Source: an optimization exercise on an open RTL-to-GDS flow (aim: small area). Production flows keep margins and buffers that such runs may drop. RTL that was checked went through simulation tests only; none was proved equivalent to the original. The series may have gaps, and a smaller design here may also do less where the tests do not look. The RTL of runs 3 and 4 was laid out without a check of its function. Power figures rest on the tool's default switching activity, not on a simulated workload.

$ cat flow/design.v
module handshake (
  input  wire         source_wr_en,
  input  wire         source_rd_en,
  input  wire         terminal_wr_en,
  input  wire         terminal_rd_en,
  input  wire  [31:0] wr_data,
  input  wire         rstn,
  input  wire         clk,
  output reg  [31:0]  rd_data,
  output wire         source_fifo_full,
  output wire         source_fifo_empty,
  output wire         terminal_fifo_full,
  output wire         terminal_fifo_empty
  );
  localparam N = 63;
  reg  [5:0]  wp;      
  reg  [5:0]  rp;      
  reg  [4:0]  scnt;    
  reg  [4:0]  tcnt;    
  reg         lv;      
  wire s_full  = &scnt;
  wire s_empty = ~|scnt;
  wire t_full  = &tcnt;
  wire t_empty = ~|tcnt;
  wire ready = terminal_wr_en & ~t_full;
  wire spush = source_wr_en & ~s_full;
  wire spop  = source_rd_en & ~s_empty & ready;
  wire tpush = ready & lv;
  wire tpop  = terminal_rd_en & ~t_empty;
  always @(posedge clk or negedge rstn) begin
    if (!rstn) begin
      wp   <= 6'd0;
      rp   <= 6'd0;
      scnt <= 5'd0;
      tcnt <= 5'd0;
      lv   <= 1'b0;
    end else begin
      if (spush) wp <= (wp == N - 1) ? 6'd0 : wp + 6'd1;
      if (tpop)  rp <= (rp == N - 1) ? 6'd0 : rp + 6'd1;
      scnt <= scnt + {4'd0, spush} - {4'd0, spop};
      tcnt <= tcnt + {4'd0, tpush} - {4'd0, tpop};
      lv   <= spop | (lv & ~ready);
    end
  end
  wire full63 = s_full & t_full & lv;
  wire [31:0] rd_or [0:N-1];
  genvar i;
  generate
    for (i = 0; i < N; i = i + 1) begin : word
      reg  [31:0] m;
      wire wsel  = spush & (wp == i);
      wire wkeep = (wp != i) | full63;
      always @(posedge clk)
        m <= ({32{wsel}} & wr_data) | ({32{wkeep}} & m);
      assign rd_or[i] = m;
    end
  endgenerate
  always @(posedge clk)
    if (tpop) rd_data <= rd_or[rp];
  assign source_fifo_full    = s_full;
  assign source_fifo_empty   = s_empty;
  assign terminal_fifo_full  = t_full;
  assign terminal_fifo_empty = t_empty;
endmodule
$ cat flow/flow/run.sh
#!/bin/bash
# Own layout flow: the standard flow (standard.sh), changed in four ways:
#  - synthesis maps with flow/abc_speed.script, which leaves out ABC's fanout
#    buffering and gate sizing (OpenROAD repairs slew and load later); the
#    flip-flop mapping and all other synthesis steps are unchanged;
#  - ports are buffered with buf_1;
#  - CTS uses clkbuf_8 in clusters of up to 20 sinks, without dummy loads;
#  - after global routing, gates with slack to spare are downsized.
# Each tool's output goes to a log file in the work folder (flow_*.log) and
# ORFS's own logs under orfs/logs/.
set -euo pipefail
W=$PWD
rm -rf "$W/scripts_abc"
cp -r "$FLOW_HOME/scripts" "$W/scripts_abc"
cp "$W/flow/abc_speed.script" "$W/scripts_abc/abc_speed.script"
bash standard.sh synth "SCRIPTS_DIR=$W/scripts_abc" > "$W/flow_synth.log" 2>&1
bash standard.sh ${FLOW_TARGET:-finish} \
  "CTS_ARGS=-sink_clustering_enable -repair_clock_nets -dont_use_dummy_load -buf_list sky130_fd_sc_hd__clkbuf_8 -sink_clustering_size 20 -sink_clustering_max_diameter 50" \
  "BUFFER_PORTS_ARGS=-buffer_cell sky130_fd_sc_hd__buf_1" \
  RECOVER_POWER=100 > "$W/flow_layout.log" 2>&1
$ cat flow/flow/abc_speed.script
&get -n
&st
&dch
&nf -R 1000
&put
topo
$ cat flow/standard.sh
#!/bin/bash
# synth_recipe.tcl (not shown) runs the flow's synth.tcl, then flattens the netlist and writes it again
# the make line also repeats each setting of config.mk as NAME=value (left out here)
make -C /OpenROAD-flow-scripts/flow DESIGN_CONFIG=/design/flow/config.mk WORK_HOME=/design/flow/orfs CLKGATE_MAP_FILE= SYNTH_SCRIPT=/design/flow/synth_recipe.tcl "${@:-finish}"
$ cat flow/config.mk
export PLATFORM = sky130hd
export DESIGN_NAME = handshake
export DESIGN_NICKNAME = handshake
export VERILOG_FILES = /design/flow/design.v
export SDC_FILE = /design/flow/constraint.sdc
export NUM_CORES = 8
export LEC_CHECK = 0
export CAP_MARGIN = 20
export CORE_MARGIN = 2
export CORE_UTILIZATION = 65
export SLEW_MARGIN = 20
$ cat flow/constraint.sdc
create_clock -name core_clock -period 6.0 [get_ports {clk}]
set_input_delay 1.2000 -clock core_clock [delete_from_list [all_inputs] [get_ports {clk}]]
set_output_delay 1.2000 -clock core_clock [all_outputs]
set_load 0.01 [all_outputs]
run_1/met3.png
Scale bar: 100 µm.
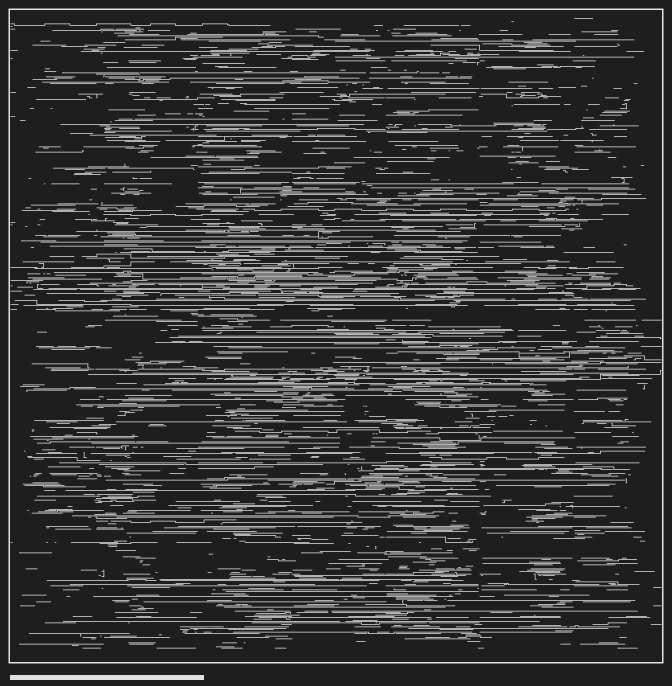
The wires run mostly horizontal. 890 nets have wire on it. The longest straight run is 185 µm. The layer holds 15% of the routed length.

run_1/metal_stack.png
Scale bar: 100 µm.
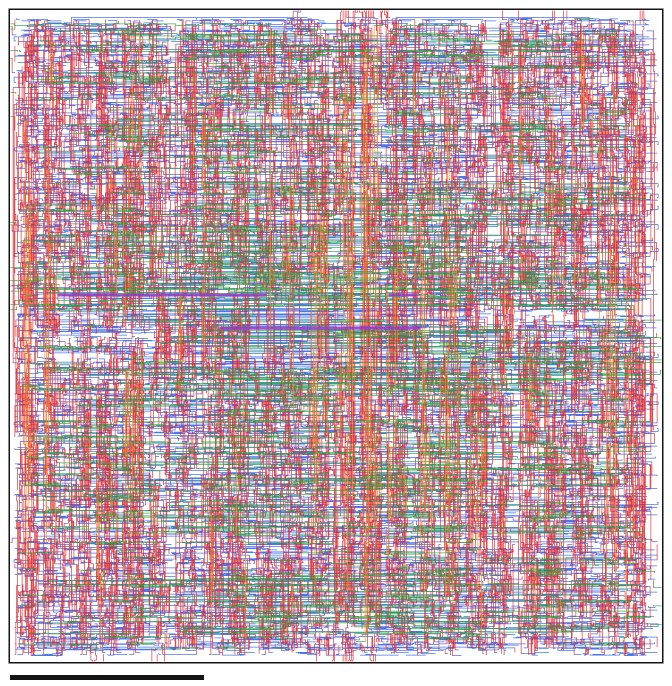
Key: met4 = orange [wire length 10,700 µm]; met5 = purple [wire length 220 µm]; met2 = red [wire length 105 mm]; met1 = blue [wire length 100 mm]; met3 = green [wire length 37.9 mm]

==> results.sh, run 1 <==
export IMPL_die_area_um2=112000
export IMPL_synth_fa_ha_area_frac=0.00442
export IMPL_netlist_instances=5854
export IMPL_intPower_w=0.0239
export IMPL_synth_mux_area_frac=0
export IMPL_dp_hpwl_mm=144
export IMPL_finalWirelength_mm=254
export IMPL_synth_avg_cell_area_um2=12.2
export IMPL_run_status="complete, but fails checks"
export IMPL_fillers=8167
export IMPL_slowest_stage="clkbuf_1"
export IMPL_drv_slew=1431
export IMPL_grt_overflow=0
export IMPL_cp_max_fo=32
export IMPL_clock_skew_ns=0.0958
export IMPL_worst_skew_pair_late_latency_ns=0.93
export IMPL_slew_headroom=-0.461
export IMPL_antenna_found_initial=7
export IMPL_grt_use_total=0.437
export IMPL_worst_slew_pin_slew_ns=2.19
export IMPL_dpl_cell_area_um2=75900
export IMPL_area_growth_pct=8.83
export IMPL_finalInstanceArea_um2=77600
export IMPL_synth_area_um2=71300
export IMPL_crit_chain="ha_1 > nand4_1 > and2_0 > inv_1 > or2_0 > nor2_2 > clkbuf_1 > a22o_1"
export IMPL_finalSetupViolations=0
export IMPL_grt_pass1_vias=57300
export IMPL_post_cts_resized=0
export IMPL_timing_fmax_mhz=208
export IMPL_fin_crit_sh=0.800
export IMPL_synthXorXnorAreaFrac=0.00111
export IMPL_floorplan_rows=121
export IMPL_synth_nets=5916
export IMPL_hold_path_class="reg2reg"
export IMPL_num_vias=60600
export IMPL_cts_tree="built"
export IMPL_fin_nets=6363
export IMPL_p_per_area_nw_per_um2=449
export IMPL_ys_seq_area_frac=0.587
export IMPL_critPathMaxStageDelay_ns=1.57
export IMPL_postCtsHoldBufs=0
export IMPL_p_comb_frac=0.235
export IMPL_drv_cap=46
export IMPL_cts_sinks=2071
export IMPL_clockBufferDepth=3
export IMPL_ys_warn_count=1
export IMPL_ys_types=35
export IMPL_grt_pass1_wl_mm=373
export IMPL_synth_top_family_by_area="compound AO/OA/AOI/OAI gates"
export IMPL_first_pass_iters=7
export IMPL_synth_compound_area_frac=0.354
export IMPL_fin_crit_ns=4.80
export IMPL_synth_edff_count=32
export IMPL_cts_max_level=4
export IMPL_pwr_share_seq=0.578
export IMPL_post_cts_setup_buffer_count=0
export IMPL_violations="max-capacitance violations, max-slew violations"
export IMPL_drc=0
export IMPL_gp_congestion=1.06
export IMPL_r2r_slack_ns=1.20
export IMPL_rsz0062_at_grt="false"
export IMPL_switching_share=0.314
export IMPL_p_sw_w=0.0110
export IMPL_synthFlopType="dfxtp_1"
export IMPL_io_pins=74
export IMPL_drive_gt1_frac=0.0751
export IMPL_drt_wirelength_per_cell_um=32.9
export IMPL_die_w_um=335
export IMPL_synth_async_sr_flop_share=0.0111
export IMPL_grt_max_degree=64
export IMPL_finalSetupTns_ns=0
export IMPL_cts_clk_slew_worst_paths_ns=0.10
export IMPL_arrival_ns=5.62
export IMPL_synth_simple_area_share=0.0518
export IMPL_die_y_um=335
export IMPL_viasPerCell=7.85
export IMPL_worstSetupPathType="reg2reg"
export IMPL_p_leak_nw=28.8
export IMPL_core_um2=109000
export IMPL_cts_root_buf="clkbuf_8"
export IMPL_start_util=0.655
export IMPL_synth_seq_cells=2071
export IMPL_cp_required_ns=6.82
export IMPL_finalHoldViolCount=0
export IMPL_register_area_um2=41900
export IMPL_crit_path_end_kind="register"
export IMPL_cp_start_kind="register"
export IMPL_cts_made_buffers=152
export IMPL_io_buffers=73
export IMPL_drtIter0Drc=9216
export IMPL_ir_drop_mv=0.362
export IMPL_ant_nets=0
export IMPL_multiInputGateArea_um2=30000
export IMPL_p_clk_frac=0.187
run_1/gate_families.png
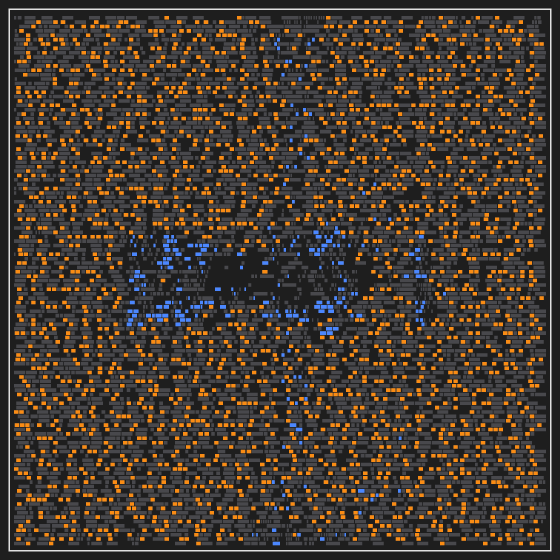
Key: NOR gates = blue [cells 233, most used nor4_1, where center]; AND-OR and OR-AND gates = orange [cells 2,021, most used a22o_1, where spread over the die]

run 1: per-layer routing:
layer	GRT usage	vias up	share of wire
met3	0.155	527	0.15
met5	0.0139	-	0.00086
met2	0.614	4147	0.41
met1	0.606	30500	0.40
met4	0.184	6	0.042
li1	-	25400	-
run 1: state kept, by name, indices dropped and copies added, names as in the netlist, named ones only:
register and count:
word.m 2016, rd_data 32, rp 6, wp 6, scnt 5, tcnt 5
run 1: worst max-delay path: cells and delay by family, from the launching register on:
kind	cells	cell delay, ns
compound gates	1	0.31
fa+ha+maj	1	0.22
buf+inv	2	1.75
flops	1	0.42
simple gates	4	2.01
run 1: stage by stage:
| step | hold WS [ns] | setup WS [ns] | utilization | total power [W] | instances |
|---|---|---|---|---|---|
| after floorplan | 0.449 | 1.26 | - | 0.0250 | 5854 |
| after detailed placement | 0.464 | 2.12 | 0.697 | 0.0282 | 7560 |
| after CTS | 0.272 | 2.19 | 0.716 | 0.0345 | 7712 |
| after global placement | 0.461 | 2.12 | 0.697 | 0.0278 | 7560 |
| after global routing | 0.492 | 1.15 | 0.713 | 0.0362 | 7715 |
| final | 0.483 | 1.20 | 0.713 | 0.0349 | 7717 |
run 1: cell usage in the layout, fill, tap and decap left out, drive strengths merged, types with 3 or more instances in the layout:
cell type     n
nor3         53
clkbuf      200
nand2        82
and3          7
or3           3
clkinv       24
nor4         77
edfxtp       32
dfxtp      2016
a21oi         9
dfrtp        23
a31oi         3
nand2b        4
ha           22
nor2         95
nand4       231
nand3       114
diode         4
nor2b         5
or2           3
xnor2         7
buf         245
a22oi       992
and2         16
a22o       2016
a21o          3
run 1: synth_stat cells, types with 2 or more instances:
| cell type | n | area share |
|---|---|---|
| a22o_1 | 2016 | 0.25 |
| dfxtp_1 | 2016 | 0.57 |
| a22oi_1 | 992 | 0.10 |
| nand4_1 | 231 | 0.020 |
| nand3_1 | 114 | 0.0080 |
| nor2_1 | 95 | 0.0050 |
| nand2_1 | 82 | 0.0043 |
| nor4_1 | 77 | 0.0068 |
| nor3_1 | 53 | 0.0037 |
| edfxtp_1 | 32 | 0.013 |
| clkinv_1 | 25 | 0.0013 |
| dfrtp_1 | 23 | 0.0081 |
| ha_1 | 22 | 0.0039 |
| and2_0 | 16 | 0.0014 |
| a21oi_1 | 9 | 0.00063 |
| and3_1 | 7 | 0.00061 |
| xnor2_1 | 7 | 0.00086 |
| nor2b_1 | 5 | 0.00044 |
| nand2b_1 | 4 | 0.00035 |
| a21o_1 | 3 | 0.00032 |
| a31oi_1 | 3 | 0.00026 |
| or2_0 | 3 | 0.00026 |
| or3_1 | 3 | 0.00026 |
| fa_1 | 2 | 0.00056 |
| nor4b_1 | 2 | 0.00025 |
| o21ai_0 | 2 | 0.00014 |
| xor2_1 | 2 | 0.00025 |
run 1: cell type report:
cell class                      count  share of cell area
Tap cell                         1414              0.0228
Sequential cell                  2071               0.540
Antenna cell                        4            0.000129
Timing Repair Buffer              293              0.0232
Multi-Input combinational cell   3758               0.386
Inverter                           25             0.00121
Clock buffer                      152              0.0269
run 1: power groups by stage:
| stage | sequential, W | clock (W) | combinational, W |
|---|---|---|---|
| floorplan | 0.0197 | 0 | 0.00527 |
| CTS | 0.0200 | 0.00651 | 0.00800 |
| finish | 0.0202 | 0.00652 | 0.00818 |
| global placement | 0.0201 | 0 | 0.00772 |
| detailed placement | 0.0203 | 0 | 0.00797 |
| global route | 0.0205 | 0.00700 | 0.00866 |
run 1: kinds of logic (layout without fill, tap and decap cells):
family                     Yosys count  count (layout)
DFF                               2071            2071
other                                0               4
AOI/OAI and AO/OA                 3031            3031
xor gates and xnor gates             9               9
buffers and inverters               25             470
and+or+nand+nor                    694             694
adders and majority gates           24              24
run 1: path summary, 6_finish.rpt:
| check | startpoint | to | cells past startpoint |
|---|---|---|---|
| worst min register to register | word[38].m[10] | word[38].m[10] | 1 |
| min in group asynchronous | rstn | tcnt[4] | 2 |
| worst max-delay path | scnt[2] | word[46].m[16] | 8 |
| max in group asynchronous | rstn | wp[2] | 2 |
| worst min-delay path | word[38].m[10] | word[38].m[10] | 1 |
| worst max register to register | scnt[2] | word[46].m[16] | 8 |
==> run 1 -> run 2 <==
==> flow/run.sh (new file) <==
#!/bin/bash
# synth_recipe.tcl (not shown) runs the flow's synth.tcl, then flattens the netlist and writes it again
# the make line also repeats each setting of config.mk as NAME=value (left out here)
make -C /OpenROAD-flow-scripts/flow DESIGN_CONFIG=/design/flow/config.mk WORK_HOME=/design/flow/orfs CLKGATE_MAP_FILE= SYNTH_SCRIPT=/design/flow/synth_recipe.tcl finish
removed: flow/flow/run.sh
removed: flow/flow/abc_speed.script
removed: flow/standard.sh
==> run 2 against run 1 <==
The run now finishes clean. Synthesized cell count grew 18%. Worst setup slack lost 0.19 ns. Register-to-register slack lost 0.19 ns. Worst hold slack lost 0.0065 ns. Die area grew 6.4%. Sequential share of layout area shrank 4.7 points. Sequential cell count is the same.
==> results.sh, run 2 <==
export IMPL_run_status="finished clean"
export IMPL_reg_largest_list="word.m: 2016 flops, rd_data: 32 flops"
export IMPL_synth_seq_cells=2071
export IMPL_fillers=8233
export IMPL_fin_crit_ns=4.99
export IMPL_cts_root_buf="clkbuf_16"
export IMPL_register_area_um2=41900
export IMPL_drt_wirelength_per_cell_um=42.6
export IMPL_layout_common_cells="2,123 x a22o_1, 2,016 x dfxtp_1, 699 x a22oi_1"
export IMPL_synth_area_um2=76000
export IMPL_holdPathStages=1
export IMPL_floorplan_rows=125
export IMPL_synthFlopType="dfxtp_1"
export IMPL_multiInputGateArea_um2=31500
export IMPL_synth_async_sr_flop_share=0.0111
export IMPL_r2r_slack_ns=1.01
export IMPL_cts_made_buffers=197
export IMPL_start_util=0.655
export IMPL_io_pins=74
export IMPL_post_cts_setup_buffer_count=0
export IMPL_slew_headroom=0.110
export IMPL_worstSetupPathType="reg2reg"
export IMPL_hold_path_class="reg2reg"
export IMPL_largest_reg_flops=2016
export IMPL_cp_max_fo=44
export IMPL_crit_start="rp[3]"
export IMPL_reg2reg_from="rp[3]"
export IMPL_r2r_worst_path_cells=7
export IMPL_grt_max_degree=64
export IMPL_finalHoldViolCount=0
export IMPL_fin_nets=6663
export IMPL_die_w_um=346
export IMPL_area_growth_pct=11.9
export IMPL_drive_gt1_frac=0.120
export IMPL_ys_types=64
export IMPL_layout_commonest_cell="a22o_1"
export IMPL_drv_slew=0
export IMPL_min_delay_start="word[8].m[26]"
export IMPL_p_per_area_nw_per_um2=528
export IMPL_synth_edff_count=32
export IMPL_die_area_um2=120000
export IMPL_grt_use_total=0.569
export IMPL_antenna_found_initial=31
export IMPL_worst_slew_pin_slew_ns=1.34
export IMPL_ir_drop_mv=0.421
export IMPL_drc=0
export IMPL_die_y_um=346
export IMPL_viasPerCell=8.44
export IMPL_post_cts_resized=0
export IMPL_p_leak_nw=32.7
export IMPL_ys_warn_count=1
export IMPL_r2r_end="rd_data[28]"
export IMPL_synth_avg_cell_area_um2=11.0
export IMPL_synth_nets=6950
export IMPL_synth_top_cell_area_share=0.531
export IMPL_grt_pass1_wl_mm=487
export IMPL_regMostFlops="word.m"
export IMPL_netlist_instances=6888
export IMPL_synthTopCellsByArea="dfxtp_1 53%, a22o_1 24%, a22oi_1 6.9%, clkbuf_1 3.0%, edfxtp_1 1.3%"
export IMPL_fin_crit_sh=0.831
export IMPL_gp_congestion=1.04
export IMPL_finalSetupViolations=0
export IMPL_cp_required_ns=6.56
export IMPL_grt_overflow=0
export IMPL_clock_skew_ns=0.0264
export IMPL_timing_fmax_mhz=201
export IMPL_finalWirelength_mm=354
export IMPL_cts_sinks=2071
export IMPL_drv_cap=0
export IMPL_cts_clk_slew_worst_paths_ns=0.06
export IMPL_synth_area_leader_cell="dfxtp_1"
export IMPL_ant_nets=0
export IMPL_ys_seq_area_frac=0.551
export IMPL_cp_start_kind="register"
export IMPL_whs_endpoint="word[8].m[26]"
export IMPL_clockBufferDepth=3
export IMPL_num_vias=70100
export IMPL_layout_setup_ws_ns=1.01
export IMPL_postCtsHoldBufs=0
export IMPL_core_um2=116000
export IMPL_drtIter0Drc=15500
export IMPL_arrival_ns=5.55
export IMPL_crit_path_end_kind="register"
export IMPL_first_pass_iters=16
export IMPL_finalSetupTns_ns=0
export IMPL_cts_max_level=4
export IMPL_synthTopCellsByCount="2,123 x a22o_1, 2,016 x dfxtp_1, 699 x a22oi_1"
export IMPL_dp_hpwl_mm=212
export IMPL_worst_skew_pair_late_latency_ns=0.87
export IMPL_grt_pass1_vias=64000
export IMPL_cts_tree="built"
export IMPL_place_ws_ns=1.33
export IMPL_io_buffers=73
export IMPL_rsz0062_at_grt="false"
export IMPL_post_synth_top_count_cell="a22o_1"
[run 2: worst max-delay path, cell delays in order (launching register included)]
cell and delay (ns):
dfrtp_2 0.73, nand2_1 0.85, nor2_4 0.37, buf_4 0.34
a221oi_1 0.73, nand4_1 0.34, nor4_1 1.09, a31oi_1 0.20
[run 2: how the worst max path moves through the flow]
stage,endpoint,slack [ns]
finish,rd_data[28],1.01
global route,rd_data[28],1.16
CTS,rd_data[28],1.34
detailed placement,rd_data[28],1.33
global placement,rd_data[28],1.33
floorplan,tcnt[4],2.41
[run 2: kinds of logic after synthesis]
family | synth area share
AND/OR/NAND/NOR | 0.0479
flip-flops | 0.551
buffers and inverters | 0.0458
AO/OA/AOI/OAI | 0.343
multiplexers | 0.00690
adder cells (fa/ha/maj) | 0.00415
XOR/XNOR | 0.00104
[run 2: cell type report]
cell class                 count  share of cell area
timing repair buffer         361              0.0345
tap                         1524              0.0224
antenna                       15            0.000442
inverter                      31             0.00137
clock inverter                64             0.00815
clock buffer                 297              0.0696
multi-input combinational   3939               0.371
sequential                  2071               0.493
[run 2: layer usage]
layer  global-route usage  vias up  wire, µm  part of all wire
met5               0.0476        -      1210            0.0034
met4                0.442       54     35200             0.099
met3                0.311     2136     65300              0.18
met2                0.734     7479    132000              0.37
met1                0.691    34000    120000              0.34
li1                     -    26500         -                 -
[run 2: report_power, final]
part	internal (W)	switching (W)	total, W
sequential	0.0184	0.00286	0.0212
clock	0.00728	0.00557	0.0128
combinational	0.00475	0.00606	0.0108
[run 2: per-stage QoR]
step	cell area, µm²	utilization	hold WS, ns	std cells	total power [W]
global placement	78100	0.673	0.456	7912	0.0309
CTS	84800	0.730	0.480	8277	0.0438
detailed placement	78100	0.673	0.462	7916	0.0313
floorplan	76000	-	0.441	6888	0.0272
finish	85000	0.733	0.476	8302	0.0449
global route	85000	0.732	0.488	8288	0.0458
run_2/met3.png
Scale bar: 100 µm.
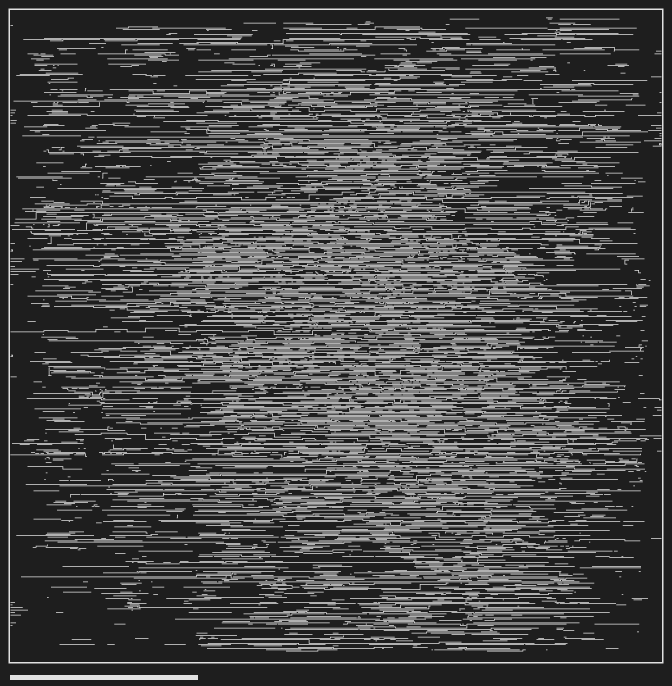
The wires run mostly horizontal. 1,287 nets have wire on it.

run_2/final_routing.png
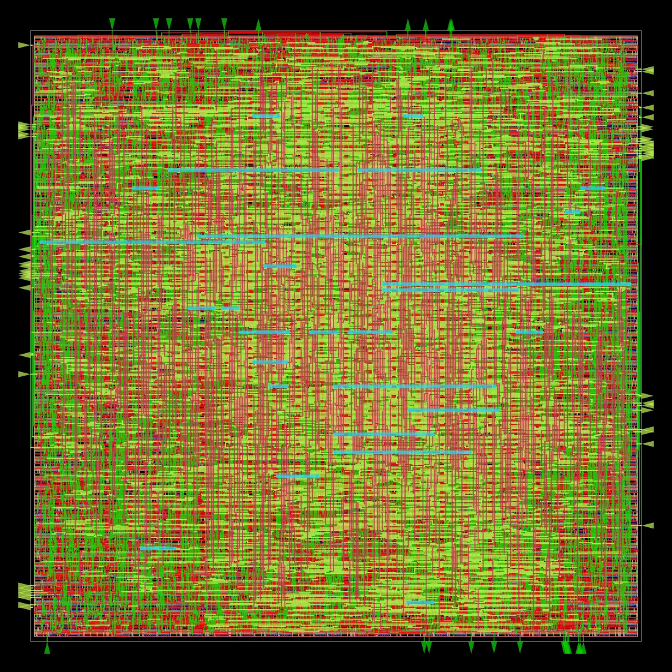
WL met2: 132 mm
DR top layer: met5
routed wl met3: 65.3 mm

==> run 2 -> run 3 <==
==> flow/design.v (replaced) <==
module handshake (
  input  wire         source_wr_en,
  input  wire         source_rd_en,
  input  wire         terminal_wr_en,
  input  wire         terminal_rd_en,
  input  wire  [31:0] wr_data,
  input  wire         rstn,
  input  wire         clk,
  output wire [31:0]  rd_data,
  output wire         source_fifo_full,
  output wire         source_fifo_empty,
  output wire         terminal_fifo_full,
  output wire         terminal_fifo_empty
  );
  reg  [5:0]  wp;      
  reg  [5:0]  lp;      
  reg  [4:0]  scnt;    
  reg  [4:0]  tcnt;    
  reg         lv;      
  wire s_full  = &scnt;
  wire s_empty = ~|scnt;
  wire t_full  = &tcnt;
  wire t_empty = ~|tcnt;
  wire ready = terminal_wr_en & ~t_full;
  wire spush = source_wr_en & ~s_full;
  wire spop  = source_rd_en & ~s_empty & ready;
  wire tpush = ready & lv;
  wire tpop  = terminal_rd_en & ~t_empty;
  always @(posedge clk or negedge rstn) begin
    if (!rstn) begin
      wp   <= 6'd0;
      lp   <= 6'd63;
      scnt <= 5'd0;
      tcnt <= 5'd0;
      lv   <= 1'b0;
    end else begin
      wp   <= wp + {5'd0, spush};
      lp   <= lp + {5'd0, tpop};
      scnt <= scnt + {4'd0, spush} - {4'd0, spop};
      tcnt <= tcnt + {4'd0, tpush} - {4'd0, tpop};
      lv   <= spop | (lv & ~ready);
    end
  end
  wire full63 = s_full & t_full & lv;
  wire [63:0] wsel, wkeep;
  wire [31:0] rd_w [0:63];
  genvar i;
  generate
    for (i = 0; i < 64; i = i + 1) begin : word
      reg [31:0] m;
      assign wsel[i]  = spush & (wp == i);
      assign wkeep[i] = (wp != i) | full63;
      always @(posedge clk)
        m <= ({32{wsel[i]}} & wr_data) | ({32{wkeep[i]}} & m);
      assign rd_w[i] = m;
    end
  endgenerate
  assign rd_data = rd_w[lp];
  assign source_fifo_full    = s_full;
  assign source_fifo_empty   = s_empty;
  assign terminal_fifo_full  = t_full;
  assign terminal_fifo_empty = t_empty;
endmodule
--- a/flow/config.mk
+++ b/flow/config.mk
@@ -7,5 +7,5 @@
 export LEC_CHECK = 0
 export CAP_MARGIN = 20
 export CORE_MARGIN = 2
-export CORE_UTILIZATION = 65
+export CORE_UTILIZATION = 40
 export SLEW_MARGIN = 20
==> run 3 against run 2 <==
The layout now fails its checks (negative setup slack). Sequential share of layout area down 3.1 points. Register-to-register slack better by 1.1 ns. Largest power group unchanged. First-iteration DRC count up 0.95%. Critical endpoint is now rd_data[4]. Sequential power down 4%.
==> results.sh, run 3 <==
export IMPL_run_status="complete, but fails checks"
export IMPL_violations="negative setup slack"
export IMPL_layout_setup_ws_ns=-0.247
export IMPL_antenna_found_initial=51
export IMPL_placed_cells=9140
export IMPL_hold_path_class="reg2reg"
export IMPL_first_pass_iters=9
export IMPL_cp_max_fo=24
export IMPL_finalSetupTns_ns=-2.21
export IMPL_ys_seq_area_frac=0.538
export IMPL_ir_drop_mv=0.440
export IMPL_slew_headroom=0.0753
export IMPL_rsz0062_at_grt="true"
export IMPL_netlist_instances=7024
export IMPL_finalHoldViolCount=0
export IMPL_die_y_um=443
export IMPL_viasPerCell=7.66
export IMPL_grt_pass1_wl_mm=569
export IMPL_gp_congestion=0.996
export IMPL_place_ws_ns=0.278
export IMPL_synth_area_um2=77300
export IMPL_p_leak_nw=35.4
export IMPL_regMostFlops="word.m"
export IMPL_synthTopCellsByCount="2,146 x a22o_1, 2,048 x dfxtp_1, 619 x a22oi_1"
export IMPL_post_synth_top_count_cell="a22o_1"
export IMPL_cts_tree="built"
export IMPL_cts_max_level=4
export IMPL_finalWirelength_mm=425
export IMPL_finalNonFillerCells=9603
export IMPL_worst_slew_pin_slew_ns=1.39
export IMPL_timing_fmax_mhz=160
export IMPL_fin_util=0.468
export IMPL_cp_required_ns=4.80
export IMPL_die_area_um2=197000
export IMPL_cp_start_kind="register"
export IMPL_start_util=0.402
export IMPL_holdPathStages=1
export IMPL_grt_max_degree=65
export IMPL_critPathMaxStageDelay_ns=0.82
export IMPL_synth_avg_cell_area_um2=11.0
export IMPL_synthFlopType="dfxtp_1"
export IMPL_io_pins=74
export IMPL_reg_largest_list="word.m: 2048 flops, lp: 6 flops, wp: 6 flops"
export IMPL_layout_commonest_cell="a22o_1"
export IMPL_die_w_um=443
export IMPL_drv_slew=0
export IMPL_path_buf_inv=2
export IMPL_ys_types=81
export IMPL_grt_pass1_vias=66100
export IMPL_drc=0
export IMPL_worst_skew_pair_late_latency_ns=0.91
export IMPL_clock_skew_ns=0.0560
export IMPL_cts_made_buffers=211
export IMPL_cts_clk_slew_worst_paths_ns=0.07
export IMPL_synth_seq_cells=2071
export IMPL_drt_wirelength_per_cell_um=44.2
export IMPL_cts_sinks=2071
export IMPL_fin_crit_sh=1.04
export IMPL_drv_cap=0
export IMPL_worstSetupPathType="reg2out"
export IMPL_ys_warn_count=1
export IMPL_fin_crit_ns=6.25
export IMPL_fin_nets=6911
export IMPL_grt_use_total=0.413
export IMPL_finalSetupViolations=24
export IMPL_drive_gt1_frac=0.157
export IMPL_io_buffers=73
export IMPL_layout_common_cells="2,146 x a22o_1, 2,048 x dfxtp_1, 618 x a22oi_1"
export IMPL_num_vias=73500
export IMPL_arrival_ns=5.05
export IMPL_core_um2=192000
export IMPL_clockBufferDepth=3
export IMPL_floorplan_rows=161
export IMPL_synth_edff_count=0
export IMPL_drtIter0Drc=15600
export IMPL_cp_depth=8
export IMPL_largest_reg_flops=2048
export IMPL_r2r_worst_path_cells=8
export IMPL_synthTopCellsByArea="dfxtp_1 53%, a22o_1 24%, a22oi_1 6.0%, clkbuf_1 2.7%, and3_1 1.7%"
export IMPL_ant_nets=0
export IMPL_synth_async_sr_flop_share=0.0111
export IMPL_grt_overflow=0
export IMPL_cts_root_buf="clkbuf_16"
export IMPL_slowest_stage="dfstp_4"
export IMPL_crit_path_end_kind="output port"
export IMPL_crit_family="simple AND/OR/NAND/NOR gates"
export IMPL_synth_area_leader_cell="dfxtp_1"
export IMPL_area_growth_pct=16.5
export IMPL_synth_top_cell_area_share=0.531
export IMPL_synth_nets=7082
-- run 3: cell types whose count changed after synthesis, moves of 33 or more --
| cell | delta |
|---|---|
| clkbuf_1 | -53 |
| a2111oi_0 | +61 |
| and3_1 | +186 |
| a22oi_1 | -80 |
| nor2_1 | -71 |
| buf_4 | +33 |
| buf_2 | +123 |
| buf_1 | -75 |
-- run 3: through the flow --
stage | hold slack (ns) | area (µm²) | total power, W
finish | 0.472 | 90000 | 0.0476
global route | 0.481 | 89900 | 0.0484
CTS | 0.472 | 89600 | 0.0465
global placement | 0.453 | 81600 | 0.0322
floorplan | 0.441 | 77300 | 0.0267
detailed placement | 0.455 | 81700 | 0.0325
-- run 3: report_power, final --
part	total [W]	switching, W	internal (W)	leakage (nW)
clock	0.0140	0.00597	0.00800	3.61
combinational	0.0132	0.00782	0.00542	14.8
sequential	0.0204	0.00251	0.0179	17.0
-- run 3: logic make-up (layout without fill, tap and decap cells) --
kind of cell / Yosys count / in the layout / share of synthesized area
compound gates: 3097 / 3097 / 0.337
other cells: 0 / 51 / 0
fa+ha+maj: 20 / 20 / 0.00343
buf+inv: 912 / 913 / 0.0519
simple gates: 883 / 884 / 0.0640
xor+xnor: 16 / 16 / 0.00181
flops: 2071 / 2071 / 0.538
mux: 25 / 25 / 0.00348
-- run 3: path summary, 6_finish.rpt --
kind                                start              to  slack [ns]
max                                 lp[4]      rd_data[4]       -0.25
max reg2reg                       scnt[2]  word[12].m[15]        2.12
min in group asynchronous            rstn         tcnt[4]        0.69
max in group asynchronous            rstn           lp[5]        4.95
min reg2reg                word[43].m[18]  word[43].m[18]        0.47
min                        word[43].m[18]  word[43].m[18]        0.47
-- run 3: cell type report --
class / count / area [µm²]
Multi-Input combinational cell: 4042 / 33200
Sequential cell: 2071 / 41600
Fill cell: 17400 / 102000
Clock buffer: 310 / 6290
Tap cell: 2526 / 3160
Clock inverter: 76 / 1030
Inverter: 19 / 71.3
Antenna cell: 51 / 128
Timing Repair Buffer: 508 / 4540
-- run 3: repair_timing --
item                                    CTS  global route
endpoints found under the hold margin     0             0
endpoints found under the setup margin   32            26
hold buffers                              0             0
cloned                                    2             0
gates resized for setup                  85            39
pin swaps                                 9            11
setup buffers                            16             8
-- run 3: worst reg2reg max path, delay by kind of cell (launching register included) --
kind            cells  cell delay (ns)
compound gates      1             0.33
fa+ha+maj           1             0.20
flops               1             0.40
simple gates        4             2.00
buf+inv             2             0.89
-- run 3: metal layers --
layer | part of all wire | wire length (µm) | vias to the layer above | track usage
li1 | - | - | 27300 | -
met3 | 0.17 | 71400 | 2138 | 0.193
met2 | 0.39 | 164000 | 7662 | 0.555
met1 | 0.35 | 150000 | 36400 | 0.508
met5 | 0.0014 | 603 | - | 0.00904
met4 | 0.092 | 39100 | 24 | 0.305
run_3/met3.png
Scale bar: 100 µm.
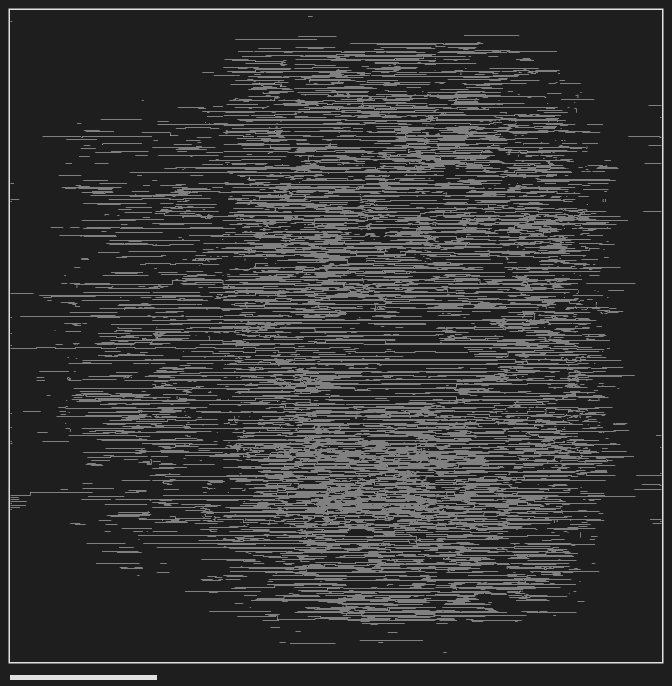
The layer holds 17% of the routed length. 1,371 nets have wire on it.

run_3/metal_stack.png
Scale bar: 100 µm.
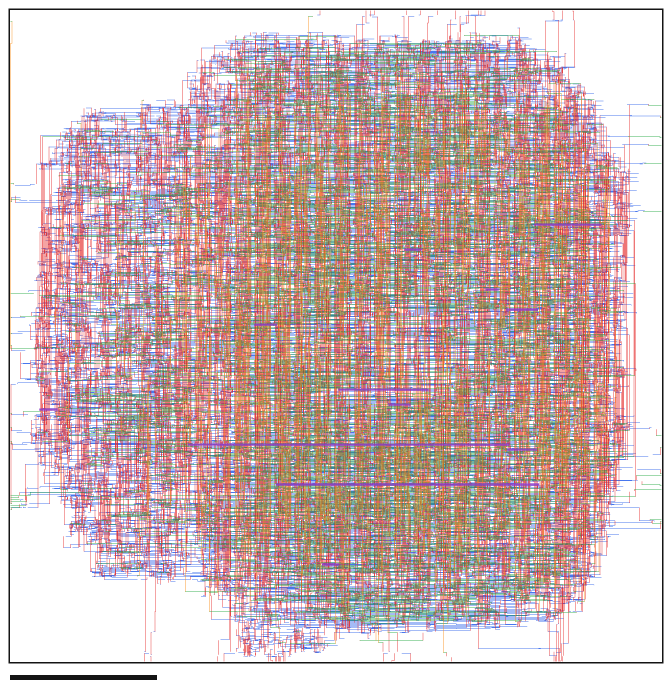
Key: met2 = red [wire length 164 mm]; met1 = blue [wire length 150 mm]; met5 = purple [wire length 604 µm]; met4 = orange [wire length 39.1 mm]; met3 = green [wire length 71.4 mm]

==> run 3 -> run 4 <==
==> flow/design.v (replaced) <==
module source (
  input  wire         wr_en,        
  input  wire         rd_en,     
  input  wire  [32-1:0] wr_data,     
  input  wire         rstn,   
  input  wire         clk,
  input wire         source_ready,
  output reg [32-1:0]  source_data,
  output reg          source_valid,
  output wire         fifo_full,    
  output wire         fifo_empty);   
  integer i ;
  	reg  [32-1:0] fifo [32-1:0]; 
  	reg  [5-1:0] rd_addr,wr_addr;
	reg  [5-1:0] cnt;
  	always @ (posedge clk or negedge rstn)
    begin : cnt_judge
      if (rstn == 1'b0) begin
        cnt <= 'b0;
	  end
      else if(wr_en && !fifo_full && !(rd_en && !fifo_empty && source_ready)) begin
        cnt <= cnt +1;
      end
      else if(!(wr_en && !fifo_full) && rd_en && !fifo_empty && source_ready) begin
        cnt <= cnt -1;
      end
      else begin
        cnt <= cnt;
      end
    end                                      
  	always @ (posedge clk or negedge rstn)
    begin : write
      if (rstn == 1'b0) begin
	    for(i=0;i<32;i=i+1) fifo[i] <= 'b0;
        wr_addr <= 1'b0;
	  end
      else if (wr_en && !fifo_full) begin
	      fifo[wr_addr] <= wr_data;
          wr_addr <= wr_addr + 1;
      end
      else begin
	  	  wr_addr <= wr_addr;
	      fifo[wr_addr] <= fifo[wr_addr];
	  end
    end                         
    always @ (posedge clk or negedge rstn)
    begin : read
      if (rstn == 1'b0) begin
        rd_addr <= 1'b0;
	    source_valid <= 0; 
	  end
      else if (rd_en && !fifo_empty && source_ready) begin
	      source_data <= fifo[rd_addr];
	      rd_addr <= rd_addr + 1;
	      source_valid <= 1;
      end
      else begin
	  	  rd_addr <= rd_addr;
	      source_valid <= source_valid && !source_ready;
	  end
    end
   	assign fifo_full = (cnt==32-1)? 1 : 0;
  	assign fifo_empty = (cnt==0)? 1 : 0;
endmodule
module terminal (
  input  wire         wr_en,        
  input  wire         rd_en,     
  input  wire  [32-1:0] wr_data, 
  input  wire 	 	  terminal_valid,
  input  wire         rstn,   
  input  wire         clk,
  output reg [32-1:0]  rd_data,       
  output wire   	  terminal_ready,
  output wire         fifo_full,      
  output wire         fifo_empty);     
  integer i ;
  	reg  [32-1:0] fifo [32-1:0]; 
  	reg  [5-1:0] rd_addr,wr_addr;
	reg  [5-1:0] cnt;
  	always @ (posedge clk or negedge rstn)
    begin : cnt_judge
      if (rstn == 1'b0) begin
        cnt <= 'b0;
	  end
      else if(wr_en && terminal_valid && !fifo_full && !(rd_en && !fifo_empty)) begin
        cnt <= cnt +1;
      end
      else if(!(wr_en && terminal_valid && !fifo_full) && rd_en && !fifo_empty) begin
        cnt <= cnt -1;
      end
      else begin
        cnt <= cnt;
      end
    end                                      
  	always @ (posedge clk or negedge rstn)
    begin : write
      if (rstn == 1'b0) begin
	    for(i=0;i<32;i=i+1) fifo[i] <= 'b0;
        wr_addr <= 1'b0;
	  end
      else if (wr_en && terminal_valid && !fifo_full) begin
	      fifo[wr_addr] <= wr_data;
          wr_addr <= wr_addr + 1;
      end
      else begin
	  	  wr_addr <= wr_addr;
	      fifo[wr_addr] <= fifo[wr_addr];
	  end
    end                         
    always @ (posedge clk or negedge rstn)
    begin : read
      if (rstn == 1'b0) begin
        rd_addr <= 1'b0;
	  end
      else if (rd_en && !fifo_empty) begin
	      rd_data <= fifo[rd_addr];
          rd_addr <= rd_addr + 1;
      end
      else begin
	  	  rd_addr <= rd_addr;
	  end
    end
   	assign fifo_full = (cnt==32-1)? 1 : 0;
    assign terminal_ready = !fifo_full && wr_en;
  	assign fifo_empty = (cnt==0)? 1 : 0;
endmodule
module handshake (
  input  wire         source_wr_en,        
  input  wire         source_rd_en, 
  input  wire         terminal_wr_en,        
  input  wire         terminal_rd_en, 
  input  wire  [32-1:0] wr_data,     
  input  wire         rstn,   
  input  wire         clk,
  output wire [32-1:0]  rd_data,
  output wire         source_fifo_full,    
  output wire         source_fifo_empty,
  output wire         terminal_fifo_full,    
  output wire         terminal_fifo_empty
	); 
	wire ready,valid;
	wire [31:0]  data;
  source mst(
	  .wr_en(source_wr_en),
	  .rd_en(source_rd_en),
	  .source_data(data),
	  .wr_data(wr_data),
	  .clk(clk),
	  .rstn(rstn),
	  .fifo_full(source_fifo_full),
	  .fifo_empty(source_fifo_empty),
	  .source_valid(valid),
	  .source_ready(ready)
	  );
  terminal slv(
	  .wr_en(terminal_wr_en),
	  .rd_en(terminal_rd_en),
	  .wr_data(data),
	  .rd_data(rd_data),
	  .clk(clk),
	  .rstn(rstn),
	  .fifo_full(terminal_fifo_full),
	  .fifo_empty(terminal_fifo_empty),
	  .terminal_valid(valid),
	  .terminal_ready(ready)
	  );
endmodule
==> run 4 against run 3 <==
The run now finishes clean. Routed wire length increased by 63%. Register-to-register slack worse by 1.3 ns. First-iteration DRC count grew 43%. Global-route usage rose by 8.5 points. Worst setup slack improved by 1.0 ns. Largest power group is now combinational cells.
==> results.sh, run 4 <==
export IMPL_cp_start_kind="register"
export IMPL_cts_root_buf="clkbuf_16"
export IMPL_synthTopCellsByCount="2,175 x nand2_1, 2,079 x dfrtp_1, 1,960 x o21ai_0"
export IMPL_fillers=25100
export IMPL_crit_start="mst.rd_addr[2]"
export IMPL_ys_warn_count=4
export IMPL_cpMostUsedCell="buf_4"
export IMPL_clock_skew_ns=0.110
export IMPL_post_cts_resized=0
export IMPL_grt_overflow=0
export IMPL_p_per_area_nw_per_um2=719
export IMPL_post_synth_top_count_cell="nand2_1"
export IMPL_run_status="finished clean"
export IMPL_reg2reg_from="mst.rd_addr[2]"
export IMPL_cts_tree="built"
export IMPL_area_growth_pct=14.8
export IMPL_io_pins=74
export IMPL_synth_edff_count=64
export IMPL_worst_skew_pair_late_latency_ns=1.04
export IMPL_reg_largest_list="mst.fifo: 1024 flops, slv.fifo: 1024 flops"
export IMPL_synth_area_leader_cell="dfrtp_1"
export IMPL_finalHoldViolCount=0
export IMPL_drv_slew=0
export IMPL_dp_hpwl_mm=442
export IMPL_layout_common_cells="2,128 x nand2_1, 2,067 x dfrtp_1, 1,944 x o21ai_0"
export IMPL_finalSetupViolations=0
export IMPL_arrival_ns=5.82
export IMPL_p_leak_nw=52.9
export IMPL_die_y_um=521
export IMPL_drv_cap=0
export IMPL_slowest_stage="dfrtp_4"
export IMPL_fin_crit_ns=5.20
export IMPL_fin_nets=11300
export IMPL_timing_fmax_mhz=192
export IMPL_cp_required_ns=6.62
export IMPL_ys_seq_area_frac=0.505
export IMPL_synth_async_sr_flop_share=0.970
export IMPL_die_area_um2=271000
export IMPL_antenna_found_initial=121
export IMPL_synth_top_cell_area_share=0.487
export IMPL_num_vias=113000
export IMPL_drtIter0Drc=22400
export IMPL_postCtsHoldBufs=0
export IMPL_netlist_instances=11400
export IMPL_grt_max_degree=162
export IMPL_layout_commonest_cell="nand2_1"
export IMPL_cts_clk_slew_worst_paths_ns=0.06
export IMPL_clockBufferDepth=4
export IMPL_slew_headroom=0.0764
export IMPL_drc=0
export IMPL_synthTopCellsByArea="dfrtp_1 49%, o21ai_0 9.2%, nand2_1 7.6%, a22oi_1 4.9%, mux2i_1 4.9%"
export IMPL_total_power_w=0.0882
export IMPL_cts_max_level=4
export IMPL_cts_sinks=2143
export IMPL_ir_drop_mv=0.342
export IMPL_synth_area_um2=107000
export IMPL_grt_use_total=0.498
export IMPL_wl_met3_mm=111
export IMPL_worstSetupPathType="reg2reg"
export IMPL_drt_wirelength_per_cell_um=46.0
export IMPL_critPathMaxStageDelay_ns=0.95
export IMPL_grt_pass1_wl_mm=921
export IMPL_hold_path_class="in2async"
export IMPL_synthFlopType="dfrtp_1"
export IMPL_cp_max_fo=34
export IMPL_crit_path_end_kind="register"
export IMPL_start_util=0.402
export IMPL_met1_length_mm=228
export IMPL_ant_nets=0
export IMPL_first_pass_iters=13
export IMPL_core_um2=266000
export IMPL_finalWirelength_mm=693
export IMPL_worst_slew_pin_slew_ns=1.39
export IMPL_gp_congestion=1.08
export IMPL_synth_avg_cell_area_um2=9.38
export IMPL_fin_crit_sh=0.866
export IMPL_top_layer_used="met5"
export IMPL_synth_seq_cells=2143
export IMPL_worst_hold_slack_ns=0.135
export IMPL_cts_made_buffers=241
export IMPL_ys_types=98
export IMPL_floorplan_rows=189
export IMPL_crit_chain="buf_4 > nand2_1 > nor2_4 > buf_4 > a22oi_1 > nand3_1 > nor4_1 > a21oi_1"
export IMPL_viasPerCell=7.49
export IMPL_die_w_um=521
export IMPL_routed_wl_met2_mm=266
export IMPL_drive_gt1_frac=0.129
export IMPL_post_cts_setup_buffer_count=0
export IMPL_synth_nets=11500
export IMPL_grt_pass1_vias=102000
export IMPL_rsz0062_at_grt="false"
export IMPL_finalSetupTns_ns=0
export IMPL_io_buffers=73
==> run 4: cell count changes after synthesis, moves of 269 or more <==
cell	change
mux2i_1	+514
o21ai_0	+1951
a22o_1	-1983
dfxtp_1	-2048
nand2_1	+2014
clkbuf_1	+269
dfrtp_1	+2062
==> run 4: logic make-up after synthesis <==
kind of cell	share of synthesized area
AOI/OAI and AO/OA	0.245
and+or+nand+nor	0.131
DFF	0.505
buffers and inverters	0.0479
muxes	0.0655
adders and majority gates	0.00389
xor gates and xnor gates	0.00164
==> run 4: final timing paths <==
kind	to	slack, ns	cells past startpoint
min in group core_clock	register	0.47	1
max in group asynchronous	mst.fifo[16][11]	3.50	3
max	mst.source_data[12]	0.80	8
min	slv.fifo[28][0]	0.13	1
min reg2reg	register	0.47	1
max reg2reg	mst.source_data[12]	0.80	8
==> run 4: where the power goes <==
group / switching, W / internal, W / leakage [nW]
Combinational: 0.0307 / 0.0120 / 25.3
Clock: 0.00688 / 0.00920 / 4.08
Sequential: 0.00803 / 0.0214 / 23.6
Total: 0.0456 / 0.0426 / 52.9
==> run 4: metal layers <==
metal / GRT usage / vias to the layer above
met4: 0.477 / 67
li1: - / 41600
met3: 0.255 / 4681
met5: 0.0112 / -
met2: 0.666 / 12200
met1: 0.564 / 54400
==> run 4: area by class of cell <==
type | count | area [µm²] | share of cell area
inverter | 97 | 364 | 0.00297
sequential | 2143 | 54000 | 0.440
timing repair buffer | 656 | 5680 | 0.0463
clock buffer | 324 | 6840 | 0.0557
tap | 3533 | 4420 | 0.0360
antenna | 135 | 338 | 0.00275
multi-input combinational | 8061 | 49600 | 0.404
clock inverter | 126 | 1510 | 0.0123
==> run 4: worst max-delay path, delay by kind of cell (launching register included) <==
family / cells / cell delay, ns
AND/OR/NAND/NOR: 4 / 1.49
buffers and inverters: 2 / 1.27
AO/OA/AOI/OAI: 2 / 0.99
flip-flops: 1 / 0.95
==> run 4: through the flow <==
| step | utilization | std cells | cell area, µm² | worst slack, ns |
|---|---|---|---|---|
| after floorplan | - | 11400 | 107000 | 2.38 |
| after global placement | 0.428 | 14500 | 114000 | 1.63 |
| after detailed placement | 0.428 | 14500 | 114000 | 1.56 |
| after CTS | 0.459 | 14900 | 122000 | 1.57 |
| after global routing | 0.461 | 15000 | 122000 | 1.28 |
| final | 0.462 | 15100 | 123000 | 0.803 |
run_4/metal_stack.png
Scale bar: 200 µm.
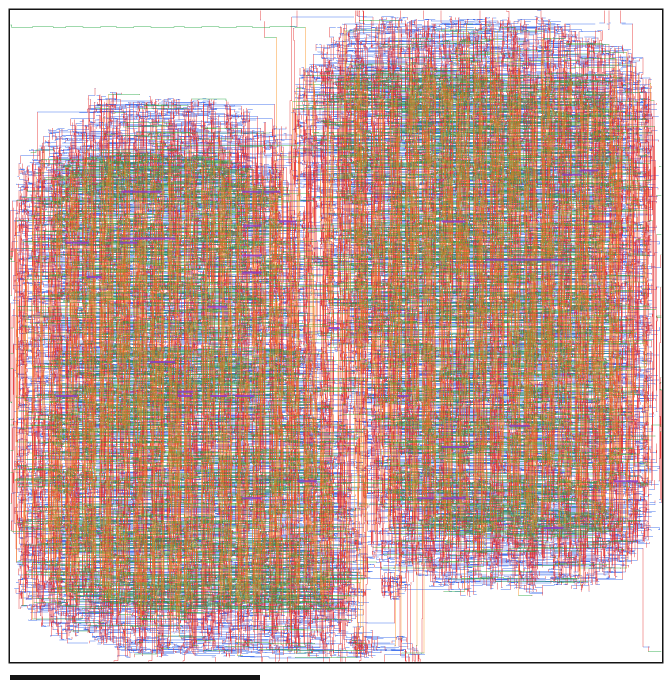
Key: met5 = purple [wire length 540 µm]; met2 = red [wire length 266 mm]; met4 = orange [wire length 88.0 mm]; met1 = blue [wire length 228 mm]; met3 = green [wire length 111 mm]

run_4/met3.png
Scale bar: 200 µm.
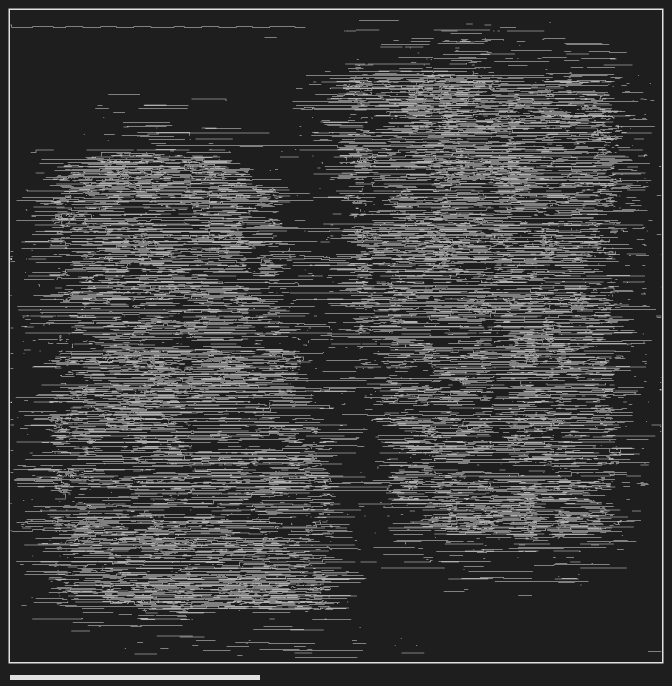
The layer holds 16% of the routed length. 2,099 nets have wire on it. The layer carries 111 mm of wire.

## Run 5: files that changed since run 4, shown whole
removed: flow/run.sh
==> flow/design.v <==
module handshake (
  input  wire         source_wr_en,
  input  wire         source_rd_en,
  input  wire         terminal_wr_en,
  input  wire         terminal_rd_en,
  input  wire  [31:0] wr_data,
  input  wire         rstn,
  input  wire         clk,
  output reg  [31:0]  rd_data,
  output wire         source_fifo_full,
  output wire         source_fifo_empty,
  output wire         terminal_fifo_full,
  output wire         terminal_fifo_empty
  );
  localparam N = 63;
  reg  [5:0]  wp;      
  reg  [5:0]  rp;      
  reg  [4:0]  scnt;    
  reg  [4:0]  tcnt;    
  reg         lv;      
  wire s_full  = &scnt;
  wire s_empty = ~|scnt;
  wire t_full  = &tcnt;
  wire t_empty = ~|tcnt;
  wire ready = terminal_wr_en & ~t_full;
  wire spush = source_wr_en & ~s_full;
  wire spop  = source_rd_en & ~s_empty & ready;
  wire tpush = ready & lv;
  wire tpop  = terminal_rd_en & ~t_empty;
  always @(posedge clk or negedge rstn) begin
    if (!rstn) begin
      wp   <= 6'd0;
      rp   <= 6'd0;
      scnt <= 5'd0;
      tcnt <= 5'd0;
      lv   <= 1'b0;
    end else begin
      if (spush) wp <= (wp == N - 1) ? 6'd0 : wp + 6'd1;
      if (tpop)  rp <= (rp == N - 1) ? 6'd0 : rp + 6'd1;
      scnt <= scnt + {4'd0, spush} - {4'd0, spop};
      tcnt <= tcnt + {4'd0, tpush} - {4'd0, tpop};
      if (spop | ready) lv <= spop;    
    end
  end
  wire full63 = s_full & t_full & lv;
  wire [N-1:0]    rsel;
  wire [32*N-1:0] words;
  wire [31:0]     rd_word;
  genvar i;
  generate
    for (i = 0; i < N; i = i + 1) begin : word
      reg  [31:0] m;
      wire wsel  = spush & (wp == i);
      wire wkeep = (wp != i) | full63;
      always @(posedge clk)
        m <= ({32{wsel}} & wr_data) | ({32{wkeep}} & m);
      assign rsel[i] = (rp == i);
      assign words[32*i +: 32] = m;
    end
  endgenerate
  rdmux #(.N(N)) rdm (.sel(rsel), .d(words), .y(rd_word));
  always @(posedge clk)
    if (tpop) rd_data <= rd_word;
  assign source_fifo_full    = s_full;
  assign source_fifo_empty   = s_empty;
  assign terminal_fifo_full  = t_full;
  assign terminal_fifo_empty = t_empty;
endmodule
module rdmux #(parameter N = 63) (
  input  wire [N-1:0]    sel,
  input  wire [32*N-1:0] d,
  output reg  [31:0]     y
  );
  integer k;
  always @* begin
    y = 32'd0;
    for (k = 0; k < N; k = k + 1)
      y = y | ({32{sel[k]}} & d[32*k +: 32]);
  end
endmodule
==> flow/flow/run.sh <==
#!/bin/bash
# Own layout flow: the standard flow (standard.sh), changed in these ways:
#  - the read multiplexer (module rdmux) is synthesized from a gate-level
#    version that flow/gen_rdmux.py writes (a222oi and NAND/NOR cells); the
#    rest of design.v is synthesized as standard.sh does;
#  - synthesis maps with flow/abc_speed.script, which leaves out ABC's fanout
#    buffering and gate sizing (OpenROAD repairs slew and load later); the
#    flip-flop mapping and all other synthesis steps are unchanged;
#  - its flip-flops are then renamed to the standard synthesis's names
#    (flow/regnames.py), matched by the register each one drives;
#  - ports are buffered with buf_1;
#  - CTS uses clkbuf_8 in clusters of up to 20 sinks, without dummy loads;
# Each tool's output goes to a log file in the work folder (flow_*.log) and
# ORFS's own logs under orfs/logs/.
set -euo pipefail
W=$PWD
python3 "$W/flow/gen_rdmux.py" "$W/rdmux_cells.v" > "$W/flow_gen.log" 2>&1
python3 - "$W/design.v" "$W/rdmux_cells.v" "$W/design_own.v" <<'PY' >> "$W/flow_gen.log" 2>&1
import re, sys
d = open(sys.argv[1]).read()
cells = open(sys.argv[2]).read()
m = re.search(r'^module rdmux\b.*?^endmodule\b', d, re.S | re.M)
assert m, 'module rdmux not found'
open(sys.argv[3], 'w').write(d[:m.start()] + cells + d[m.end():])
print('replaced rdmux')
PY
rm -rf "$W/scripts_abc"
cp -r "$FLOW_HOME/scripts" "$W/scripts_abc"
cp "$W/flow/abc_speed.script" "$W/scripts_abc/abc_speed.script"
R=$W/orfs/results/sky130hd/handshake/base
# The standard synthesis, kept only for its flip-flop names.
bash standard.sh synth > "$W/flow_refsynth.log" 2>&1
cp "$R/1_2_yosys.v" "$W/ref_1_2_yosys.v"
rm -rf "$W/orfs"
OWN=("SCRIPTS_DIR=$W/scripts_abc" "VERILOG_FILES=$W/design_own.v")
bash standard.sh synth "${OWN[@]}" > "$W/flow_synth.log" 2>&1
# Name each flip-flop as the standard synthesis does, then rebuild 1_synth.odb.
python3 "$W/flow/regnames.py" "$W/ref_1_2_yosys.v" "$R/1_2_yosys.v" "$W/own_1_2_yosys.v" > "$W/flow_regnames.log" 2>&1
cp "$W/own_1_2_yosys.v" "$R/1_2_yosys.v"
rm -f "$R/1_synth.odb"
bash standard.sh synth "${OWN[@]}" >> "$W/flow_synth.log" 2>&1
bash standard.sh ${FLOW_TARGET:-finish} \
  "CTS_ARGS=-sink_clustering_enable -repair_clock_nets -dont_use_dummy_load -buf_list sky130_fd_sc_hd__clkbuf_8 -sink_clustering_size 20 -sink_clustering_max_diameter 50" \
  "BUFFER_PORTS_ARGS=-buffer_cell sky130_fd_sc_hd__buf_1" \
  > "$W/flow_layout.log" 2>&1
==> flow/flow/abc_speed.script <==
&get -n
&st
&dch
&nf -R 1000
&put
topo
==> flow/flow/gen_rdmux.py <==
#!/usr/bin/env python3
# Writes flow/rdmux_cells.v: module rdmux (see rtl/handshake.v) for N = 63,
# built from sky130_fd_sc_hd cells: per bit 21 a222oi, then nand4/nand3/nand2,
# two nor3 and a final nand2.
import sys
N = 63
P = 'sky130_fd_sc_hd__'
o = []
o.append('// Generated by gen/gen_rdmux.py: gate-level rdmux for the own flow.')
o.append('module rdmux #(parameter N = 63) (')
o.append('  input  wire [N-1:0]    sel,')
o.append('  input  wire [32*N-1:0] d,')
o.append('  output wire [31:0]     y')
o.append('  );')
for b in range(32):
    o.append(f'  wire [20:0] g{b};')
    o.append(f'  wire [5:0] p{b};')
    o.append(f'  wire [1:0] n{b};')
    for g in range(21):
        e = [3*g, 3*g+1, 3*g+2]
        pins = []
        for pn, k in zip('ABC', e):
            pins.append(f'.{pn}1(sel[{k}]), .{pn}2(d[{32*k+b}])')
        o.append(f'  {P}a222oi_1 m{b}_{g} ({", ".join(pins)}, .Y(g{b}[{g}]));')
    groups = [(0,4),(4,8),(8,12),(12,16),(16,19),(19,21)]
    for j,(lo,hi) in enumerate(groups):
        n = hi-lo
        cell = {4:'nand4_1',3:'nand3_1',2:'nand2_1'}[n]
        pins = ', '.join(f'.{pn}(g{b}[{lo+i}])' for i,pn in enumerate('ABCD'[:n]))
        o.append(f'  {P}{cell} o{b}_{j} ({pins}, .Y(p{b}[{j}]));')
    o.append(f'  {P}nor3_1 r{b}_0 (.A(p{b}[0]), .B(p{b}[1]), .C(p{b}[2]), .Y(n{b}[0]));')
    o.append(f'  {P}nor3_1 r{b}_1 (.A(p{b}[3]), .B(p{b}[4]), .C(p{b}[5]), .Y(n{b}[1]));')
    o.append(f'  {P}nand2_1 f{b} (.A(n{b}[0]), .B(n{b}[1]), .Y(y[{b}]));')
o.append('endmodule')
open(sys.argv[1] if len(sys.argv) > 1 else 'flow/rdmux_cells.v','w').write('\n'.join(o)+'\n')
==> flow/flow/regnames.py <==
#!/usr/bin/env python3
# regnames.py REF.v MINE.v OUT.v
# Gives each flip-flop in MINE.v (the own flow's synthesis) the instance name
# that the flip-flop driving the same Q net has in REF.v (the standard
# synthesis), so the registers pair with the standard synthesis by name.
# Fails unless both netlists have the same flip-flops, Q nets and cell types.
import re, sys
INST = re.compile(r'^(\s*)(sky130_fd_sc_hd__(?:df|edf|sdf)\w+)\s+(\S+)\s*\((.*?)\);', re.S | re.M)
QPIN = re.compile(r'\.Q\(\s*(.*?)\s*\)', re.S)

def flops(text):
    out = {}
    for m in INST.finditer(text):
        q = QPIN.search(m.group(4))
        assert q, 'no Q pin on ' + m.group(3)
        net = q.group(1).strip()
        assert net not in out, 'two flip-flops drive ' + net
        out[net] = (m.group(3), re.sub(r'_\d+$', '', m.group(2)), m)
    return out

ref = flops(open(sys.argv[1]).read())
text = open(sys.argv[2]).read()
mine = flops(text)
assert set(ref) == set(mine), 'flip-flop Q nets differ: %s' % sorted(set(ref) ^ set(mine))[:10]
renames = {}
for net, (name, cell, _) in mine.items():
    rname, rcell, _ = ref[net]
    assert cell == rcell, '%s: %s here, %s in the standard synthesis' % (net, cell, rcell)
    if name != rname:
        renames[name] = rname
used = set(n for n, _, _ in mine.values())
clash = [r for r in renames.values() if r in used and r not in renames]
assert not clash, 'names already used: %s' % clash[:5]
def sub(m):
    name = m.group(3)
    if name in renames:
        new = renames[name]
        return m.group(0).replace(m.group(2) + ' ' + name, m.group(2) + ' ' + new, 1)
    return m.group(0)
out = INST.sub(sub, text)
open(sys.argv[3], 'w').write(out)
print('flip-flops: %d, renamed: %d' % (len(mine), len(renames)))
for a, b in sorted(renames.items())[:20]:
    print('  %s -> %s' % (a, b))
==> flow/standard.sh <==
#!/bin/bash
# synth_recipe.tcl (not shown) runs the flow's synth.tcl, then flattens the netlist and writes it again
# the make line also repeats each setting of config.mk as NAME=value (left out here)
make -C /OpenROAD-flow-scripts/flow DESIGN_CONFIG=/design/flow/config.mk WORK_HOME=/design/flow/orfs CLKGATE_MAP_FILE= SYNTH_SCRIPT=/design/flow/synth_recipe.tcl "${@:-finish}"
==> flow/config.mk <==
export PLATFORM = sky130hd
export DESIGN_NAME = handshake
export DESIGN_NICKNAME = handshake
export VERILOG_FILES = /design/flow/design.v
export SDC_FILE = /design/flow/constraint.sdc
export NUM_CORES = 8
export LEC_CHECK = 0
export CAP_MARGIN = 20
export CORE_MARGIN = 2
export CORE_UTILIZATION = 65
export SLEW_MARGIN = 20
==> run 5 against run 4 <==
Worst setup slack gained 0.96 ns. Global-route usage shrank 5.5 points. Synthesized cell count shrank 52%. Worst hold slack gained 0.16 ns.
==> results.sh, run 5 <==
export IMPL_run_status="finished clean"
export IMPL_synth_area_leader_cell="dfxtp_1"
export IMPL_synth_area_um2=69800
export IMPL_io_buffers=73
export IMPL_drt_wirelength_per_cell_um=35.1
export IMPL_start_util=0.654
export IMPL_clock_skew_ns=0.0767
export IMPL_floorplan_rows=120
export IMPL_drc=0
export IMPL_layout_setup_ws_ns=1.77
export IMPL_finalHoldViolCount=0
export IMPL_reg_largest_list="word.m: 2016 flops, rd_data: 32 flops"
export IMPL_synth_seq_cells=2071
export IMPL_fin_crit_sh=0.706
export IMPL_crit_chain="clkinv_1 > ha_1 > nor4b_1 > nand2b_1 > clkinv_2 > ha_1 > clkinv_1 > ha_1 > clkinv_1 > fa_1 > clkinv_1 > a21oi_1 > nor2_1 > nor2_1 > xnor2_1"
export IMPL_die_y_um=332
export IMPL_synthXorXnorAreaFrac=0.00151
export IMPL_hold_path_class="in2async"
export IMPL_finalWirelength_mm=254
export IMPL_p_per_area_nw_per_um2=472
export IMPL_grt_overflow=0
export IMPL_synth_top_cell_area_share=0.578
export IMPL_cp_start_kind="register"
export IMPL_synth_mux_area_frac=0
export IMPL_finalInstanceArea_um2=76100
export IMPL_cts_made_buffers=144
export IMPL_ir_drop_mv=0.317
export IMPL_layout_common_cells="2,017 x a22o_1, 2,016 x dfxtp_1, 672 x a222oi_1"
export IMPL_post_synth_top_count_cell="a22o_1"
export IMPL_area_growth_pct=9.11
export IMPL_io_pins=74
export IMPL_cts_root_buf="clkbuf_8"
export IMPL_synth_async_sr_flop_share=0.0111
export IMPL_viasPerCell=8.23
export IMPL_path_buf_inv=5
export IMPL_dp_hpwl_mm=140
export IMPL_fillers=7759
export IMPL_grt_use_total=0.443
export IMPL_clockBufferDepth=3
export IMPL_cts_tree="built"
export IMPL_die_w_um=332
export IMPL_grt_pass1_wl_mm=372
export IMPL_cp_max_fo=38
export IMPL_ys_warn_count=1
export IMPL_drv_slew=0
export IMPL_fin_crit_ns=4.23
export IMPL_crit_path_end_kind="register"
export IMPL_worstSetupPathType="reg2reg"
export IMPL_postCtsHoldBufs=0
export IMPL_cp_required_ns=6.77
export IMPL_p_leak_nw=28.7
export IMPL_synthTopCellsByArea="dfxtp_1 58%, a22o_1 25%, a222oi_1 9.6%, edfxtp_1 1.4%, nand4_1 1.2%"
export IMPL_synth_fa_ha_area_frac=0.00452
export IMPL_slowest_stage="clkinv_2"
export IMPL_synth_simple_area_share=0.0412
export IMPL_gp_congestion=1.01
export IMPL_cts_max_level=4
export IMPL_rsz0062_at_grt="false"
export IMPL_finalSetupViolations=0
export IMPL_synth_avg_cell_area_um2=12.9
export IMPL_ant_nets=0
export IMPL_core_um2=107000
export IMPL_cts_clk_slew_worst_paths_ns=0.11
export IMPL_arrival_ns=5.01
export IMPL_grt_pass1_vias=56500
export IMPL_place_ws_ns=1.90
export IMPL_worst_slew_pin_slew_ns=1.23
export IMPL_worst_skew_pair_late_latency_ns=0.92
export IMPL_antenna_found_initial=9
export IMPL_post_cts_setup_buffer_count=0
export IMPL_cts_sinks=2071
export IMPL_critPathMaxStageDelay_ns=0.94
export IMPL_finalSetupTns_ns=0
==> run 5: cell count changes after synthesis, moves of 547 or more <==
cell and delta:
a22oi_1 -702, a222oi_1 +547, o21ai_0 -1959, a22o_1 +1854, dfxtp_1 +2016, nand2_1 -2081
dfrtp_1 -2056, clkbuf_1 -832
==> run 5: final timing paths <==
check / start / end
min in group core_clock: word[52].m[31] / word[52].m[31]
worst min register to register: word[52].m[31] / word[52].m[31]
max in group asynchronous: rstn / rp[0]
worst max-delay path: tcnt[3] / tcnt[4]
worst max register to register: tcnt[3] / tcnt[4]
worst min-delay path: rstn / scnt[4]
==> run 5: where the power goes <==
group / switching (W) / total (W) / internal, W
registers: 0.00275 / 0.0212 / 0.0184
clock network: 0.00422 / 0.00639 / 0.00216
logic: 0.00433 / 0.00837 / 0.00404
==> run 5: stage by stage <==
stage / util / std cells / hold slack [ns]
2_1_floorplan: - / 5413 / 0.449
3_3_place_gp: 0.694 / 7107 / 0.460
3_5_place_dp: 0.694 / 7107 / 0.463
4_1_cts: 0.713 / 7251 / 0.268
5_1_grt: 0.713 / 7255 / 0.298
6_report: 0.713 / 7258 / 0.300
==> run 5: routing by layer <==
layer	global-route usage	part of all wire	wire length, µm	vias to the layer above
li1	-	-	-	24500
met1	0.609	0.38	97200	29700
met2	0.630	0.41	105000	4796
met3	0.147	0.16	40000	645
met4	0.205	0.045	11500	11
met5	0.0113	0.00089	226	-
==> run 5: cell families (layout without fill, tap and decap cells) <==
group / count (synthesis) / count (layout)
fa+ha+maj: 24 / 24
compound gates: 2707 / 2707
xor+xnor: 12 / 12
simple gates: 575 / 575
flops: 2071 / 2071
other cells: 0 / 5
buf+inv: 24 / 461
==> run 5: cell type report <==
| type | instances | area (µm²) | area share |
|---|---|---|---|
| diodes | 5 | 12.5 | 0.000164 |
| clock buffers | 144 | 1980 | 0.0260 |
| inverters | 24 | 92.6 | 0.00122 |
| multi-input cells | 3318 | 28400 | 0.373 |
| flip-flops and latches | 2071 | 41900 | 0.550 |
| well taps | 1403 | 1760 | 0.0231 |
| repair buffers | 293 | 2000 | 0.0262 |
run_5/metal_stack.png
Scale bar: 100 µm.
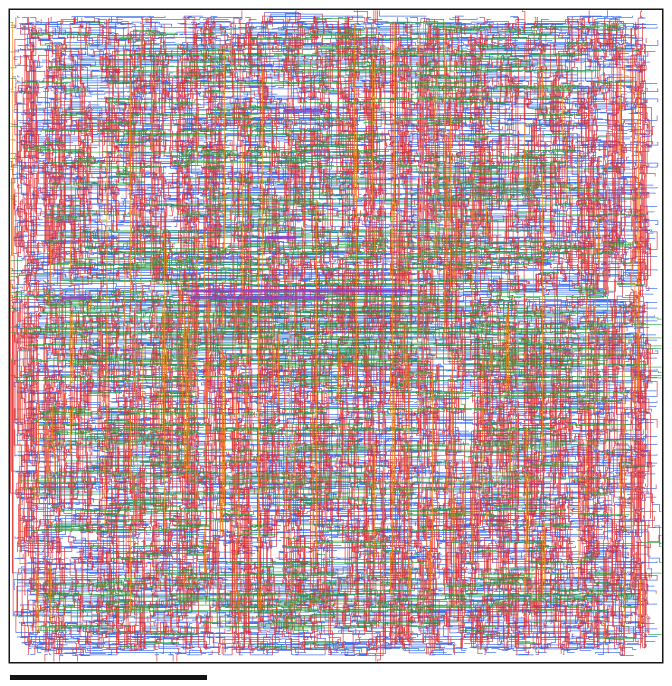
Key: met2 = red [wire length 105 mm]; met1 = blue [wire length 97.2 mm]; met3 = green [wire length 40.0 mm]; met4 = orange [wire length 11,500 µm]; met5 = purple [wire length 226 µm]

run_5/registers.png
Scale bar: 100 µm. Other sequential cells in the stronger gray, the rest of the logic in the fainter gray.
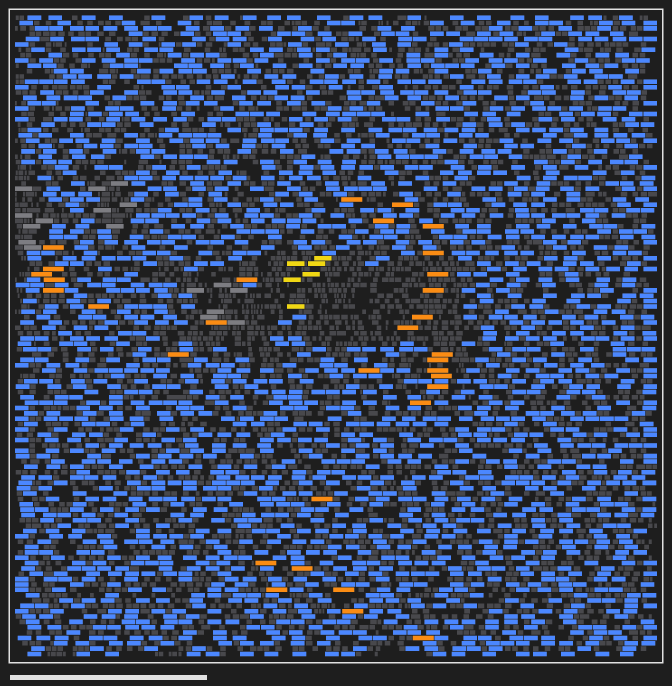
Key: rd_data = orange [sequential cells 32]; word.m = blue [sequential cells 2,016, where spread over the die]; wp = yellow [sequential cells 6, where center]
Another 17 sequential cells are not colored.

==> run 5 -> run 6 <==
--- a/flow/design.v
+++ b/flow/design.v
@@ -43,21 +43,20 @@
     end
   end
   wire full63 = s_full & t_full & lv;
-  wire [N-1:0]    rsel;
+  wire [N-1:0]    rsel, wsel, wkeep;
   wire [32*N-1:0] words;
   wire [31:0]     rd_word;
   genvar i;
   generate
     for (i = 0; i < N; i = i + 1) begin : word
       reg  [31:0] m;
-      wire wsel  = spush & (wp == i);
-      wire wkeep = (wp != i) | full63;
       always @(posedge clk)
-        m <= ({32{wsel}} & wr_data) | ({32{wkeep}} & m);
-      assign rsel[i] = (rp == i);
+        m <= ({32{wsel[i]}} & wr_data) | ({32{wkeep[i]}} & m);
       assign words[32*i +: 32] = m;
     end
   endgenerate
+  rowdec #(.N(N)) rdec (.wp(wp), .rp(rp), .spush(spush), .full63(full63),
+                        .wsel(wsel), .wkeep(wkeep), .rsel(rsel));
   rdmux #(.N(N)) rdm (.sel(rsel), .d(words), .y(rd_word));
   always @(posedge clk)
     if (tpop) rd_data <= rd_word;
@@ -78,3 +77,21 @@
       y = y | ({32{sel[k]}} & d[32*k +: 32]);
   end
 endmodule
+module rowdec #(parameter N = 63) (
+  input  wire [5:0]   wp,
+  input  wire [5:0]   rp,
+  input  wire         spush,
+  input  wire         full63,
+  output wire [N-1:0] wsel,
+  output wire [N-1:0] wkeep,
+  output wire [N-1:0] rsel
+  );
+  genvar i;
+  generate
+    for (i = 0; i < N; i = i + 1) begin : row
+      assign wsel[i]  = spush & (wp == i);
+      assign wkeep[i] = (wp != i) | full63;
+      assign rsel[i]  = (rp == i);
+    end
+  endgenerate
+endmodule
--- a/flow/flow/run.sh
+++ b/flow/flow/run.sh
@@ -1,8 +1,9 @@
 #!/bin/bash
 # Own layout flow: the standard flow (standard.sh), changed in these ways:
-#  - the read multiplexer (module rdmux) is synthesized from a gate-level
-#    version that flow/gen_rdmux.py writes (a222oi and NAND/NOR cells); the
-#    rest of design.v is synthesized as standard.sh does;
+#  - the read multiplexer (module rdmux) and the row selects (module rowdec)
+#    are synthesized from gate-level versions that flow/gen_rdmux.py and
+#    flow/gen_rowdec.py write; the rest of design.v is synthesized as
+#    standard.sh does;
 #  - synthesis maps with flow/abc_speed.script, which leaves out ABC's fanout
 #    buffering and gate sizing (OpenROAD repairs slew and load later); the
 #    flip-flop mapping and all other synthesis steps are unchanged;
@@ -15,14 +16,18 @@
 set -euo pipefail
 W=$PWD
 python3 "$W/flow/gen_rdmux.py" "$W/rdmux_cells.v" > "$W/flow_gen.log" 2>&1
-python3 - "$W/design.v" "$W/rdmux_cells.v" "$W/design_own.v" <<'PY' >> "$W/flow_gen.log" 2>&1
+python3 "$W/flow/gen_rowdec.py" "$W/rowdec_cells.v" >> "$W/flow_gen.log" 2>&1
+python3 - "$W/design.v" "$W/design_own.v" "$W/rdmux_cells.v" "$W/rowdec_cells.v" <<'PY' >> "$W/flow_gen.log" 2>&1
 import re, sys
 d = open(sys.argv[1]).read()
-cells = open(sys.argv[2]).read()
-m = re.search(r'^module rdmux\b.*?^endmodule\b', d, re.S | re.M)
-assert m, 'module rdmux not found'
-open(sys.argv[3], 'w').write(d[:m.start()] + cells + d[m.end():])
-print('replaced rdmux')
+for f in sys.argv[3:]:
+    cells = open(f).read()
+    name = re.search(r'^module (\w+)', cells, re.M).group(1)
+    m = re.search(r'^module ' + name + r'\b.*?^endmodule\b', d, re.S | re.M)
+    assert m, 'module %s not found' % name
+    d = d[:m.start()] + cells + d[m.end():]
+    print('replaced', name)
+open(sys.argv[2], 'w').write(d)
 PY
 rm -rf "$W/scripts_abc"
 cp -r "$FLOW_HOME/scripts" "$W/scripts_abc"
==> flow/flow/abc_speed.script (replaced) <==
&get -n
&st
&syn2
&dch
&nf -R 1000
&put
topo
==> flow/flow/gen_rowdec.py (new file) <==
#!/usr/bin/env python3
# Writes the gate-level module rowdec (see rtl/handshake.v) for N = 63 from
# sky130_fd_sc_hd cells: 3-bit predecoders, then one strong 2-input gate per
# row select (and2_2 for wsel and rsel, or2_2 for wkeep).
import sys
N = 63
P = 'sky130_fd_sc_hd__'
o = ['// Generated by flow/gen_rowdec.py: gate-level rowdec for the own flow.',
     'module rowdec #(parameter N = 63) (',
     '  input  wire [5:0]   wp,', '  input  wire [5:0]   rp,',
     '  input  wire         spush,', '  input  wire         full63,',
     '  output wire [N-1:0] wsel,', '  output wire [N-1:0] wkeep,', '  output wire [N-1:0] rsel',
     '  );',
     '  wire [5:0] wpn, rpn;', '  wire nfull;',
     '  wire [7:0] rl, rh, wls, wh, wln, whfn;']
for b in range(6):
    o.append(f'  {P}inv_1 iw{b} (.A(wp[{b}]), .Y(wpn[{b}]));')
    o.append(f'  {P}inv_1 ir{b} (.A(rp[{b}]), .Y(rpn[{b}]));')
o.append(f'  {P}inv_1 inf (.A(full63), .Y(nfull));')
def lits(v, vn, base, j):
    return [f'{v}[{base+t}]' if (j >> t) & 1 else f'{vn}[{base+t}]' for t in range(3)]
for j in range(8):
    a = lits('rp', 'rpn', 0, j); o.append(f'  {P}and3_1 prl{j} (.A({a[0]}), .B({a[1]}), .C({a[2]}), .X(rl[{j}]));')
    a = lits('rp', 'rpn', 3, j); o.append(f'  {P}and3_1 prh{j} (.A({a[0]}), .B({a[1]}), .C({a[2]}), .X(rh[{j}]));')
    a = lits('wp', 'wpn', 0, j); o.append(f'  {P}and4_1 pwl{j} (.A({a[0]}), .B({a[1]}), .C({a[2]}), .D(spush), .X(wls[{j}]));')
    a = lits('wp', 'wpn', 3, j); o.append(f'  {P}and3_1 pwh{j} (.A({a[0]}), .B({a[1]}), .C({a[2]}), .X(wh[{j}]));')
    a = lits('wp', 'wpn', 0, j); o.append(f'  {P}nand3_1 pwln{j} (.A({a[0]}), .B({a[1]}), .C({a[2]}), .Y(wln[{j}]));')
    a = lits('wp', 'wpn', 3, j); o.append(f'  {P}nand4_1 pwhf{j} (.A({a[0]}), .B({a[1]}), .C({a[2]}), .D(nfull), .Y(whfn[{j}]));')
for i in range(N):
    j, k = i % 8, i // 8
    o.append(f'  {P}and2_2 ws{i} (.A(wls[{j}]), .B(wh[{k}]), .X(wsel[{i}]));')
    o.append(f'  {P}or2_2 wk{i} (.A(wln[{j}]), .B(whfn[{k}]), .X(wkeep[{i}]));')
    o.append(f'  {P}and2_2 rs{i} (.A(rl[{j}]), .B(rh[{k}]), .X(rsel[{i}]));')
o.append('endmodule')
open(sys.argv[1], 'w').write('\n'.join(o) + '\n')
==> run 6 against run 5 <==
Register-to-register slack hardly changed. Sequential power is 12% lower. Cell area is 1.7% lower. First-iteration DRC count shrank 6.4%. Combinational power fell by about 30%. Worst setup slack improved by 0.0039 ns. Routed wire length grew 1.0%. Critical endpoint is now rd_data[29]. Global-route usage about the same. Fmax is essentially flat. Utilization fell by 1.5 points.
==> results.sh, run 6 <==
export IMPL_p_leak_nw=28.7
export IMPL_synth_async_sr_flop_share=0.0111
export IMPL_cp_required_ns=6.63
export IMPL_routed_wl_met2_mm=103
export IMPL_run_status="finished clean"
export IMPL_ir_drop_mv=0.294
export IMPL_slew_headroom=0.224
export IMPL_hold_path_class="in2async"
export IMPL_clock_skew_ns=0.0706
export IMPL_finalWirelength_mm=257
export IMPL_finalHoldViolCount=0
export IMPL_timing_fmax_mhz=236
export IMPL_cts_made_buffers=148
export IMPL_ant_nets=0
export IMPL_fin_crit_ns=4.23
export IMPL_cp_max_fo=32
export IMPL_floorplan_rows=120
export IMPL_synth_nets=5469
export IMPL_synthTopCellsByArea="dfxtp_1 57%, a22o_1 25%, a222oi_1 9.6%, edfxtp_1 1.4%, and2_2 1.3%"
export IMPL_synth_seq_cells=2071
export IMPL_met1_length_mm=98.1
export IMPL_reg_largest_list="word.m: 2016 flops, rd_data: 32 flops"
export IMPL_grt_pass1_vias=53800
export IMPL_core_um2=107000
export IMPL_synth_area_um2=70300
export IMPL_grt_overflow=0
export IMPL_die_area_um2=111000
export IMPL_dp_hpwl_mm=146
export IMPL_switching_share=0.303
export IMPL_drive_gt1_frac=0.0752
export IMPL_crit_path_end_kind="register"
export IMPL_grt_pass1_wl_mm=372
export IMPL_die_w_um=333
export IMPL_largest_reg_flops=2016
export IMPL_synth_top_cell_area_share=0.574
export IMPL_rsz0062_at_grt="false"
export IMPL_ys_types=30
export IMPL_drv_cap=0
export IMPL_top_layer_used="met5"
export IMPL_cts_sinks=2071
export IMPL_cts_clk_slew_worst_paths_ns=0.11
export IMPL_total_power_w=0.0309
export IMPL_intPower_w=0.0216
export IMPL_arrival_ns=4.86
export IMPL_synthFlopType="dfxtp_1"
export IMPL_p_comb_frac=0.190
export IMPL_worstSetupPathType="reg2reg"
export IMPL_pwr_share_seq=0.601
export IMPL_start_util=0.655
export IMPL_p_sw_w=0.00939
export IMPL_fin_util=0.698
export IMPL_cts_root_buf="clkbuf_8"
export IMPL_drt_wirelength_per_cell_um=36.2
export IMPL_reg2reg_from="rp[1]"
export IMPL_clockBufferDepth=3
export IMPL_die_y_um=333
export IMPL_area_growth_pct=6.52
export IMPL_gp_congestion=0.912
export IMPL_synthTopCellsByCount="2,016 x a22o_1, 2,016 x dfxtp_1, 672 x a222oi_1"
export IMPL_regMostFlops="word.m"
export IMPL_p_clk_frac=0.209
export IMPL_antenna_found_initial=26
export IMPL_synth_area_leader_cell="dfxtp_1"
export IMPL_drc=0
export IMPL_wl_met3_mm=38.7
export IMPL_worst_hold_slack_ns=0.274
export IMPL_layout_common_cells="2,016 x a22o_1, 2,016 x dfxtp_1, 672 x a222oi_1"
export IMPL_netlist_instances=5411
export IMPL_io_pins=74
export IMPL_cts_tree="built"
export IMPL_worst_slew_pin_slew_ns=1.16
export IMPL_drv_slew=0
export IMPL_post_cts_resized=0
export IMPL_drtIter0Drc=11500
export IMPL_crit_start="rp[1]"
export IMPL_ys_warn_count=1
export IMPL_viasPerCell=8.29
export IMPL_finalSetupViolations=0
export IMPL_synth_edff_count=32
export IMPL_grt_max_degree=64
export IMPL_synth_avg_cell_area_um2=13.0
export IMPL_postCtsHoldBufs=0
export IMPL_post_cts_setup_buffer_count=0
export IMPL_finalSetupTns_ns=0
export IMPL_num_vias=58900
export IMPL_first_pass_iters=17
export IMPL_worst_skew_pair_late_latency_ns=0.92
export IMPL_fin_crit_sh=0.705
export IMPL_cts_max_level=4
export IMPL_p_per_area_nw_per_um2=413
export IMPL_cp_start_kind="register"
export IMPL_ys_seq_area_frac=0.596
export IMPL_io_buffers=73
export IMPL_fin_nets=5750
export IMPL_grt_use_total=0.444
[run 6: cell count changes in the layout (fill, tap and decap cells not counted), moves of 16 or more]
cell     change
buf_4      -160
and2_2     +126
nor3_2      -63
or2_2       +63
nor2_2      -54
nand3_1     -40
and3_1      +22
nand2_1     -17
nand3_2     -16
[run 6: layout make-up]
type	instances	area (µm²)
inverter	35	131
sequential	2071	41900
tap	1403	1760
multi-input combinational	3305	28200
fill	7892	32400
antenna	15	37.5
clock buffer	148	2040
timing repair buffer	131	749
[run 6: per-layer routing]
layer / vias up / track usage
met5: - / 0.00304
met4: 36 / 0.259
met3: 758 / 0.164
met2: 4680 / 0.601
met1: 29300 / 0.603
li1: 24100 / -
[run 6: kinds of logic after synthesis]
kind of cell    share of synthesized area
fa+ha+maj                         0.00378
compound gates                      0.349
simple gates                       0.0481
xor+xnor                          0.00137
buf+inv                           0.00187
flops                               0.596
[run 6: critical path: stages (launching register included)]
cell	delay (ns)
dfrtp_1	0.50
inv_1	0.12
and3_1	0.37
and2_2	0.49
a222oi_1	0.92
nand4_1	0.73
nor3_1	0.74
nand2_1	0.10
[run 6: through the flow]
step | instance area [µm²] | std cells | worst slack, ns
global route | 74800 | 7098 | 1.88
finish | 74800 | 7108 | 1.77
global placement | 72800 | 6945 | 2.11
detailed placement | 72800 | 6945 | 2.09
CTS | 74800 | 7093 | 2.28
floorplan | 70300 | 5411 | 2.18
[run 6: worst paths after layout]
path | end | slack [ns] | cells after the start
min in group core_clock | word[30].m[8] | 0.48 | 1
hold / removal | tcnt[4] | 0.27 | 2
max in group asynchronous | wp[3] | 5.36 | 2
setup reg to reg | rd_data[29] | 1.77 | 7
hold reg to reg | word[30].m[8] | 0.48 | 1
setup / recovery | rd_data[29] | 1.77 | 7
[run 6: power by group through the flow]
stage | Sequential [W] | Clock (W) | Combinational (W)
2_1_floorplan | 0.0183 | 0 | 0.00370
3_3_place_gp | 0.0187 | 0 | 0.00545
3_5_place_dp | 0.0187 | 0 | 0.00566
4_1_cts | 0.0185 | 0.00645 | 0.00567
5_1_grt | 0.0188 | 0.00693 | 0.00617
6_report | 0.0186 | 0.00648 | 0.00587
run_6/gate_families.png
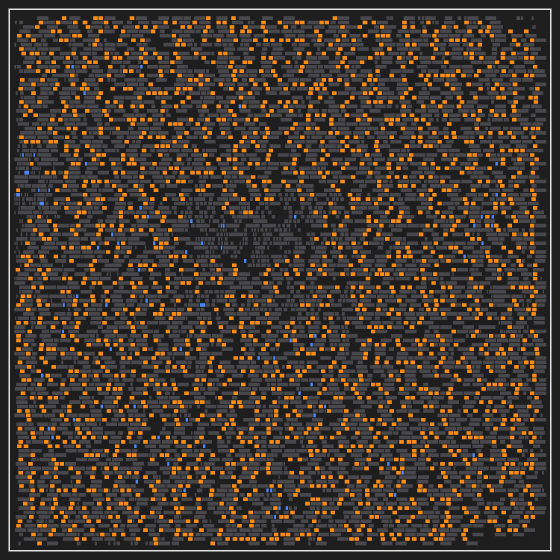
Key: NOR gates = blue [cells 74, most used nor3_1]; AND-OR and OR-AND gates = orange [cells 2,019, most used a22o_1, where spread over the die]

run_6/met3.png
Scale bar: 100 µm.
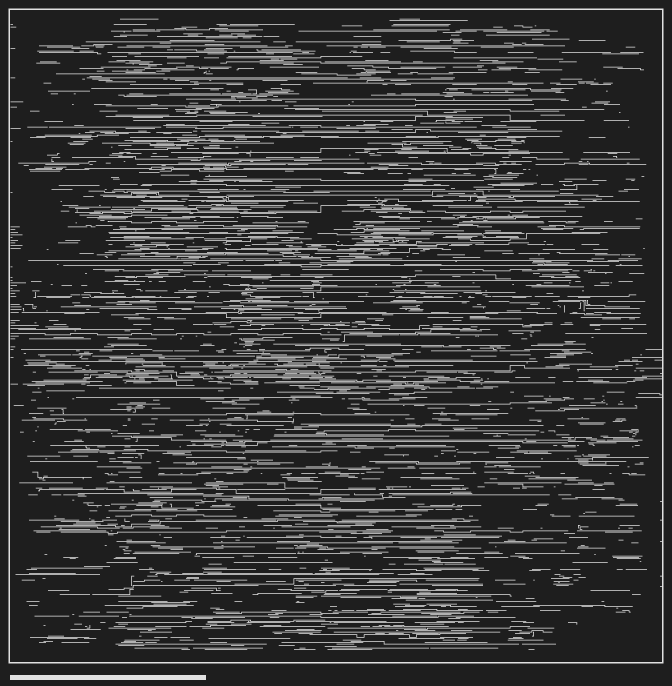
The layer holds 15% of the routed length. The layer carries 38.7 mm of wire. The wires run mostly horizontal. The longest straight run is 156 µm.

==> run 6 -> run 7 <==
--- a/flow/flow/run.sh
+++ b/flow/flow/run.sh
@@ -10,7 +10,7 @@
 #  - its flip-flops are then renamed to the standard synthesis's names
 #    (flow/regnames.py), matched by the register each one drives;
 #  - ports are buffered with buf_1;
-#  - CTS uses clkbuf_8 in clusters of up to 20 sinks, without dummy loads;
+#  - CTS uses clkbuf_8 in clusters of up to 16 sinks, without dummy loads;
 # Each tool's output goes to a log file in the work folder (flow_*.log) and
 # ORFS's own logs under orfs/logs/.
 set -euo pipefail
@@ -45,6 +45,6 @@
 rm -f "$R/1_synth.odb"
 bash standard.sh synth "${OWN[@]}" >> "$W/flow_synth.log" 2>&1
 bash standard.sh ${FLOW_TARGET:-finish} \
-  "CTS_ARGS=-sink_clustering_enable -repair_clock_nets -dont_use_dummy_load -buf_list sky130_fd_sc_hd__clkbuf_8 -sink_clustering_size 20 -sink_clustering_max_diameter 50" \
+  "CTS_ARGS=-sink_clustering_enable -repair_clock_nets -dont_use_dummy_load -buf_list sky130_fd_sc_hd__clkbuf_8 -sink_clustering_size 16 -sink_clustering_max_diameter 45" \
   "BUFFER_PORTS_ARGS=-buffer_cell sky130_fd_sc_hd__buf_1" \
   > "$W/flow_layout.log" 2>&1
==> run 7 against run 6 <==
Still clean on timing, DRC and antenna. Fmax up 0.15%. Total power grew 1.8%. Sequential share of layout area is 0.31 points lower.
==> results.sh, run 7 <==
export IMPL_run_status="finished clean"
export IMPL_synthTopCellsByArea="dfxtp_1 57%, a22o_1 25%, a222oi_1 9.6%, edfxtp_1 1.4%, and2_2 1.3%"
export IMPL_fillers=7840
export IMPL_grt_use_total=0.445
export IMPL_clockBufferDepth=3
export IMPL_cts_max_level=4
export IMPL_cts_sinks=2071
export IMPL_grt_overflow=0
export IMPL_top_layer_used="met5"
export IMPL_grt_pass1_wl_mm=373
export IMPL_rsz0062_at_grt="false"
export IMPL_ys_seq_area_frac=0.596
export IMPL_cts_root_buf="clkbuf_8"
export IMPL_slew_headroom=0.258
export IMPL_drv_cap=0
export IMPL_synth_seq_cells=2071
export IMPL_synth_nets=5469
export IMPL_hold_path_class="in2async"
export IMPL_finalNonFillerCells=7141
export IMPL_worst_skew_pair_late_latency_ns=0.95
export IMPL_finalSetupTns_ns=0
export IMPL_finalInstanceArea_um2=75300
export IMPL_first_pass_iters=14
export IMPL_ys_types=30
export IMPL_synth_avg_cell_area_um2=13.0
export IMPL_synthFlopType="dfxtp_1"
export IMPL_ys_warn_count=1
export IMPL_grt_pass1_vias=54200
export IMPL_cts_made_buffers=178
export IMPL_post_cts_setup_buffer_count=0
export IMPL_worstSetupPathType="reg2reg"
export IMPL_synth_edff_count=32
export IMPL_dpl_cell_area_um2=72800
export IMPL_die_y_um=333
export IMPL_ir_drop_mv=0.325
export IMPL_dp_hpwl_mm=146
export IMPL_cts_clk_slew_worst_paths_ns=0.09
export IMPL_p_per_area_nw_per_um2=418
export IMPL_cp_max_fo=32
export IMPL_place_ws_ns=2.09
export IMPL_crit_path_end_kind="register"
export IMPL_placed_cells=6945
export IMPL_floorplan_rows=120
export IMPL_postCtsHoldBufs=0
export IMPL_antenna_found_initial=26
export IMPL_reg_largest_list="word.m: 2016 flops, rd_data: 32 flops"
export IMPL_ant_nets=0
export IMPL_largest_reg_flops=2016
export IMPL_regMostFlops="word.m"
export IMPL_post_cts_resized=0
export IMPL_cp_required_ns=6.63
export IMPL_synth_async_sr_flop_share=0.0111
export IMPL_p_leak_nw=28.9
export IMPL_fin_crit_sh=0.704
export IMPL_finalWirelength_mm=258
export IMPL_synth_top_cell_area_share=0.574
export IMPL_synth_area_um2=70300
export IMPL_core_um2=107000
export IMPL_grt_max_degree=64
export IMPL_io_pins=74
export IMPL_layout_common_cells="2,016 x a22o_1, 2,016 x dfxtp_1, 672 x a222oi_1"
export IMPL_arrival_ns=4.85
export IMPL_area_growth_pct=7.12
export IMPL_drive_gt1_frac=0.0801
export IMPL_synthTopCellsByCount="2,016 x a22o_1, 2,016 x dfxtp_1, 672 x a222oi_1"
export IMPL_clock_skew_ns=0.0726
export IMPL_routed_wl_met2_mm=104
export IMPL_fin_crit_ns=4.22
export IMPL_cts_tree="built"
[run 7: cell count changes in the layout (fill, tap and decap cells not counted), sizes merged]
cell | previous run | this run
clkbuf | 148 | 178
diode | 15 | 18
[run 7: critical path, stage by stage, from the launching register on]
cell	delay (ns)
dfrtp_1	0.51
inv_1	0.13
and3_1	0.38
and2_2	0.49
a222oi_1	0.87
nand4_1	0.74
nor3_1	0.73
nand2_1	0.10
[run 7: cells by family (layout without fill, tap and decap cells)]
logic type | after synthesis | after routing | share of synthesized area
AO/OA/AOI/OAI | 2707 | 2707 | 0.349
XOR/XNOR | 11 | 11 | 0.00137
adder cells (fa/ha/maj) | 20 | 20 | 0.00378
buffers and inverters | 35 | 344 | 0.00187
flip-flops | 2071 | 2071 | 0.596
other | 0 | 18 | 0
AND/OR/NAND/NOR | 567 | 567 | 0.0481
[run 7: per-layer routing]
metal	up-vias	GRT usage
met5	-	0.00304
met4	24	0.253
met3	757	0.174
met2	4766	0.605
met1	29400	0.602
li1	24200	-
[run 7: worst paths after layout]
| path | start | end | slack [ns] | cells after the start |
|---|---|---|---|---|
| hold / removal | rstn | tcnt[4] | 0.28 | 2 |
| setup reg to reg | rp[1] | rd_data[29] | 1.78 | 7 |
| min in group core_clock | word[33].m[2] | word[33].m[2] | 0.48 | 1 |
| hold reg to reg | word[33].m[2] | word[33].m[2] | 0.48 | 1 |
| max in group asynchronous | rstn | wp[2] | 5.42 | 2 |
| setup / recovery | rp[1] | rd_data[29] | 1.78 | 7 |
[run 7: stage by stage]
stage	power, W	hold WS (ns)	utilization
finish	0.0315	0.282	0.702
global route	0.0325	0.269	0.702
CTS	0.0311	0.234	0.702
detailed placement	0.0244	0.452	0.679
global placement	0.0242	0.451	0.679
floorplan	0.0220	0.439	-
[run 7: area by class of cell]
cell class	instances	area (µm²)	share of cell area
clock buffers	178	2450	0.0326
flip-flops and latches	2071	41900	0.557
repair buffers	131	749	0.00996
multi-input cells	3305	28200	0.375
well taps	1403	1760	0.0233
inverters	35	131	0.00175
diodes	18	45.0	0.000598
[run 7: where the power goes]
group / switching [W] / internal [W] / total (W)
logic: 0.00332 / 0.00256 / 0.00588
registers: 0.00183 / 0.0168 / 0.0186
clock network: 0.00437 / 0.00264 / 0.00701
run_7/final_routing.png
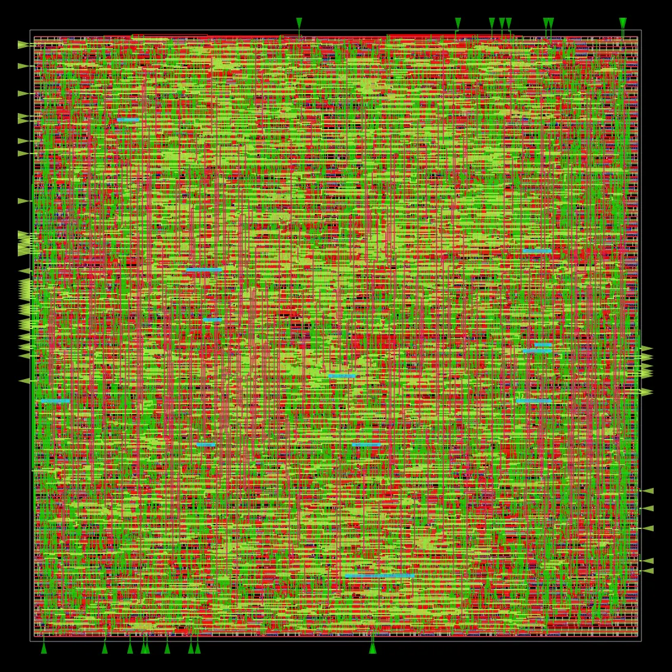
vias: 59,200
routed wl met3: 40.6 mm
DR WL/cell: 36.1 µm
M1 WL: 96.7 mm

run_7/gate_families.png
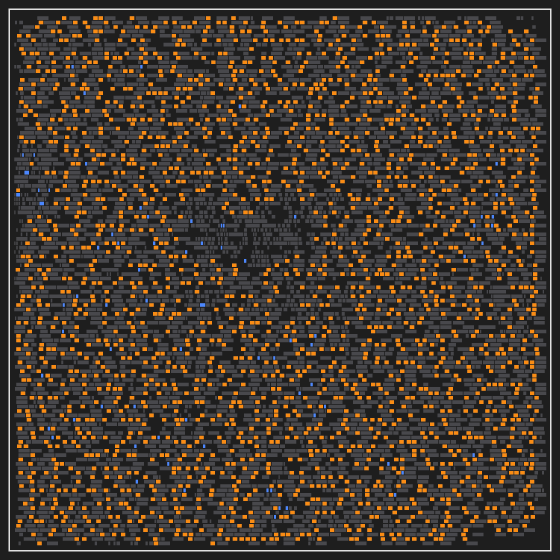
Key: NOR gates = blue [cells 74, most used nor3_1]; AND-OR and OR-AND gates = orange [cells 2,019, most used a22o_1, where spread over the die]

==> run 7 -> run 8 <==
--- a/flow/flow/run.sh
+++ b/flow/flow/run.sh
@@ -10,7 +10,7 @@
 #  - its flip-flops are then renamed to the standard synthesis's names
 #    (flow/regnames.py), matched by the register each one drives;
 #  - ports are buffered with buf_1;
-#  - CTS uses clkbuf_8 in clusters of up to 16 sinks, without dummy loads;
+#  - CTS uses clkbuf_8 in clusters of up to 18 sinks, without dummy loads;
 # Each tool's output goes to a log file in the work folder (flow_*.log) and
 # ORFS's own logs under orfs/logs/.
 set -euo pipefail
@@ -45,6 +45,6 @@
 rm -f "$R/1_synth.odb"
 bash standard.sh synth "${OWN[@]}" >> "$W/flow_synth.log" 2>&1
 bash standard.sh ${FLOW_TARGET:-finish} \
-  "CTS_ARGS=-sink_clustering_enable -repair_clock_nets -dont_use_dummy_load -buf_list sky130_fd_sc_hd__clkbuf_8 -sink_clustering_size 16 -sink_clustering_max_diameter 45" \
+  "CTS_ARGS=-sink_clustering_enable -repair_clock_nets -dont_use_dummy_load -buf_list sky130_fd_sc_hd__clkbuf_8 -sink_clustering_size 18 -sink_clustering_max_diameter 45" \
   "BUFFER_PORTS_ARGS=-buffer_cell sky130_fd_sc_hd__buf_1" \
   > "$W/flow_layout.log" 2>&1
==> flow/flow/gen_rdmux.py (replaced) <==
#!/usr/bin/env python3
# Writes flow/rdmux_cells.v: module rdmux (see rtl/handshake.v) for N = 63,
# built from sky130_fd_sc_hd cells: per bit 21 a222oi, five nand4, a nor3,
# a nor2 and a final nand3.
import sys
N = 63
P = 'sky130_fd_sc_hd__'
o = []
o.append('// Generated by gen/gen_rdmux.py: gate-level rdmux for the own flow.')
o.append('module rdmux #(parameter N = 63) (')
o.append('  input  wire [N-1:0]    sel,')
o.append('  input  wire [32*N-1:0] d,')
o.append('  output wire [31:0]     y')
o.append('  );')
for b in range(32):
    o.append(f'  wire [20:0] g{b};')
    o.append(f'  wire [4:0] p{b};')
    o.append(f'  wire [1:0] n{b};')
    for g in range(21):
        e = [3*g, 3*g+1, 3*g+2]
        pins = []
        for pn, k in zip('ABC', e):
            pins.append(f'.{pn}1(sel[{k}]), .{pn}2(d[{32*k+b}])')
        o.append(f'  {P}a222oi_1 m{b}_{g} ({", ".join(pins)}, .Y(g{b}[{g}]));')
    for j in range(5):
        pins = ', '.join(f'.{pn}(g{b}[{4*j+i}])' for i, pn in enumerate('ABCD'))
        o.append(f'  {P}nand4_1 o{b}_{j} ({pins}, .Y(p{b}[{j}]));')
    o.append(f'  {P}nor3_1 r{b}_0 (.A(p{b}[0]), .B(p{b}[1]), .C(p{b}[2]), .Y(n{b}[0]));')
    o.append(f'  {P}nor2_1 r{b}_1 (.A(p{b}[3]), .B(p{b}[4]), .Y(n{b}[1]));')
    o.append(f'  {P}nand3_1 f{b} (.A(n{b}[0]), .B(n{b}[1]), .C(g{b}[20]), .Y(y[{b}]));')
o.append('endmodule')
open(sys.argv[1] if len(sys.argv) > 1 else 'flow/rdmux_cells.v','w').write('\n'.join(o)+'\n')
==> run 8 against run 7 <==
Via count increased by 0.26%. Sequential power about the same. Cell count decreased by 0.66%. Die area decreased by 0.11%. Routed wire length decreased by 0.16%. Worst setup slack improved by 0.11 ns. Highest routed layer unchanged. Largest cell class unchanged. Sequential cell count unchanged. Combinational power about the same. Global-route usage decreased by 0.12 points. First-iteration DRC count increased by 6.9%. Critical path depth unchanged. Still clean. Critical path type unchanged. Fmax increased by 2.7%.
==> results.sh, run 8 <==
export IMPL_run_status="finished clean"
export IMPL_timing_fmax_mhz=243
export IMPL_ys_warn_count=1
export IMPL_synthTopCellsByArea="dfxtp_1 58%, a22o_1 25%, a222oi_1 9.6%, nand4_1 1.5%, edfxtp_1 1.4%"
export IMPL_finalInstanceArea_um2=75100
export IMPL_arrival_ns=4.66
export IMPL_finalHoldViolCount=0
export IMPL_ant_nets=0
export IMPL_clock_skew_ns=0.0741
export IMPL_slew_headroom=0.228
export IMPL_synth_nets=5437
export IMPL_synth_seq_cells=2071
export IMPL_finalSetupTns_ns=0
export IMPL_synthFlopType="dfxtp_1"
export IMPL_synth_avg_cell_area_um2=13.0
export IMPL_worst_hold_slack_ns=0.379
export IMPL_grt_overflow=0
export IMPL_ys_seq_area_frac=0.597
export IMPL_synth_fa_ha_area_frac=0.00378
export IMPL_place_ws_ns=2.16
export IMPL_dpl_cell_area_um2=72700
export IMPL_synthXorXnorAreaFrac=0.00137
export IMPL_num_vias=59300
export IMPL_gp_congestion=0.975
export IMPL_synth_simple_area_share=0.0471
export IMPL_clockBufferDepth=3
export IMPL_fin_crit_sh=0.686
export IMPL_ir_drop_mv=0.283
export IMPL_antenna_found_initial=16
export IMPL_fillers=7713
export IMPL_reg_largest_list="word.m: 2016 flops, rd_data: 32 flops"
export IMPL_postCtsHoldBufs=0
export IMPL_synth_compound_area_frac=0.349
export IMPL_synth_edff_count=32
export IMPL_cts_tree="built"
export IMPL_cts_root_buf="clkbuf_8"
export IMPL_floorplan_rows=120
export IMPL_drt_wirelength_per_cell_um=36.2
export IMPL_start_util=0.656
export IMPL_ys_types=30
export IMPL_die_y_um=333
export IMPL_synth_async_sr_flop_share=0.0111
export IMPL_cts_max_level=4
export IMPL_cp_max_fo=32
export IMPL_die_area_um2=111000
export IMPL_p_per_area_nw_per_um2=420
export IMPL_synth_area_leader_cell="dfxtp_1"
export IMPL_drv_slew=0
export IMPL_synth_top_cell_area_share=0.575
export IMPL_area_growth_pct=6.99
export IMPL_grt_max_degree=64
export IMPL_first_pass_iters=14
export IMPL_worst_slew_pin_slew_ns=1.16
export IMPL_grt_pass1_vias=53900
export IMPL_synthTopCellsByCount="2,016 x a22o_1, 2,016 x dfxtp_1, 672 x a222oi_1"
export IMPL_hold_path_class="in2async"
export IMPL_p_leak_nw=28.5
export IMPL_cts_sinks=2071
export IMPL_synth_area_um2=70200
export IMPL_r2r_slack_ns=1.89
export IMPL_largest_reg_flops=2016
export IMPL_core_um2=107000
export IMPL_drc=0
export IMPL_synth_mux_area_frac=0
export IMPL_regMostFlops="word.m"
export IMPL_worstSetupPathType="reg2reg"
export IMPL_die_w_um=333
export IMPL_dp_hpwl_mm=145
export IMPL_finalNonFillerCells=7094
export IMPL_post_cts_resized=0
export IMPL_fin_crit_ns=4.11
export IMPL_drtIter0Drc=12100
export IMPL_cts_made_buffers=173
export IMPL_cp_required_ns=6.55
export IMPL_worst_skew_pair_late_latency_ns=0.94
export IMPL_grt_use_total=0.444
export IMPL_finalWirelength_mm=257
export IMPL_cts_clk_slew_worst_paths_ns=0.10
export IMPL_post_cts_setup_buffer_count=0
export IMPL_crit_path_end_kind="register"
export IMPL_drive_gt1_frac=0.0799
export IMPL_grt_pass1_wl_mm=373
export IMPL_viasPerCell=8.36
export IMPL_rsz0062_at_grt="false"
export IMPL_layout_common_cells="2,016 x a22o_1, 2,016 x dfxtp_1, 672 x a222oi_1"
export IMPL_synth_top_family_by_area="compound AO/OA/AOI/OAI gates"
export IMPL_fin_nets=5744
export IMPL_drv_cap=0
export IMPL_io_pins=74
export IMPL_placed_cells=6911
run 8: cell types whose count changed after synthesis, sizes merged:
cell and delta:
nor3 -32, nor2 +32, nand4 +32, nand2 -64
run 8: routing by layer:
metal  track usage  vias to the layer above  share of wire
li1              -                    24100              -
met3         0.164                      650           0.16
met4         0.209                       18          0.052
met1         0.629                    29500           0.38
met2         0.596                     5029           0.40
met5        0.0130                        -         0.0014
run 8: worst max-delay path, stage by stage, from the launching register on:
cell and delay (ns):
dfrtp_1 0.56, inv_1 0.14, and3_1 0.46, and2_2 0.54
a222oi_1 0.72, nand4_1 0.46, nor2_1 0.47, nand3_1 0.37
run 8: per-stage QoR:
stage                     utilization  total power, W
final                           0.701          0.0315
after global routing            0.701          0.0325
after CTS                       0.701          0.0311
after detailed placement        0.679          0.0245
after global placement          0.678          0.0243
after floorplan                     -          0.0220
run 8: final timing paths:
kind,to,depth (start not counted),from
max,rd_data[18],7,rp[2]
min,wp[0],1,rstn
max reg2reg,rd_data[18],7,rp[2]
min reg2reg,word[33].m[31],1,word[33].m[31]
max in group asynchronous,tcnt[4],1,rstn
min in group core_clock,word[33].m[31],1,word[33].m[31]
run 8: power breakdown:
part | total, W | leakage (nW) | switching, W | internal (W)
Combinational | 0.00588 | 10.3 | 0.00330 | 0.00258
Clock | 0.00688 | 1.24 | 0.00430 | 0.00257
Sequential | 0.0187 | 17.0 | 0.00196 | 0.0168
Total | 0.0315 | 28.5 | 0.00957 | 0.0219
run 8: layout make-up:
cell class | instances | area [µm²] | area share
Clock buffer | 173 | 2380 | 0.0317
Antenna cell | 7 | 17.5 | 0.000233
Sequential cell | 2071 | 41900 | 0.558
Tap cell | 1403 | 1760 | 0.0234
Multi-Input combinational cell | 3273 | 28200 | 0.375
Timing Repair Buffer | 132 | 748 | 0.00997
Inverter | 35 | 131 | 0.00175
run 8: logic make-up after synthesis:
kind of cell,count (synthesis)
XOR/XNOR,11
AND/OR/NAND/NOR,535
buffers and inverters,35
AO/OA/AOI/OAI,2707
adder cells (fa/ha/maj),20
flip-flops,2071
run_8/gate_families.png
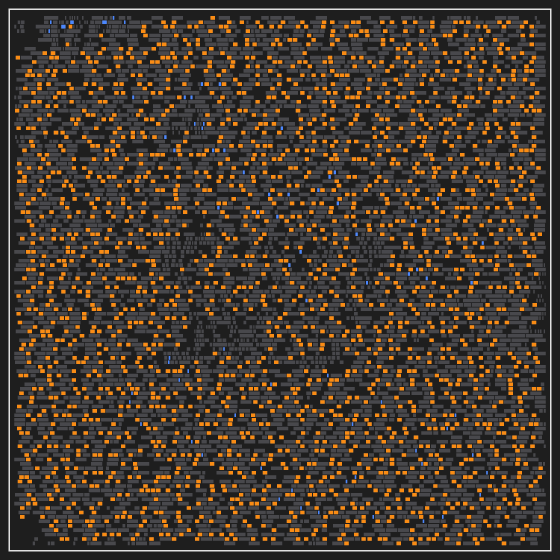
Key: AND-OR and OR-AND gates = orange [cells 2,019, most used a22o_1, where spread over the die]; NOR gates = blue [cells 74, most used nor2_1]

run_8/met3.png
Scale bar: 100 µm.
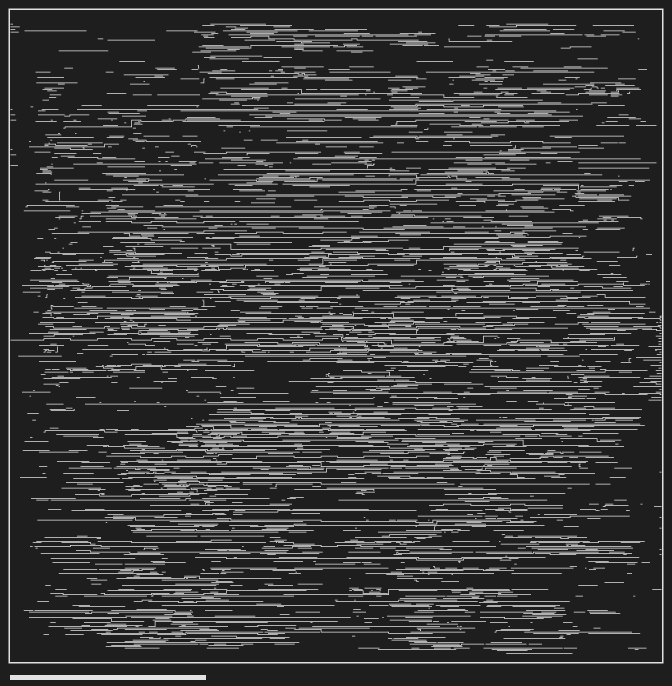
The longest straight run is 191 µm. The layer carries 41.9 mm of wire. 1,167 nets have wire on it. The layer holds 16% of the routed length. The wires run mostly horizontal.

==> run 8 -> run 9 <==
--- a/flow/flow/run.sh
+++ b/flow/flow/run.sh
@@ -10,7 +10,7 @@
 #  - its flip-flops are then renamed to the standard synthesis's names
 #    (flow/regnames.py), matched by the register each one drives;
 #  - ports are buffered with buf_1;
-#  - CTS uses clkbuf_8 in clusters of up to 18 sinks, without dummy loads;
+#  - CTS uses clkbuf_4 in clusters of up to 9 sinks, without dummy loads;
 # Each tool's output goes to a log file in the work folder (flow_*.log) and
 # ORFS's own logs under orfs/logs/.
 set -euo pipefail
@@ -45,6 +45,6 @@
 rm -f "$R/1_synth.odb"
 bash standard.sh synth "${OWN[@]}" >> "$W/flow_synth.log" 2>&1
 bash standard.sh ${FLOW_TARGET:-finish} \
-  "CTS_ARGS=-sink_clustering_enable -repair_clock_nets -dont_use_dummy_load -buf_list sky130_fd_sc_hd__clkbuf_8 -sink_clustering_size 18 -sink_clustering_max_diameter 45" \
+  "CTS_ARGS=-sink_clustering_enable -repair_clock_nets -dont_use_dummy_load -buf_list sky130_fd_sc_hd__clkbuf_4 -sink_clustering_size 9 -sink_clustering_max_diameter 40" \
   "BUFFER_PORTS_ARGS=-buffer_cell sky130_fd_sc_hd__buf_1" \
   > "$W/flow_layout.log" 2>&1
==> run 9 against run 8 <==
Sequential power about the same. Utilization decreased by 0.22 points. Clock-buffer cell count increased by 112. Synthesized cell count unchanged. Register-to-register slack improved by 0.04 ns. Cell count increased by 1.6%. Area after synthesis unchanged. Non-clock buffer count unchanged. Critical path depth unchanged. Global-route usage increased by 0.45 points. Cell area decreased by 0.31%. Fmax increased by 1.1%. Still clean on timing, DRC and antenna.
==> results.sh, run 9 <==
export IMPL_ant_nets=0
export IMPL_cts_made_buffers=285
export IMPL_r2r_worst_path_cells=7
export IMPL_p_clk_frac=0.213
export IMPL_synth_async_sr_flop_share=0.0111
export IMPL_fin_util=0.699
export IMPL_crit_path_end_kind="register"
export IMPL_run_status="finished clean"
export IMPL_cts_root_buf="clkbuf_4"
export IMPL_io_buffers=73
export IMPL_hold_path_class="in2reg"
export IMPL_grt_busiest_layer="met1"
export IMPL_core_um2=107000
export IMPL_layout_common_cells="2,016 x a22o_1, 2,016 x dfxtp_1, 672 x a222oi_1"
export IMPL_die_w_um=333
export IMPL_grt_overflow=0
export IMPL_drv_slew=0
export IMPL_switching_share=0.311
export IMPL_post_cts_setup_buffer_count=0
export IMPL_worst_slew_pin_slew_ns=1.30
export IMPL_fin_crit_ns=4.07
export IMPL_gp_congestion=0.975
export IMPL_cp_required_ns=6.90
export IMPL_drive_gt1_frac=0.0975
export IMPL_die_y_um=333
export IMPL_p_comb_frac=0.188
export IMPL_post_cts_resized=0
export IMPL_layout_setup_ws_ns=1.93
export IMPL_largest_reg_flops=2016
export IMPL_synth_area_leader_cell="dfxtp_1"
export IMPL_placed_cells=6911
export IMPL_cts_max_level=5
export IMPL_holdPathStages=3
export IMPL_worstSetupPathType="reg2reg"
export IMPL_synth_avg_cell_area_um2=13.0
export IMPL_arrival_ns=4.97
export IMPL_ir_drop_mv=0.266
export IMPL_slew_headroom=0.137
export IMPL_fin_nets=5856
export IMPL_cts_sinks=2071
export IMPL_ys_warn_count=1
export IMPL_rsz0062_at_grt="false"
export IMPL_timing_fmax_mhz=246
export IMPL_p_sw_w=0.00973
export IMPL_finalSetupTns_ns=0
export IMPL_synth_nets=5437
export IMPL_worst_skew_pair_late_latency_ns=1.26
export IMPL_cts_clk_slew_worst_paths_ns=0.10
export IMPL_cp_start_kind="register"
export IMPL_synth_seq_cells=2071
export IMPL_p_per_area_nw_per_um2=418
export IMPL_num_vias=60000
export IMPL_grt_pass1_wl_mm=377
export IMPL_worst_hold_slack_ns=0.287
export IMPL_use_met3=0.171
export IMPL_synthTopCellsByArea="dfxtp_1 58%, a22o_1 25%, a222oi_1 9.6%, nand4_1 1.5%, edfxtp_1 1.4%"
export IMPL_fin_crit_sh=0.678
export IMPL_synthFlopType="dfxtp_1"
export IMPL_synthTopCellsByCount="2,016 x a22o_1, 2,016 x dfxtp_1, 672 x a222oi_1"
export IMPL_cts_tree="built"
export IMPL_place_ws_ns=2.16
export IMPL_start_util=0.656
export IMPL_netlist_instances=5379
export IMPL_drc=0
export IMPL_grt_pass1_vias=55100
export IMPL_synth_top_cell_area_share=0.575
export IMPL_io_pins=74
export IMPL_finalSetupViolations=0
export IMPL_finalNonFillerCells=7208
export IMPL_drtIter0Drc=12600
export IMPL_grtUsageMet1=0.629
export IMPL_clock_skew_ns=0.0988
export IMPL_reg_largest_list="word.m: 2016 flops, rd_data: 32 flops"
export IMPL_antenna_found_initial=18
export IMPL_viasPerCell=8.33
export IMPL_postCtsHoldBufs=1
export IMPL_regMostFlops="word.m"
export IMPL_cp_max_fo=32
export IMPL_finalHoldViolCount=0
export IMPL_pwr_share_seq=0.599
export IMPL_ys_seq_area_frac=0.597
export IMPL_first_pass_iters=14
export IMPL_intPower_w=0.0216
export IMPL_floorplan_rows=120
export IMPL_grt_util_met2=0.596
export IMPL_grt_max_degree=64
export IMPL_die_area_um2=111000
export IMPL_synth_area_um2=70200
export IMPL_p_leak_nw=28.6
export IMPL_clockBufferDepth=4
export IMPL_finalWirelength_mm=259
export IMPL_drv_cap=0
export IMPL_dp_hpwl_mm=145
export IMPL_area_growth_pct=6.66
export IMPL_ys_types=30
export IMPL_synth_edff_count=32
export IMPL_fillers=7756
## run 9: cell counts after synthesis
Identical to the previous run, type by type.
## run 9: worst paths after layout
kind / start / endpoint / slack [ns]
max in group asynchronous: rstn / scnt[4] / 4.85
min in group asynchronous: rstn / wp[0] / 0.58
hold / removal: terminal_wr_en / lv / 0.29
setup reg to reg: rp[2] / rd_data[24] / 1.93
hold reg to reg: word[42].m[14] / word[42].m[14] / 0.48
setup / recovery: rp[2] / rd_data[24] / 1.93
## run 9: cells by family (layout without fill, tap and decap cells)
logic type,after synthesis,after routing,share of synthesized area
buf+inv,35,452,0.00187
compound gates,2707,2707,0.349
xor+xnor,11,11,0.00137
other cells,0,9,0
fa+ha+maj,20,20,0.00378
flops,2071,2071,0.597
simple gates,535,535,0.0471
## run 9: power by group through the flow
stage	combinational [W]	clock (W)	sequential, W
final	0.00589	0.00665	0.0187
after global routing	0.00618	0.00722	0.0190
after CTS	0.00567	0.00666	0.0186
after detailed placement	0.00566	0	0.0188
after global placement	0.00544	0	0.0189
after floorplan	0.00370	0	0.0183
## run 9: worst max-delay path, stage by stage, from the launching register on
cell and delay [ns]:
dfrtp_1 0.56, inv_1 0.14, and3_1 0.42, and2_2 0.62, a222oi_1 0.52, nand4_1 0.58, nor2_1 0.75, nand3_1 0.17
## run 9: area by class of cell
type	count	area, µm²	area share
repair buffers	132	753	0.0101
diodes	9	22.5	0.000301
well taps	1403	1760	0.0235
clock buffers	285	2140	0.0286
multi-input cells	3273	28200	0.376
inverters	35	131	0.00176
flip-flops and latches	2071	41900	0.560
## run 9: layer usage
metal / routed length (µm) / share of wire
met3: 43200 / 0.17
met4: 14500 / 0.056
met1: 98900 / 0.38
met5: 123 / 0.00047
met2: 102000 / 0.39
## run 9: per-stage QoR
step | instance area [µm²] | power (W)
2_1_floorplan | 70200 | 0.0220
3_3_place_gp | 72600 | 0.0243
3_5_place_dp | 72700 | 0.0245
4_1_cts | 74800 | 0.0309
5_1_grt | 74800 | 0.0324
6_report | 74800 | 0.0313
run_9/final_routing.png
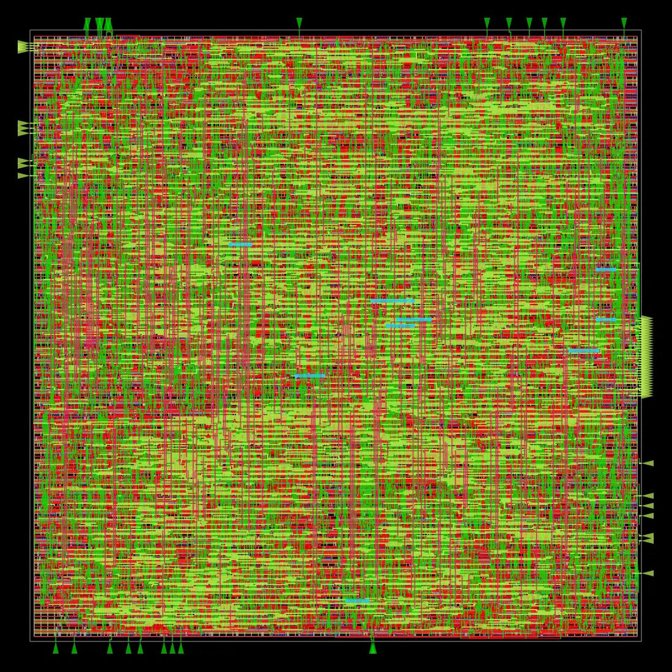
WL met2: 102 mm
DR WL/cell: 35.9 µm
GRT Overall Usage: 0.449
routed wl met3: 43.2 mm

run_9/gate_families.png
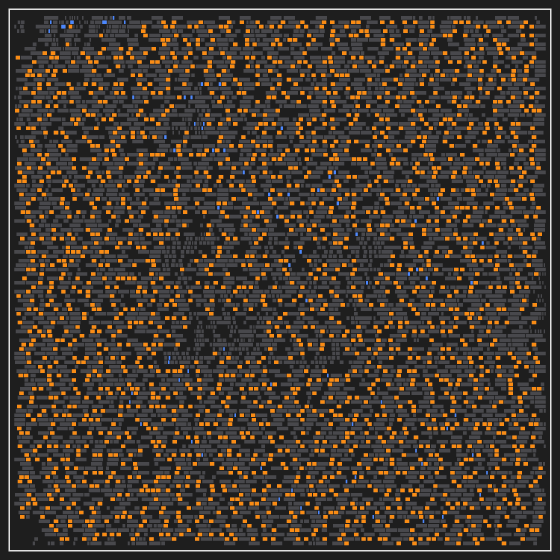
Key: NOR gates = blue [cells 74, most used nor2_1]; AND-OR and OR-AND gates = orange [cells 2,019, most used a22o_1, where spread over the die]


## Gallery

The routed nets.
image #1
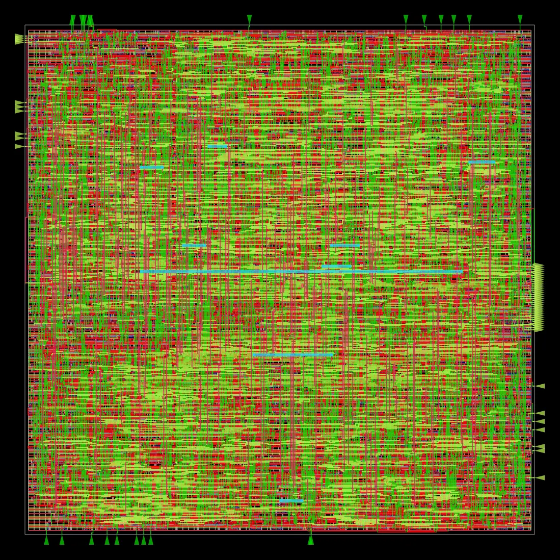
image #2
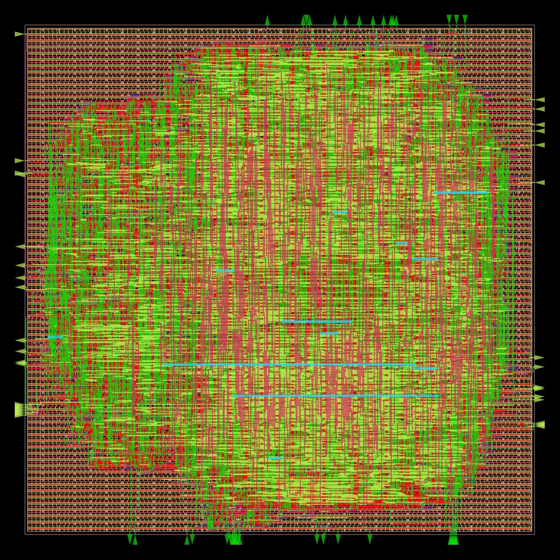
image #3
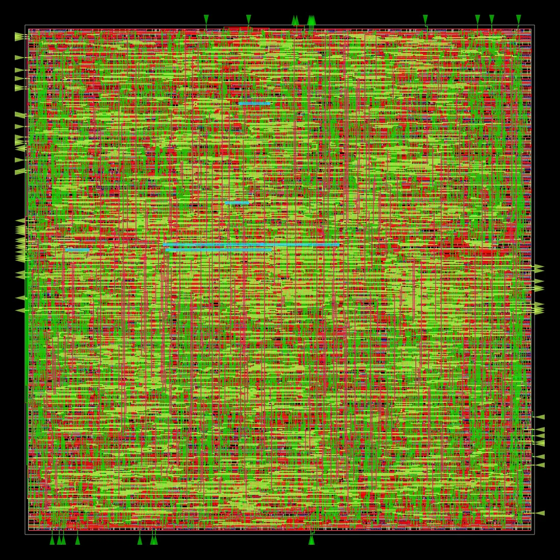
image #4
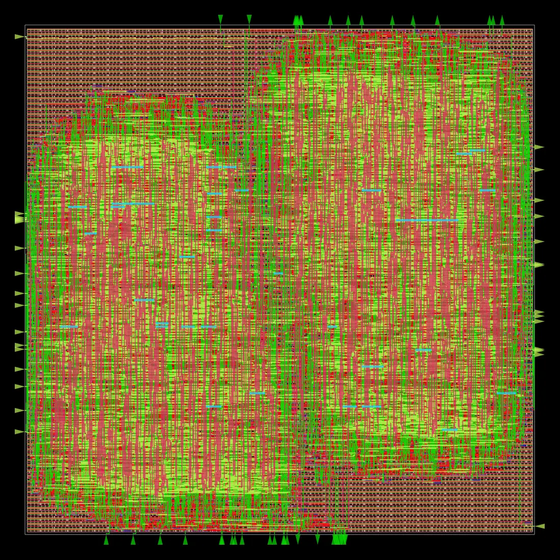
image #5
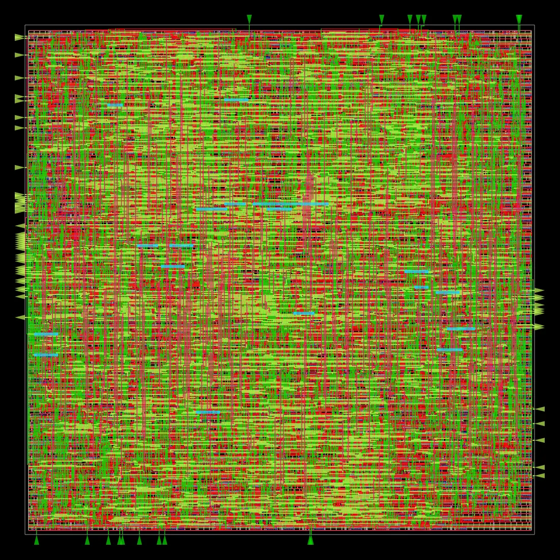
image #6
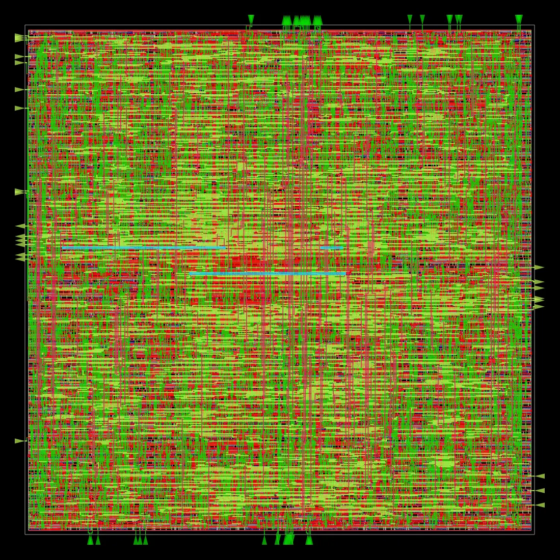
Of these, most wire: image #4
| picture | from |
|---|---|
| image #2 | run 3 |
| image #1 | run 8 |
| image #3 | run 5 |
| image #5 | run 6 |
| image #6 | run 1 |
| image #4 | run 4 |


==> gallery <==
Routed metal, one color a layer.
Scale bar: 100 µm.
panel A
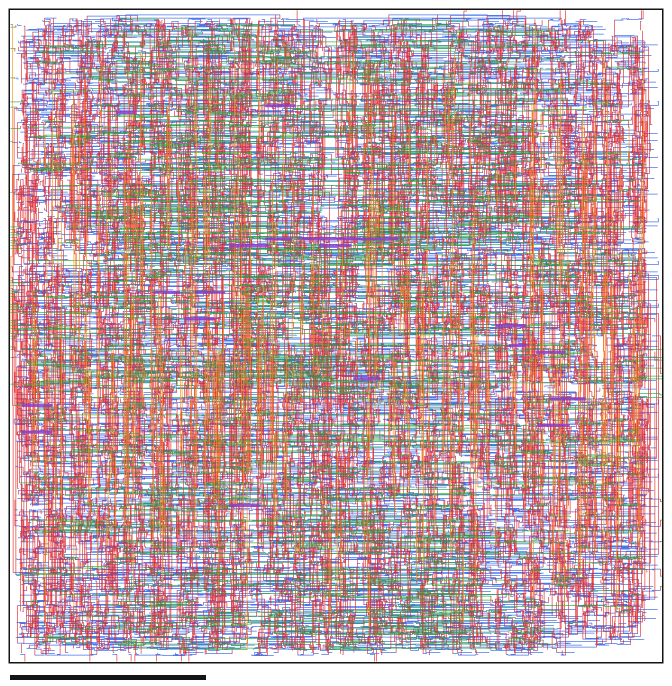
panel B
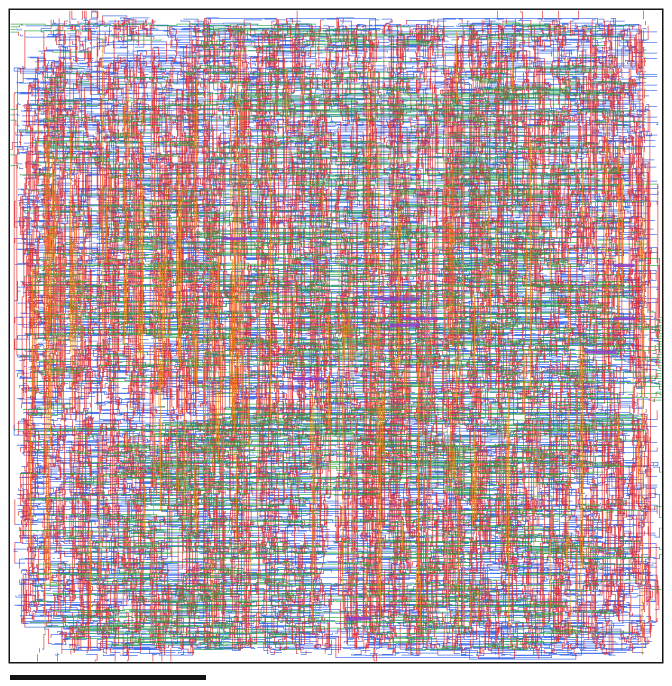
panel C
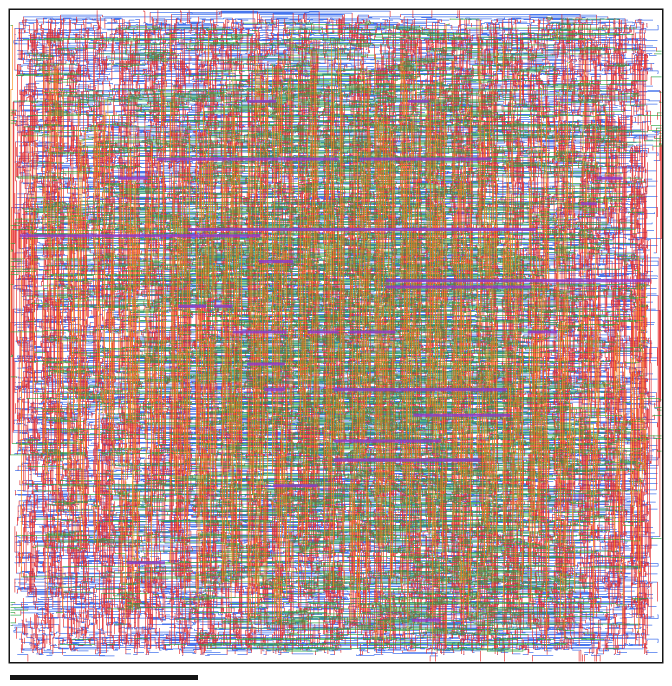
- most wire: panel C
- run 6 = panel A
- run 2 = panel C
- run 9 = panel B

==> re-timing with driven ports <==
Ports are ideal in the flow. The routed layouts listed here were re-timed in OpenROAD.
Step 1: set_driving_cell puts a clkbuf_16 on clk and a buf_2 on each other input, an assumption about the parent block.
Step 2, shift: input delay + t, output delay - t, t = (earliest + latest rising clock arrival at the registers) / 2. This alone moves slack from input paths to output paths.
Slacks: ideal ports / drivers / drivers and shift; pairs: ideal ports / drivers.
run | shift t [ns] | setup slack, ns | worst setup path after step 2 | clock arrival spread, ns | worst register clock-pin slew, ns
run 1 | 0.965 | 1.199 / 1.199 / 0.724 | input to register | 0.095 / 0.096 | 0.12 / 0.12
run 2 | 0.940 | 1.014 / 1.014 / 1.014 | register to register | 0.033 / 0.033 | 0.07 / 0.07
run 3 | 0.974 | -0.247 / -0.340 / 0.634 | register to output | 0.057 / 0.057 | 0.07 / 0.07
run 4 | 1.084 | 0.803 / 0.803 / 0.803 | register to register | 0.111 / 0.111 | 0.07 / 0.07
run 5 | 0.961 | 1.766 / 1.766 / 1.545 | input to register | 0.077 / 0.077 | 0.12 / 0.12
run 6 | 0.957 | 1.770 / 1.770 / 1.770 | register to register | 0.073 / 0.073 | 0.12 / 0.12
run 7 | 0.982 | 1.776 / 1.776 / 1.776 | register to register | 0.076 / 0.076 | 0.10 / 0.10
run 8 | 0.966 | 1.886 / 1.886 / 1.886 | register to register | 0.089 / 0.089 | 0.11 / 0.11
run 9 | 1.288 | 1.931 / 1.931 / 1.931 | register to register | 0.107 / 0.106 | 0.12 / 0.12
For run 1, which loses most, drivers alone change the setup slack by 0.000 ns; drivers and shift together by -0.475 ns.
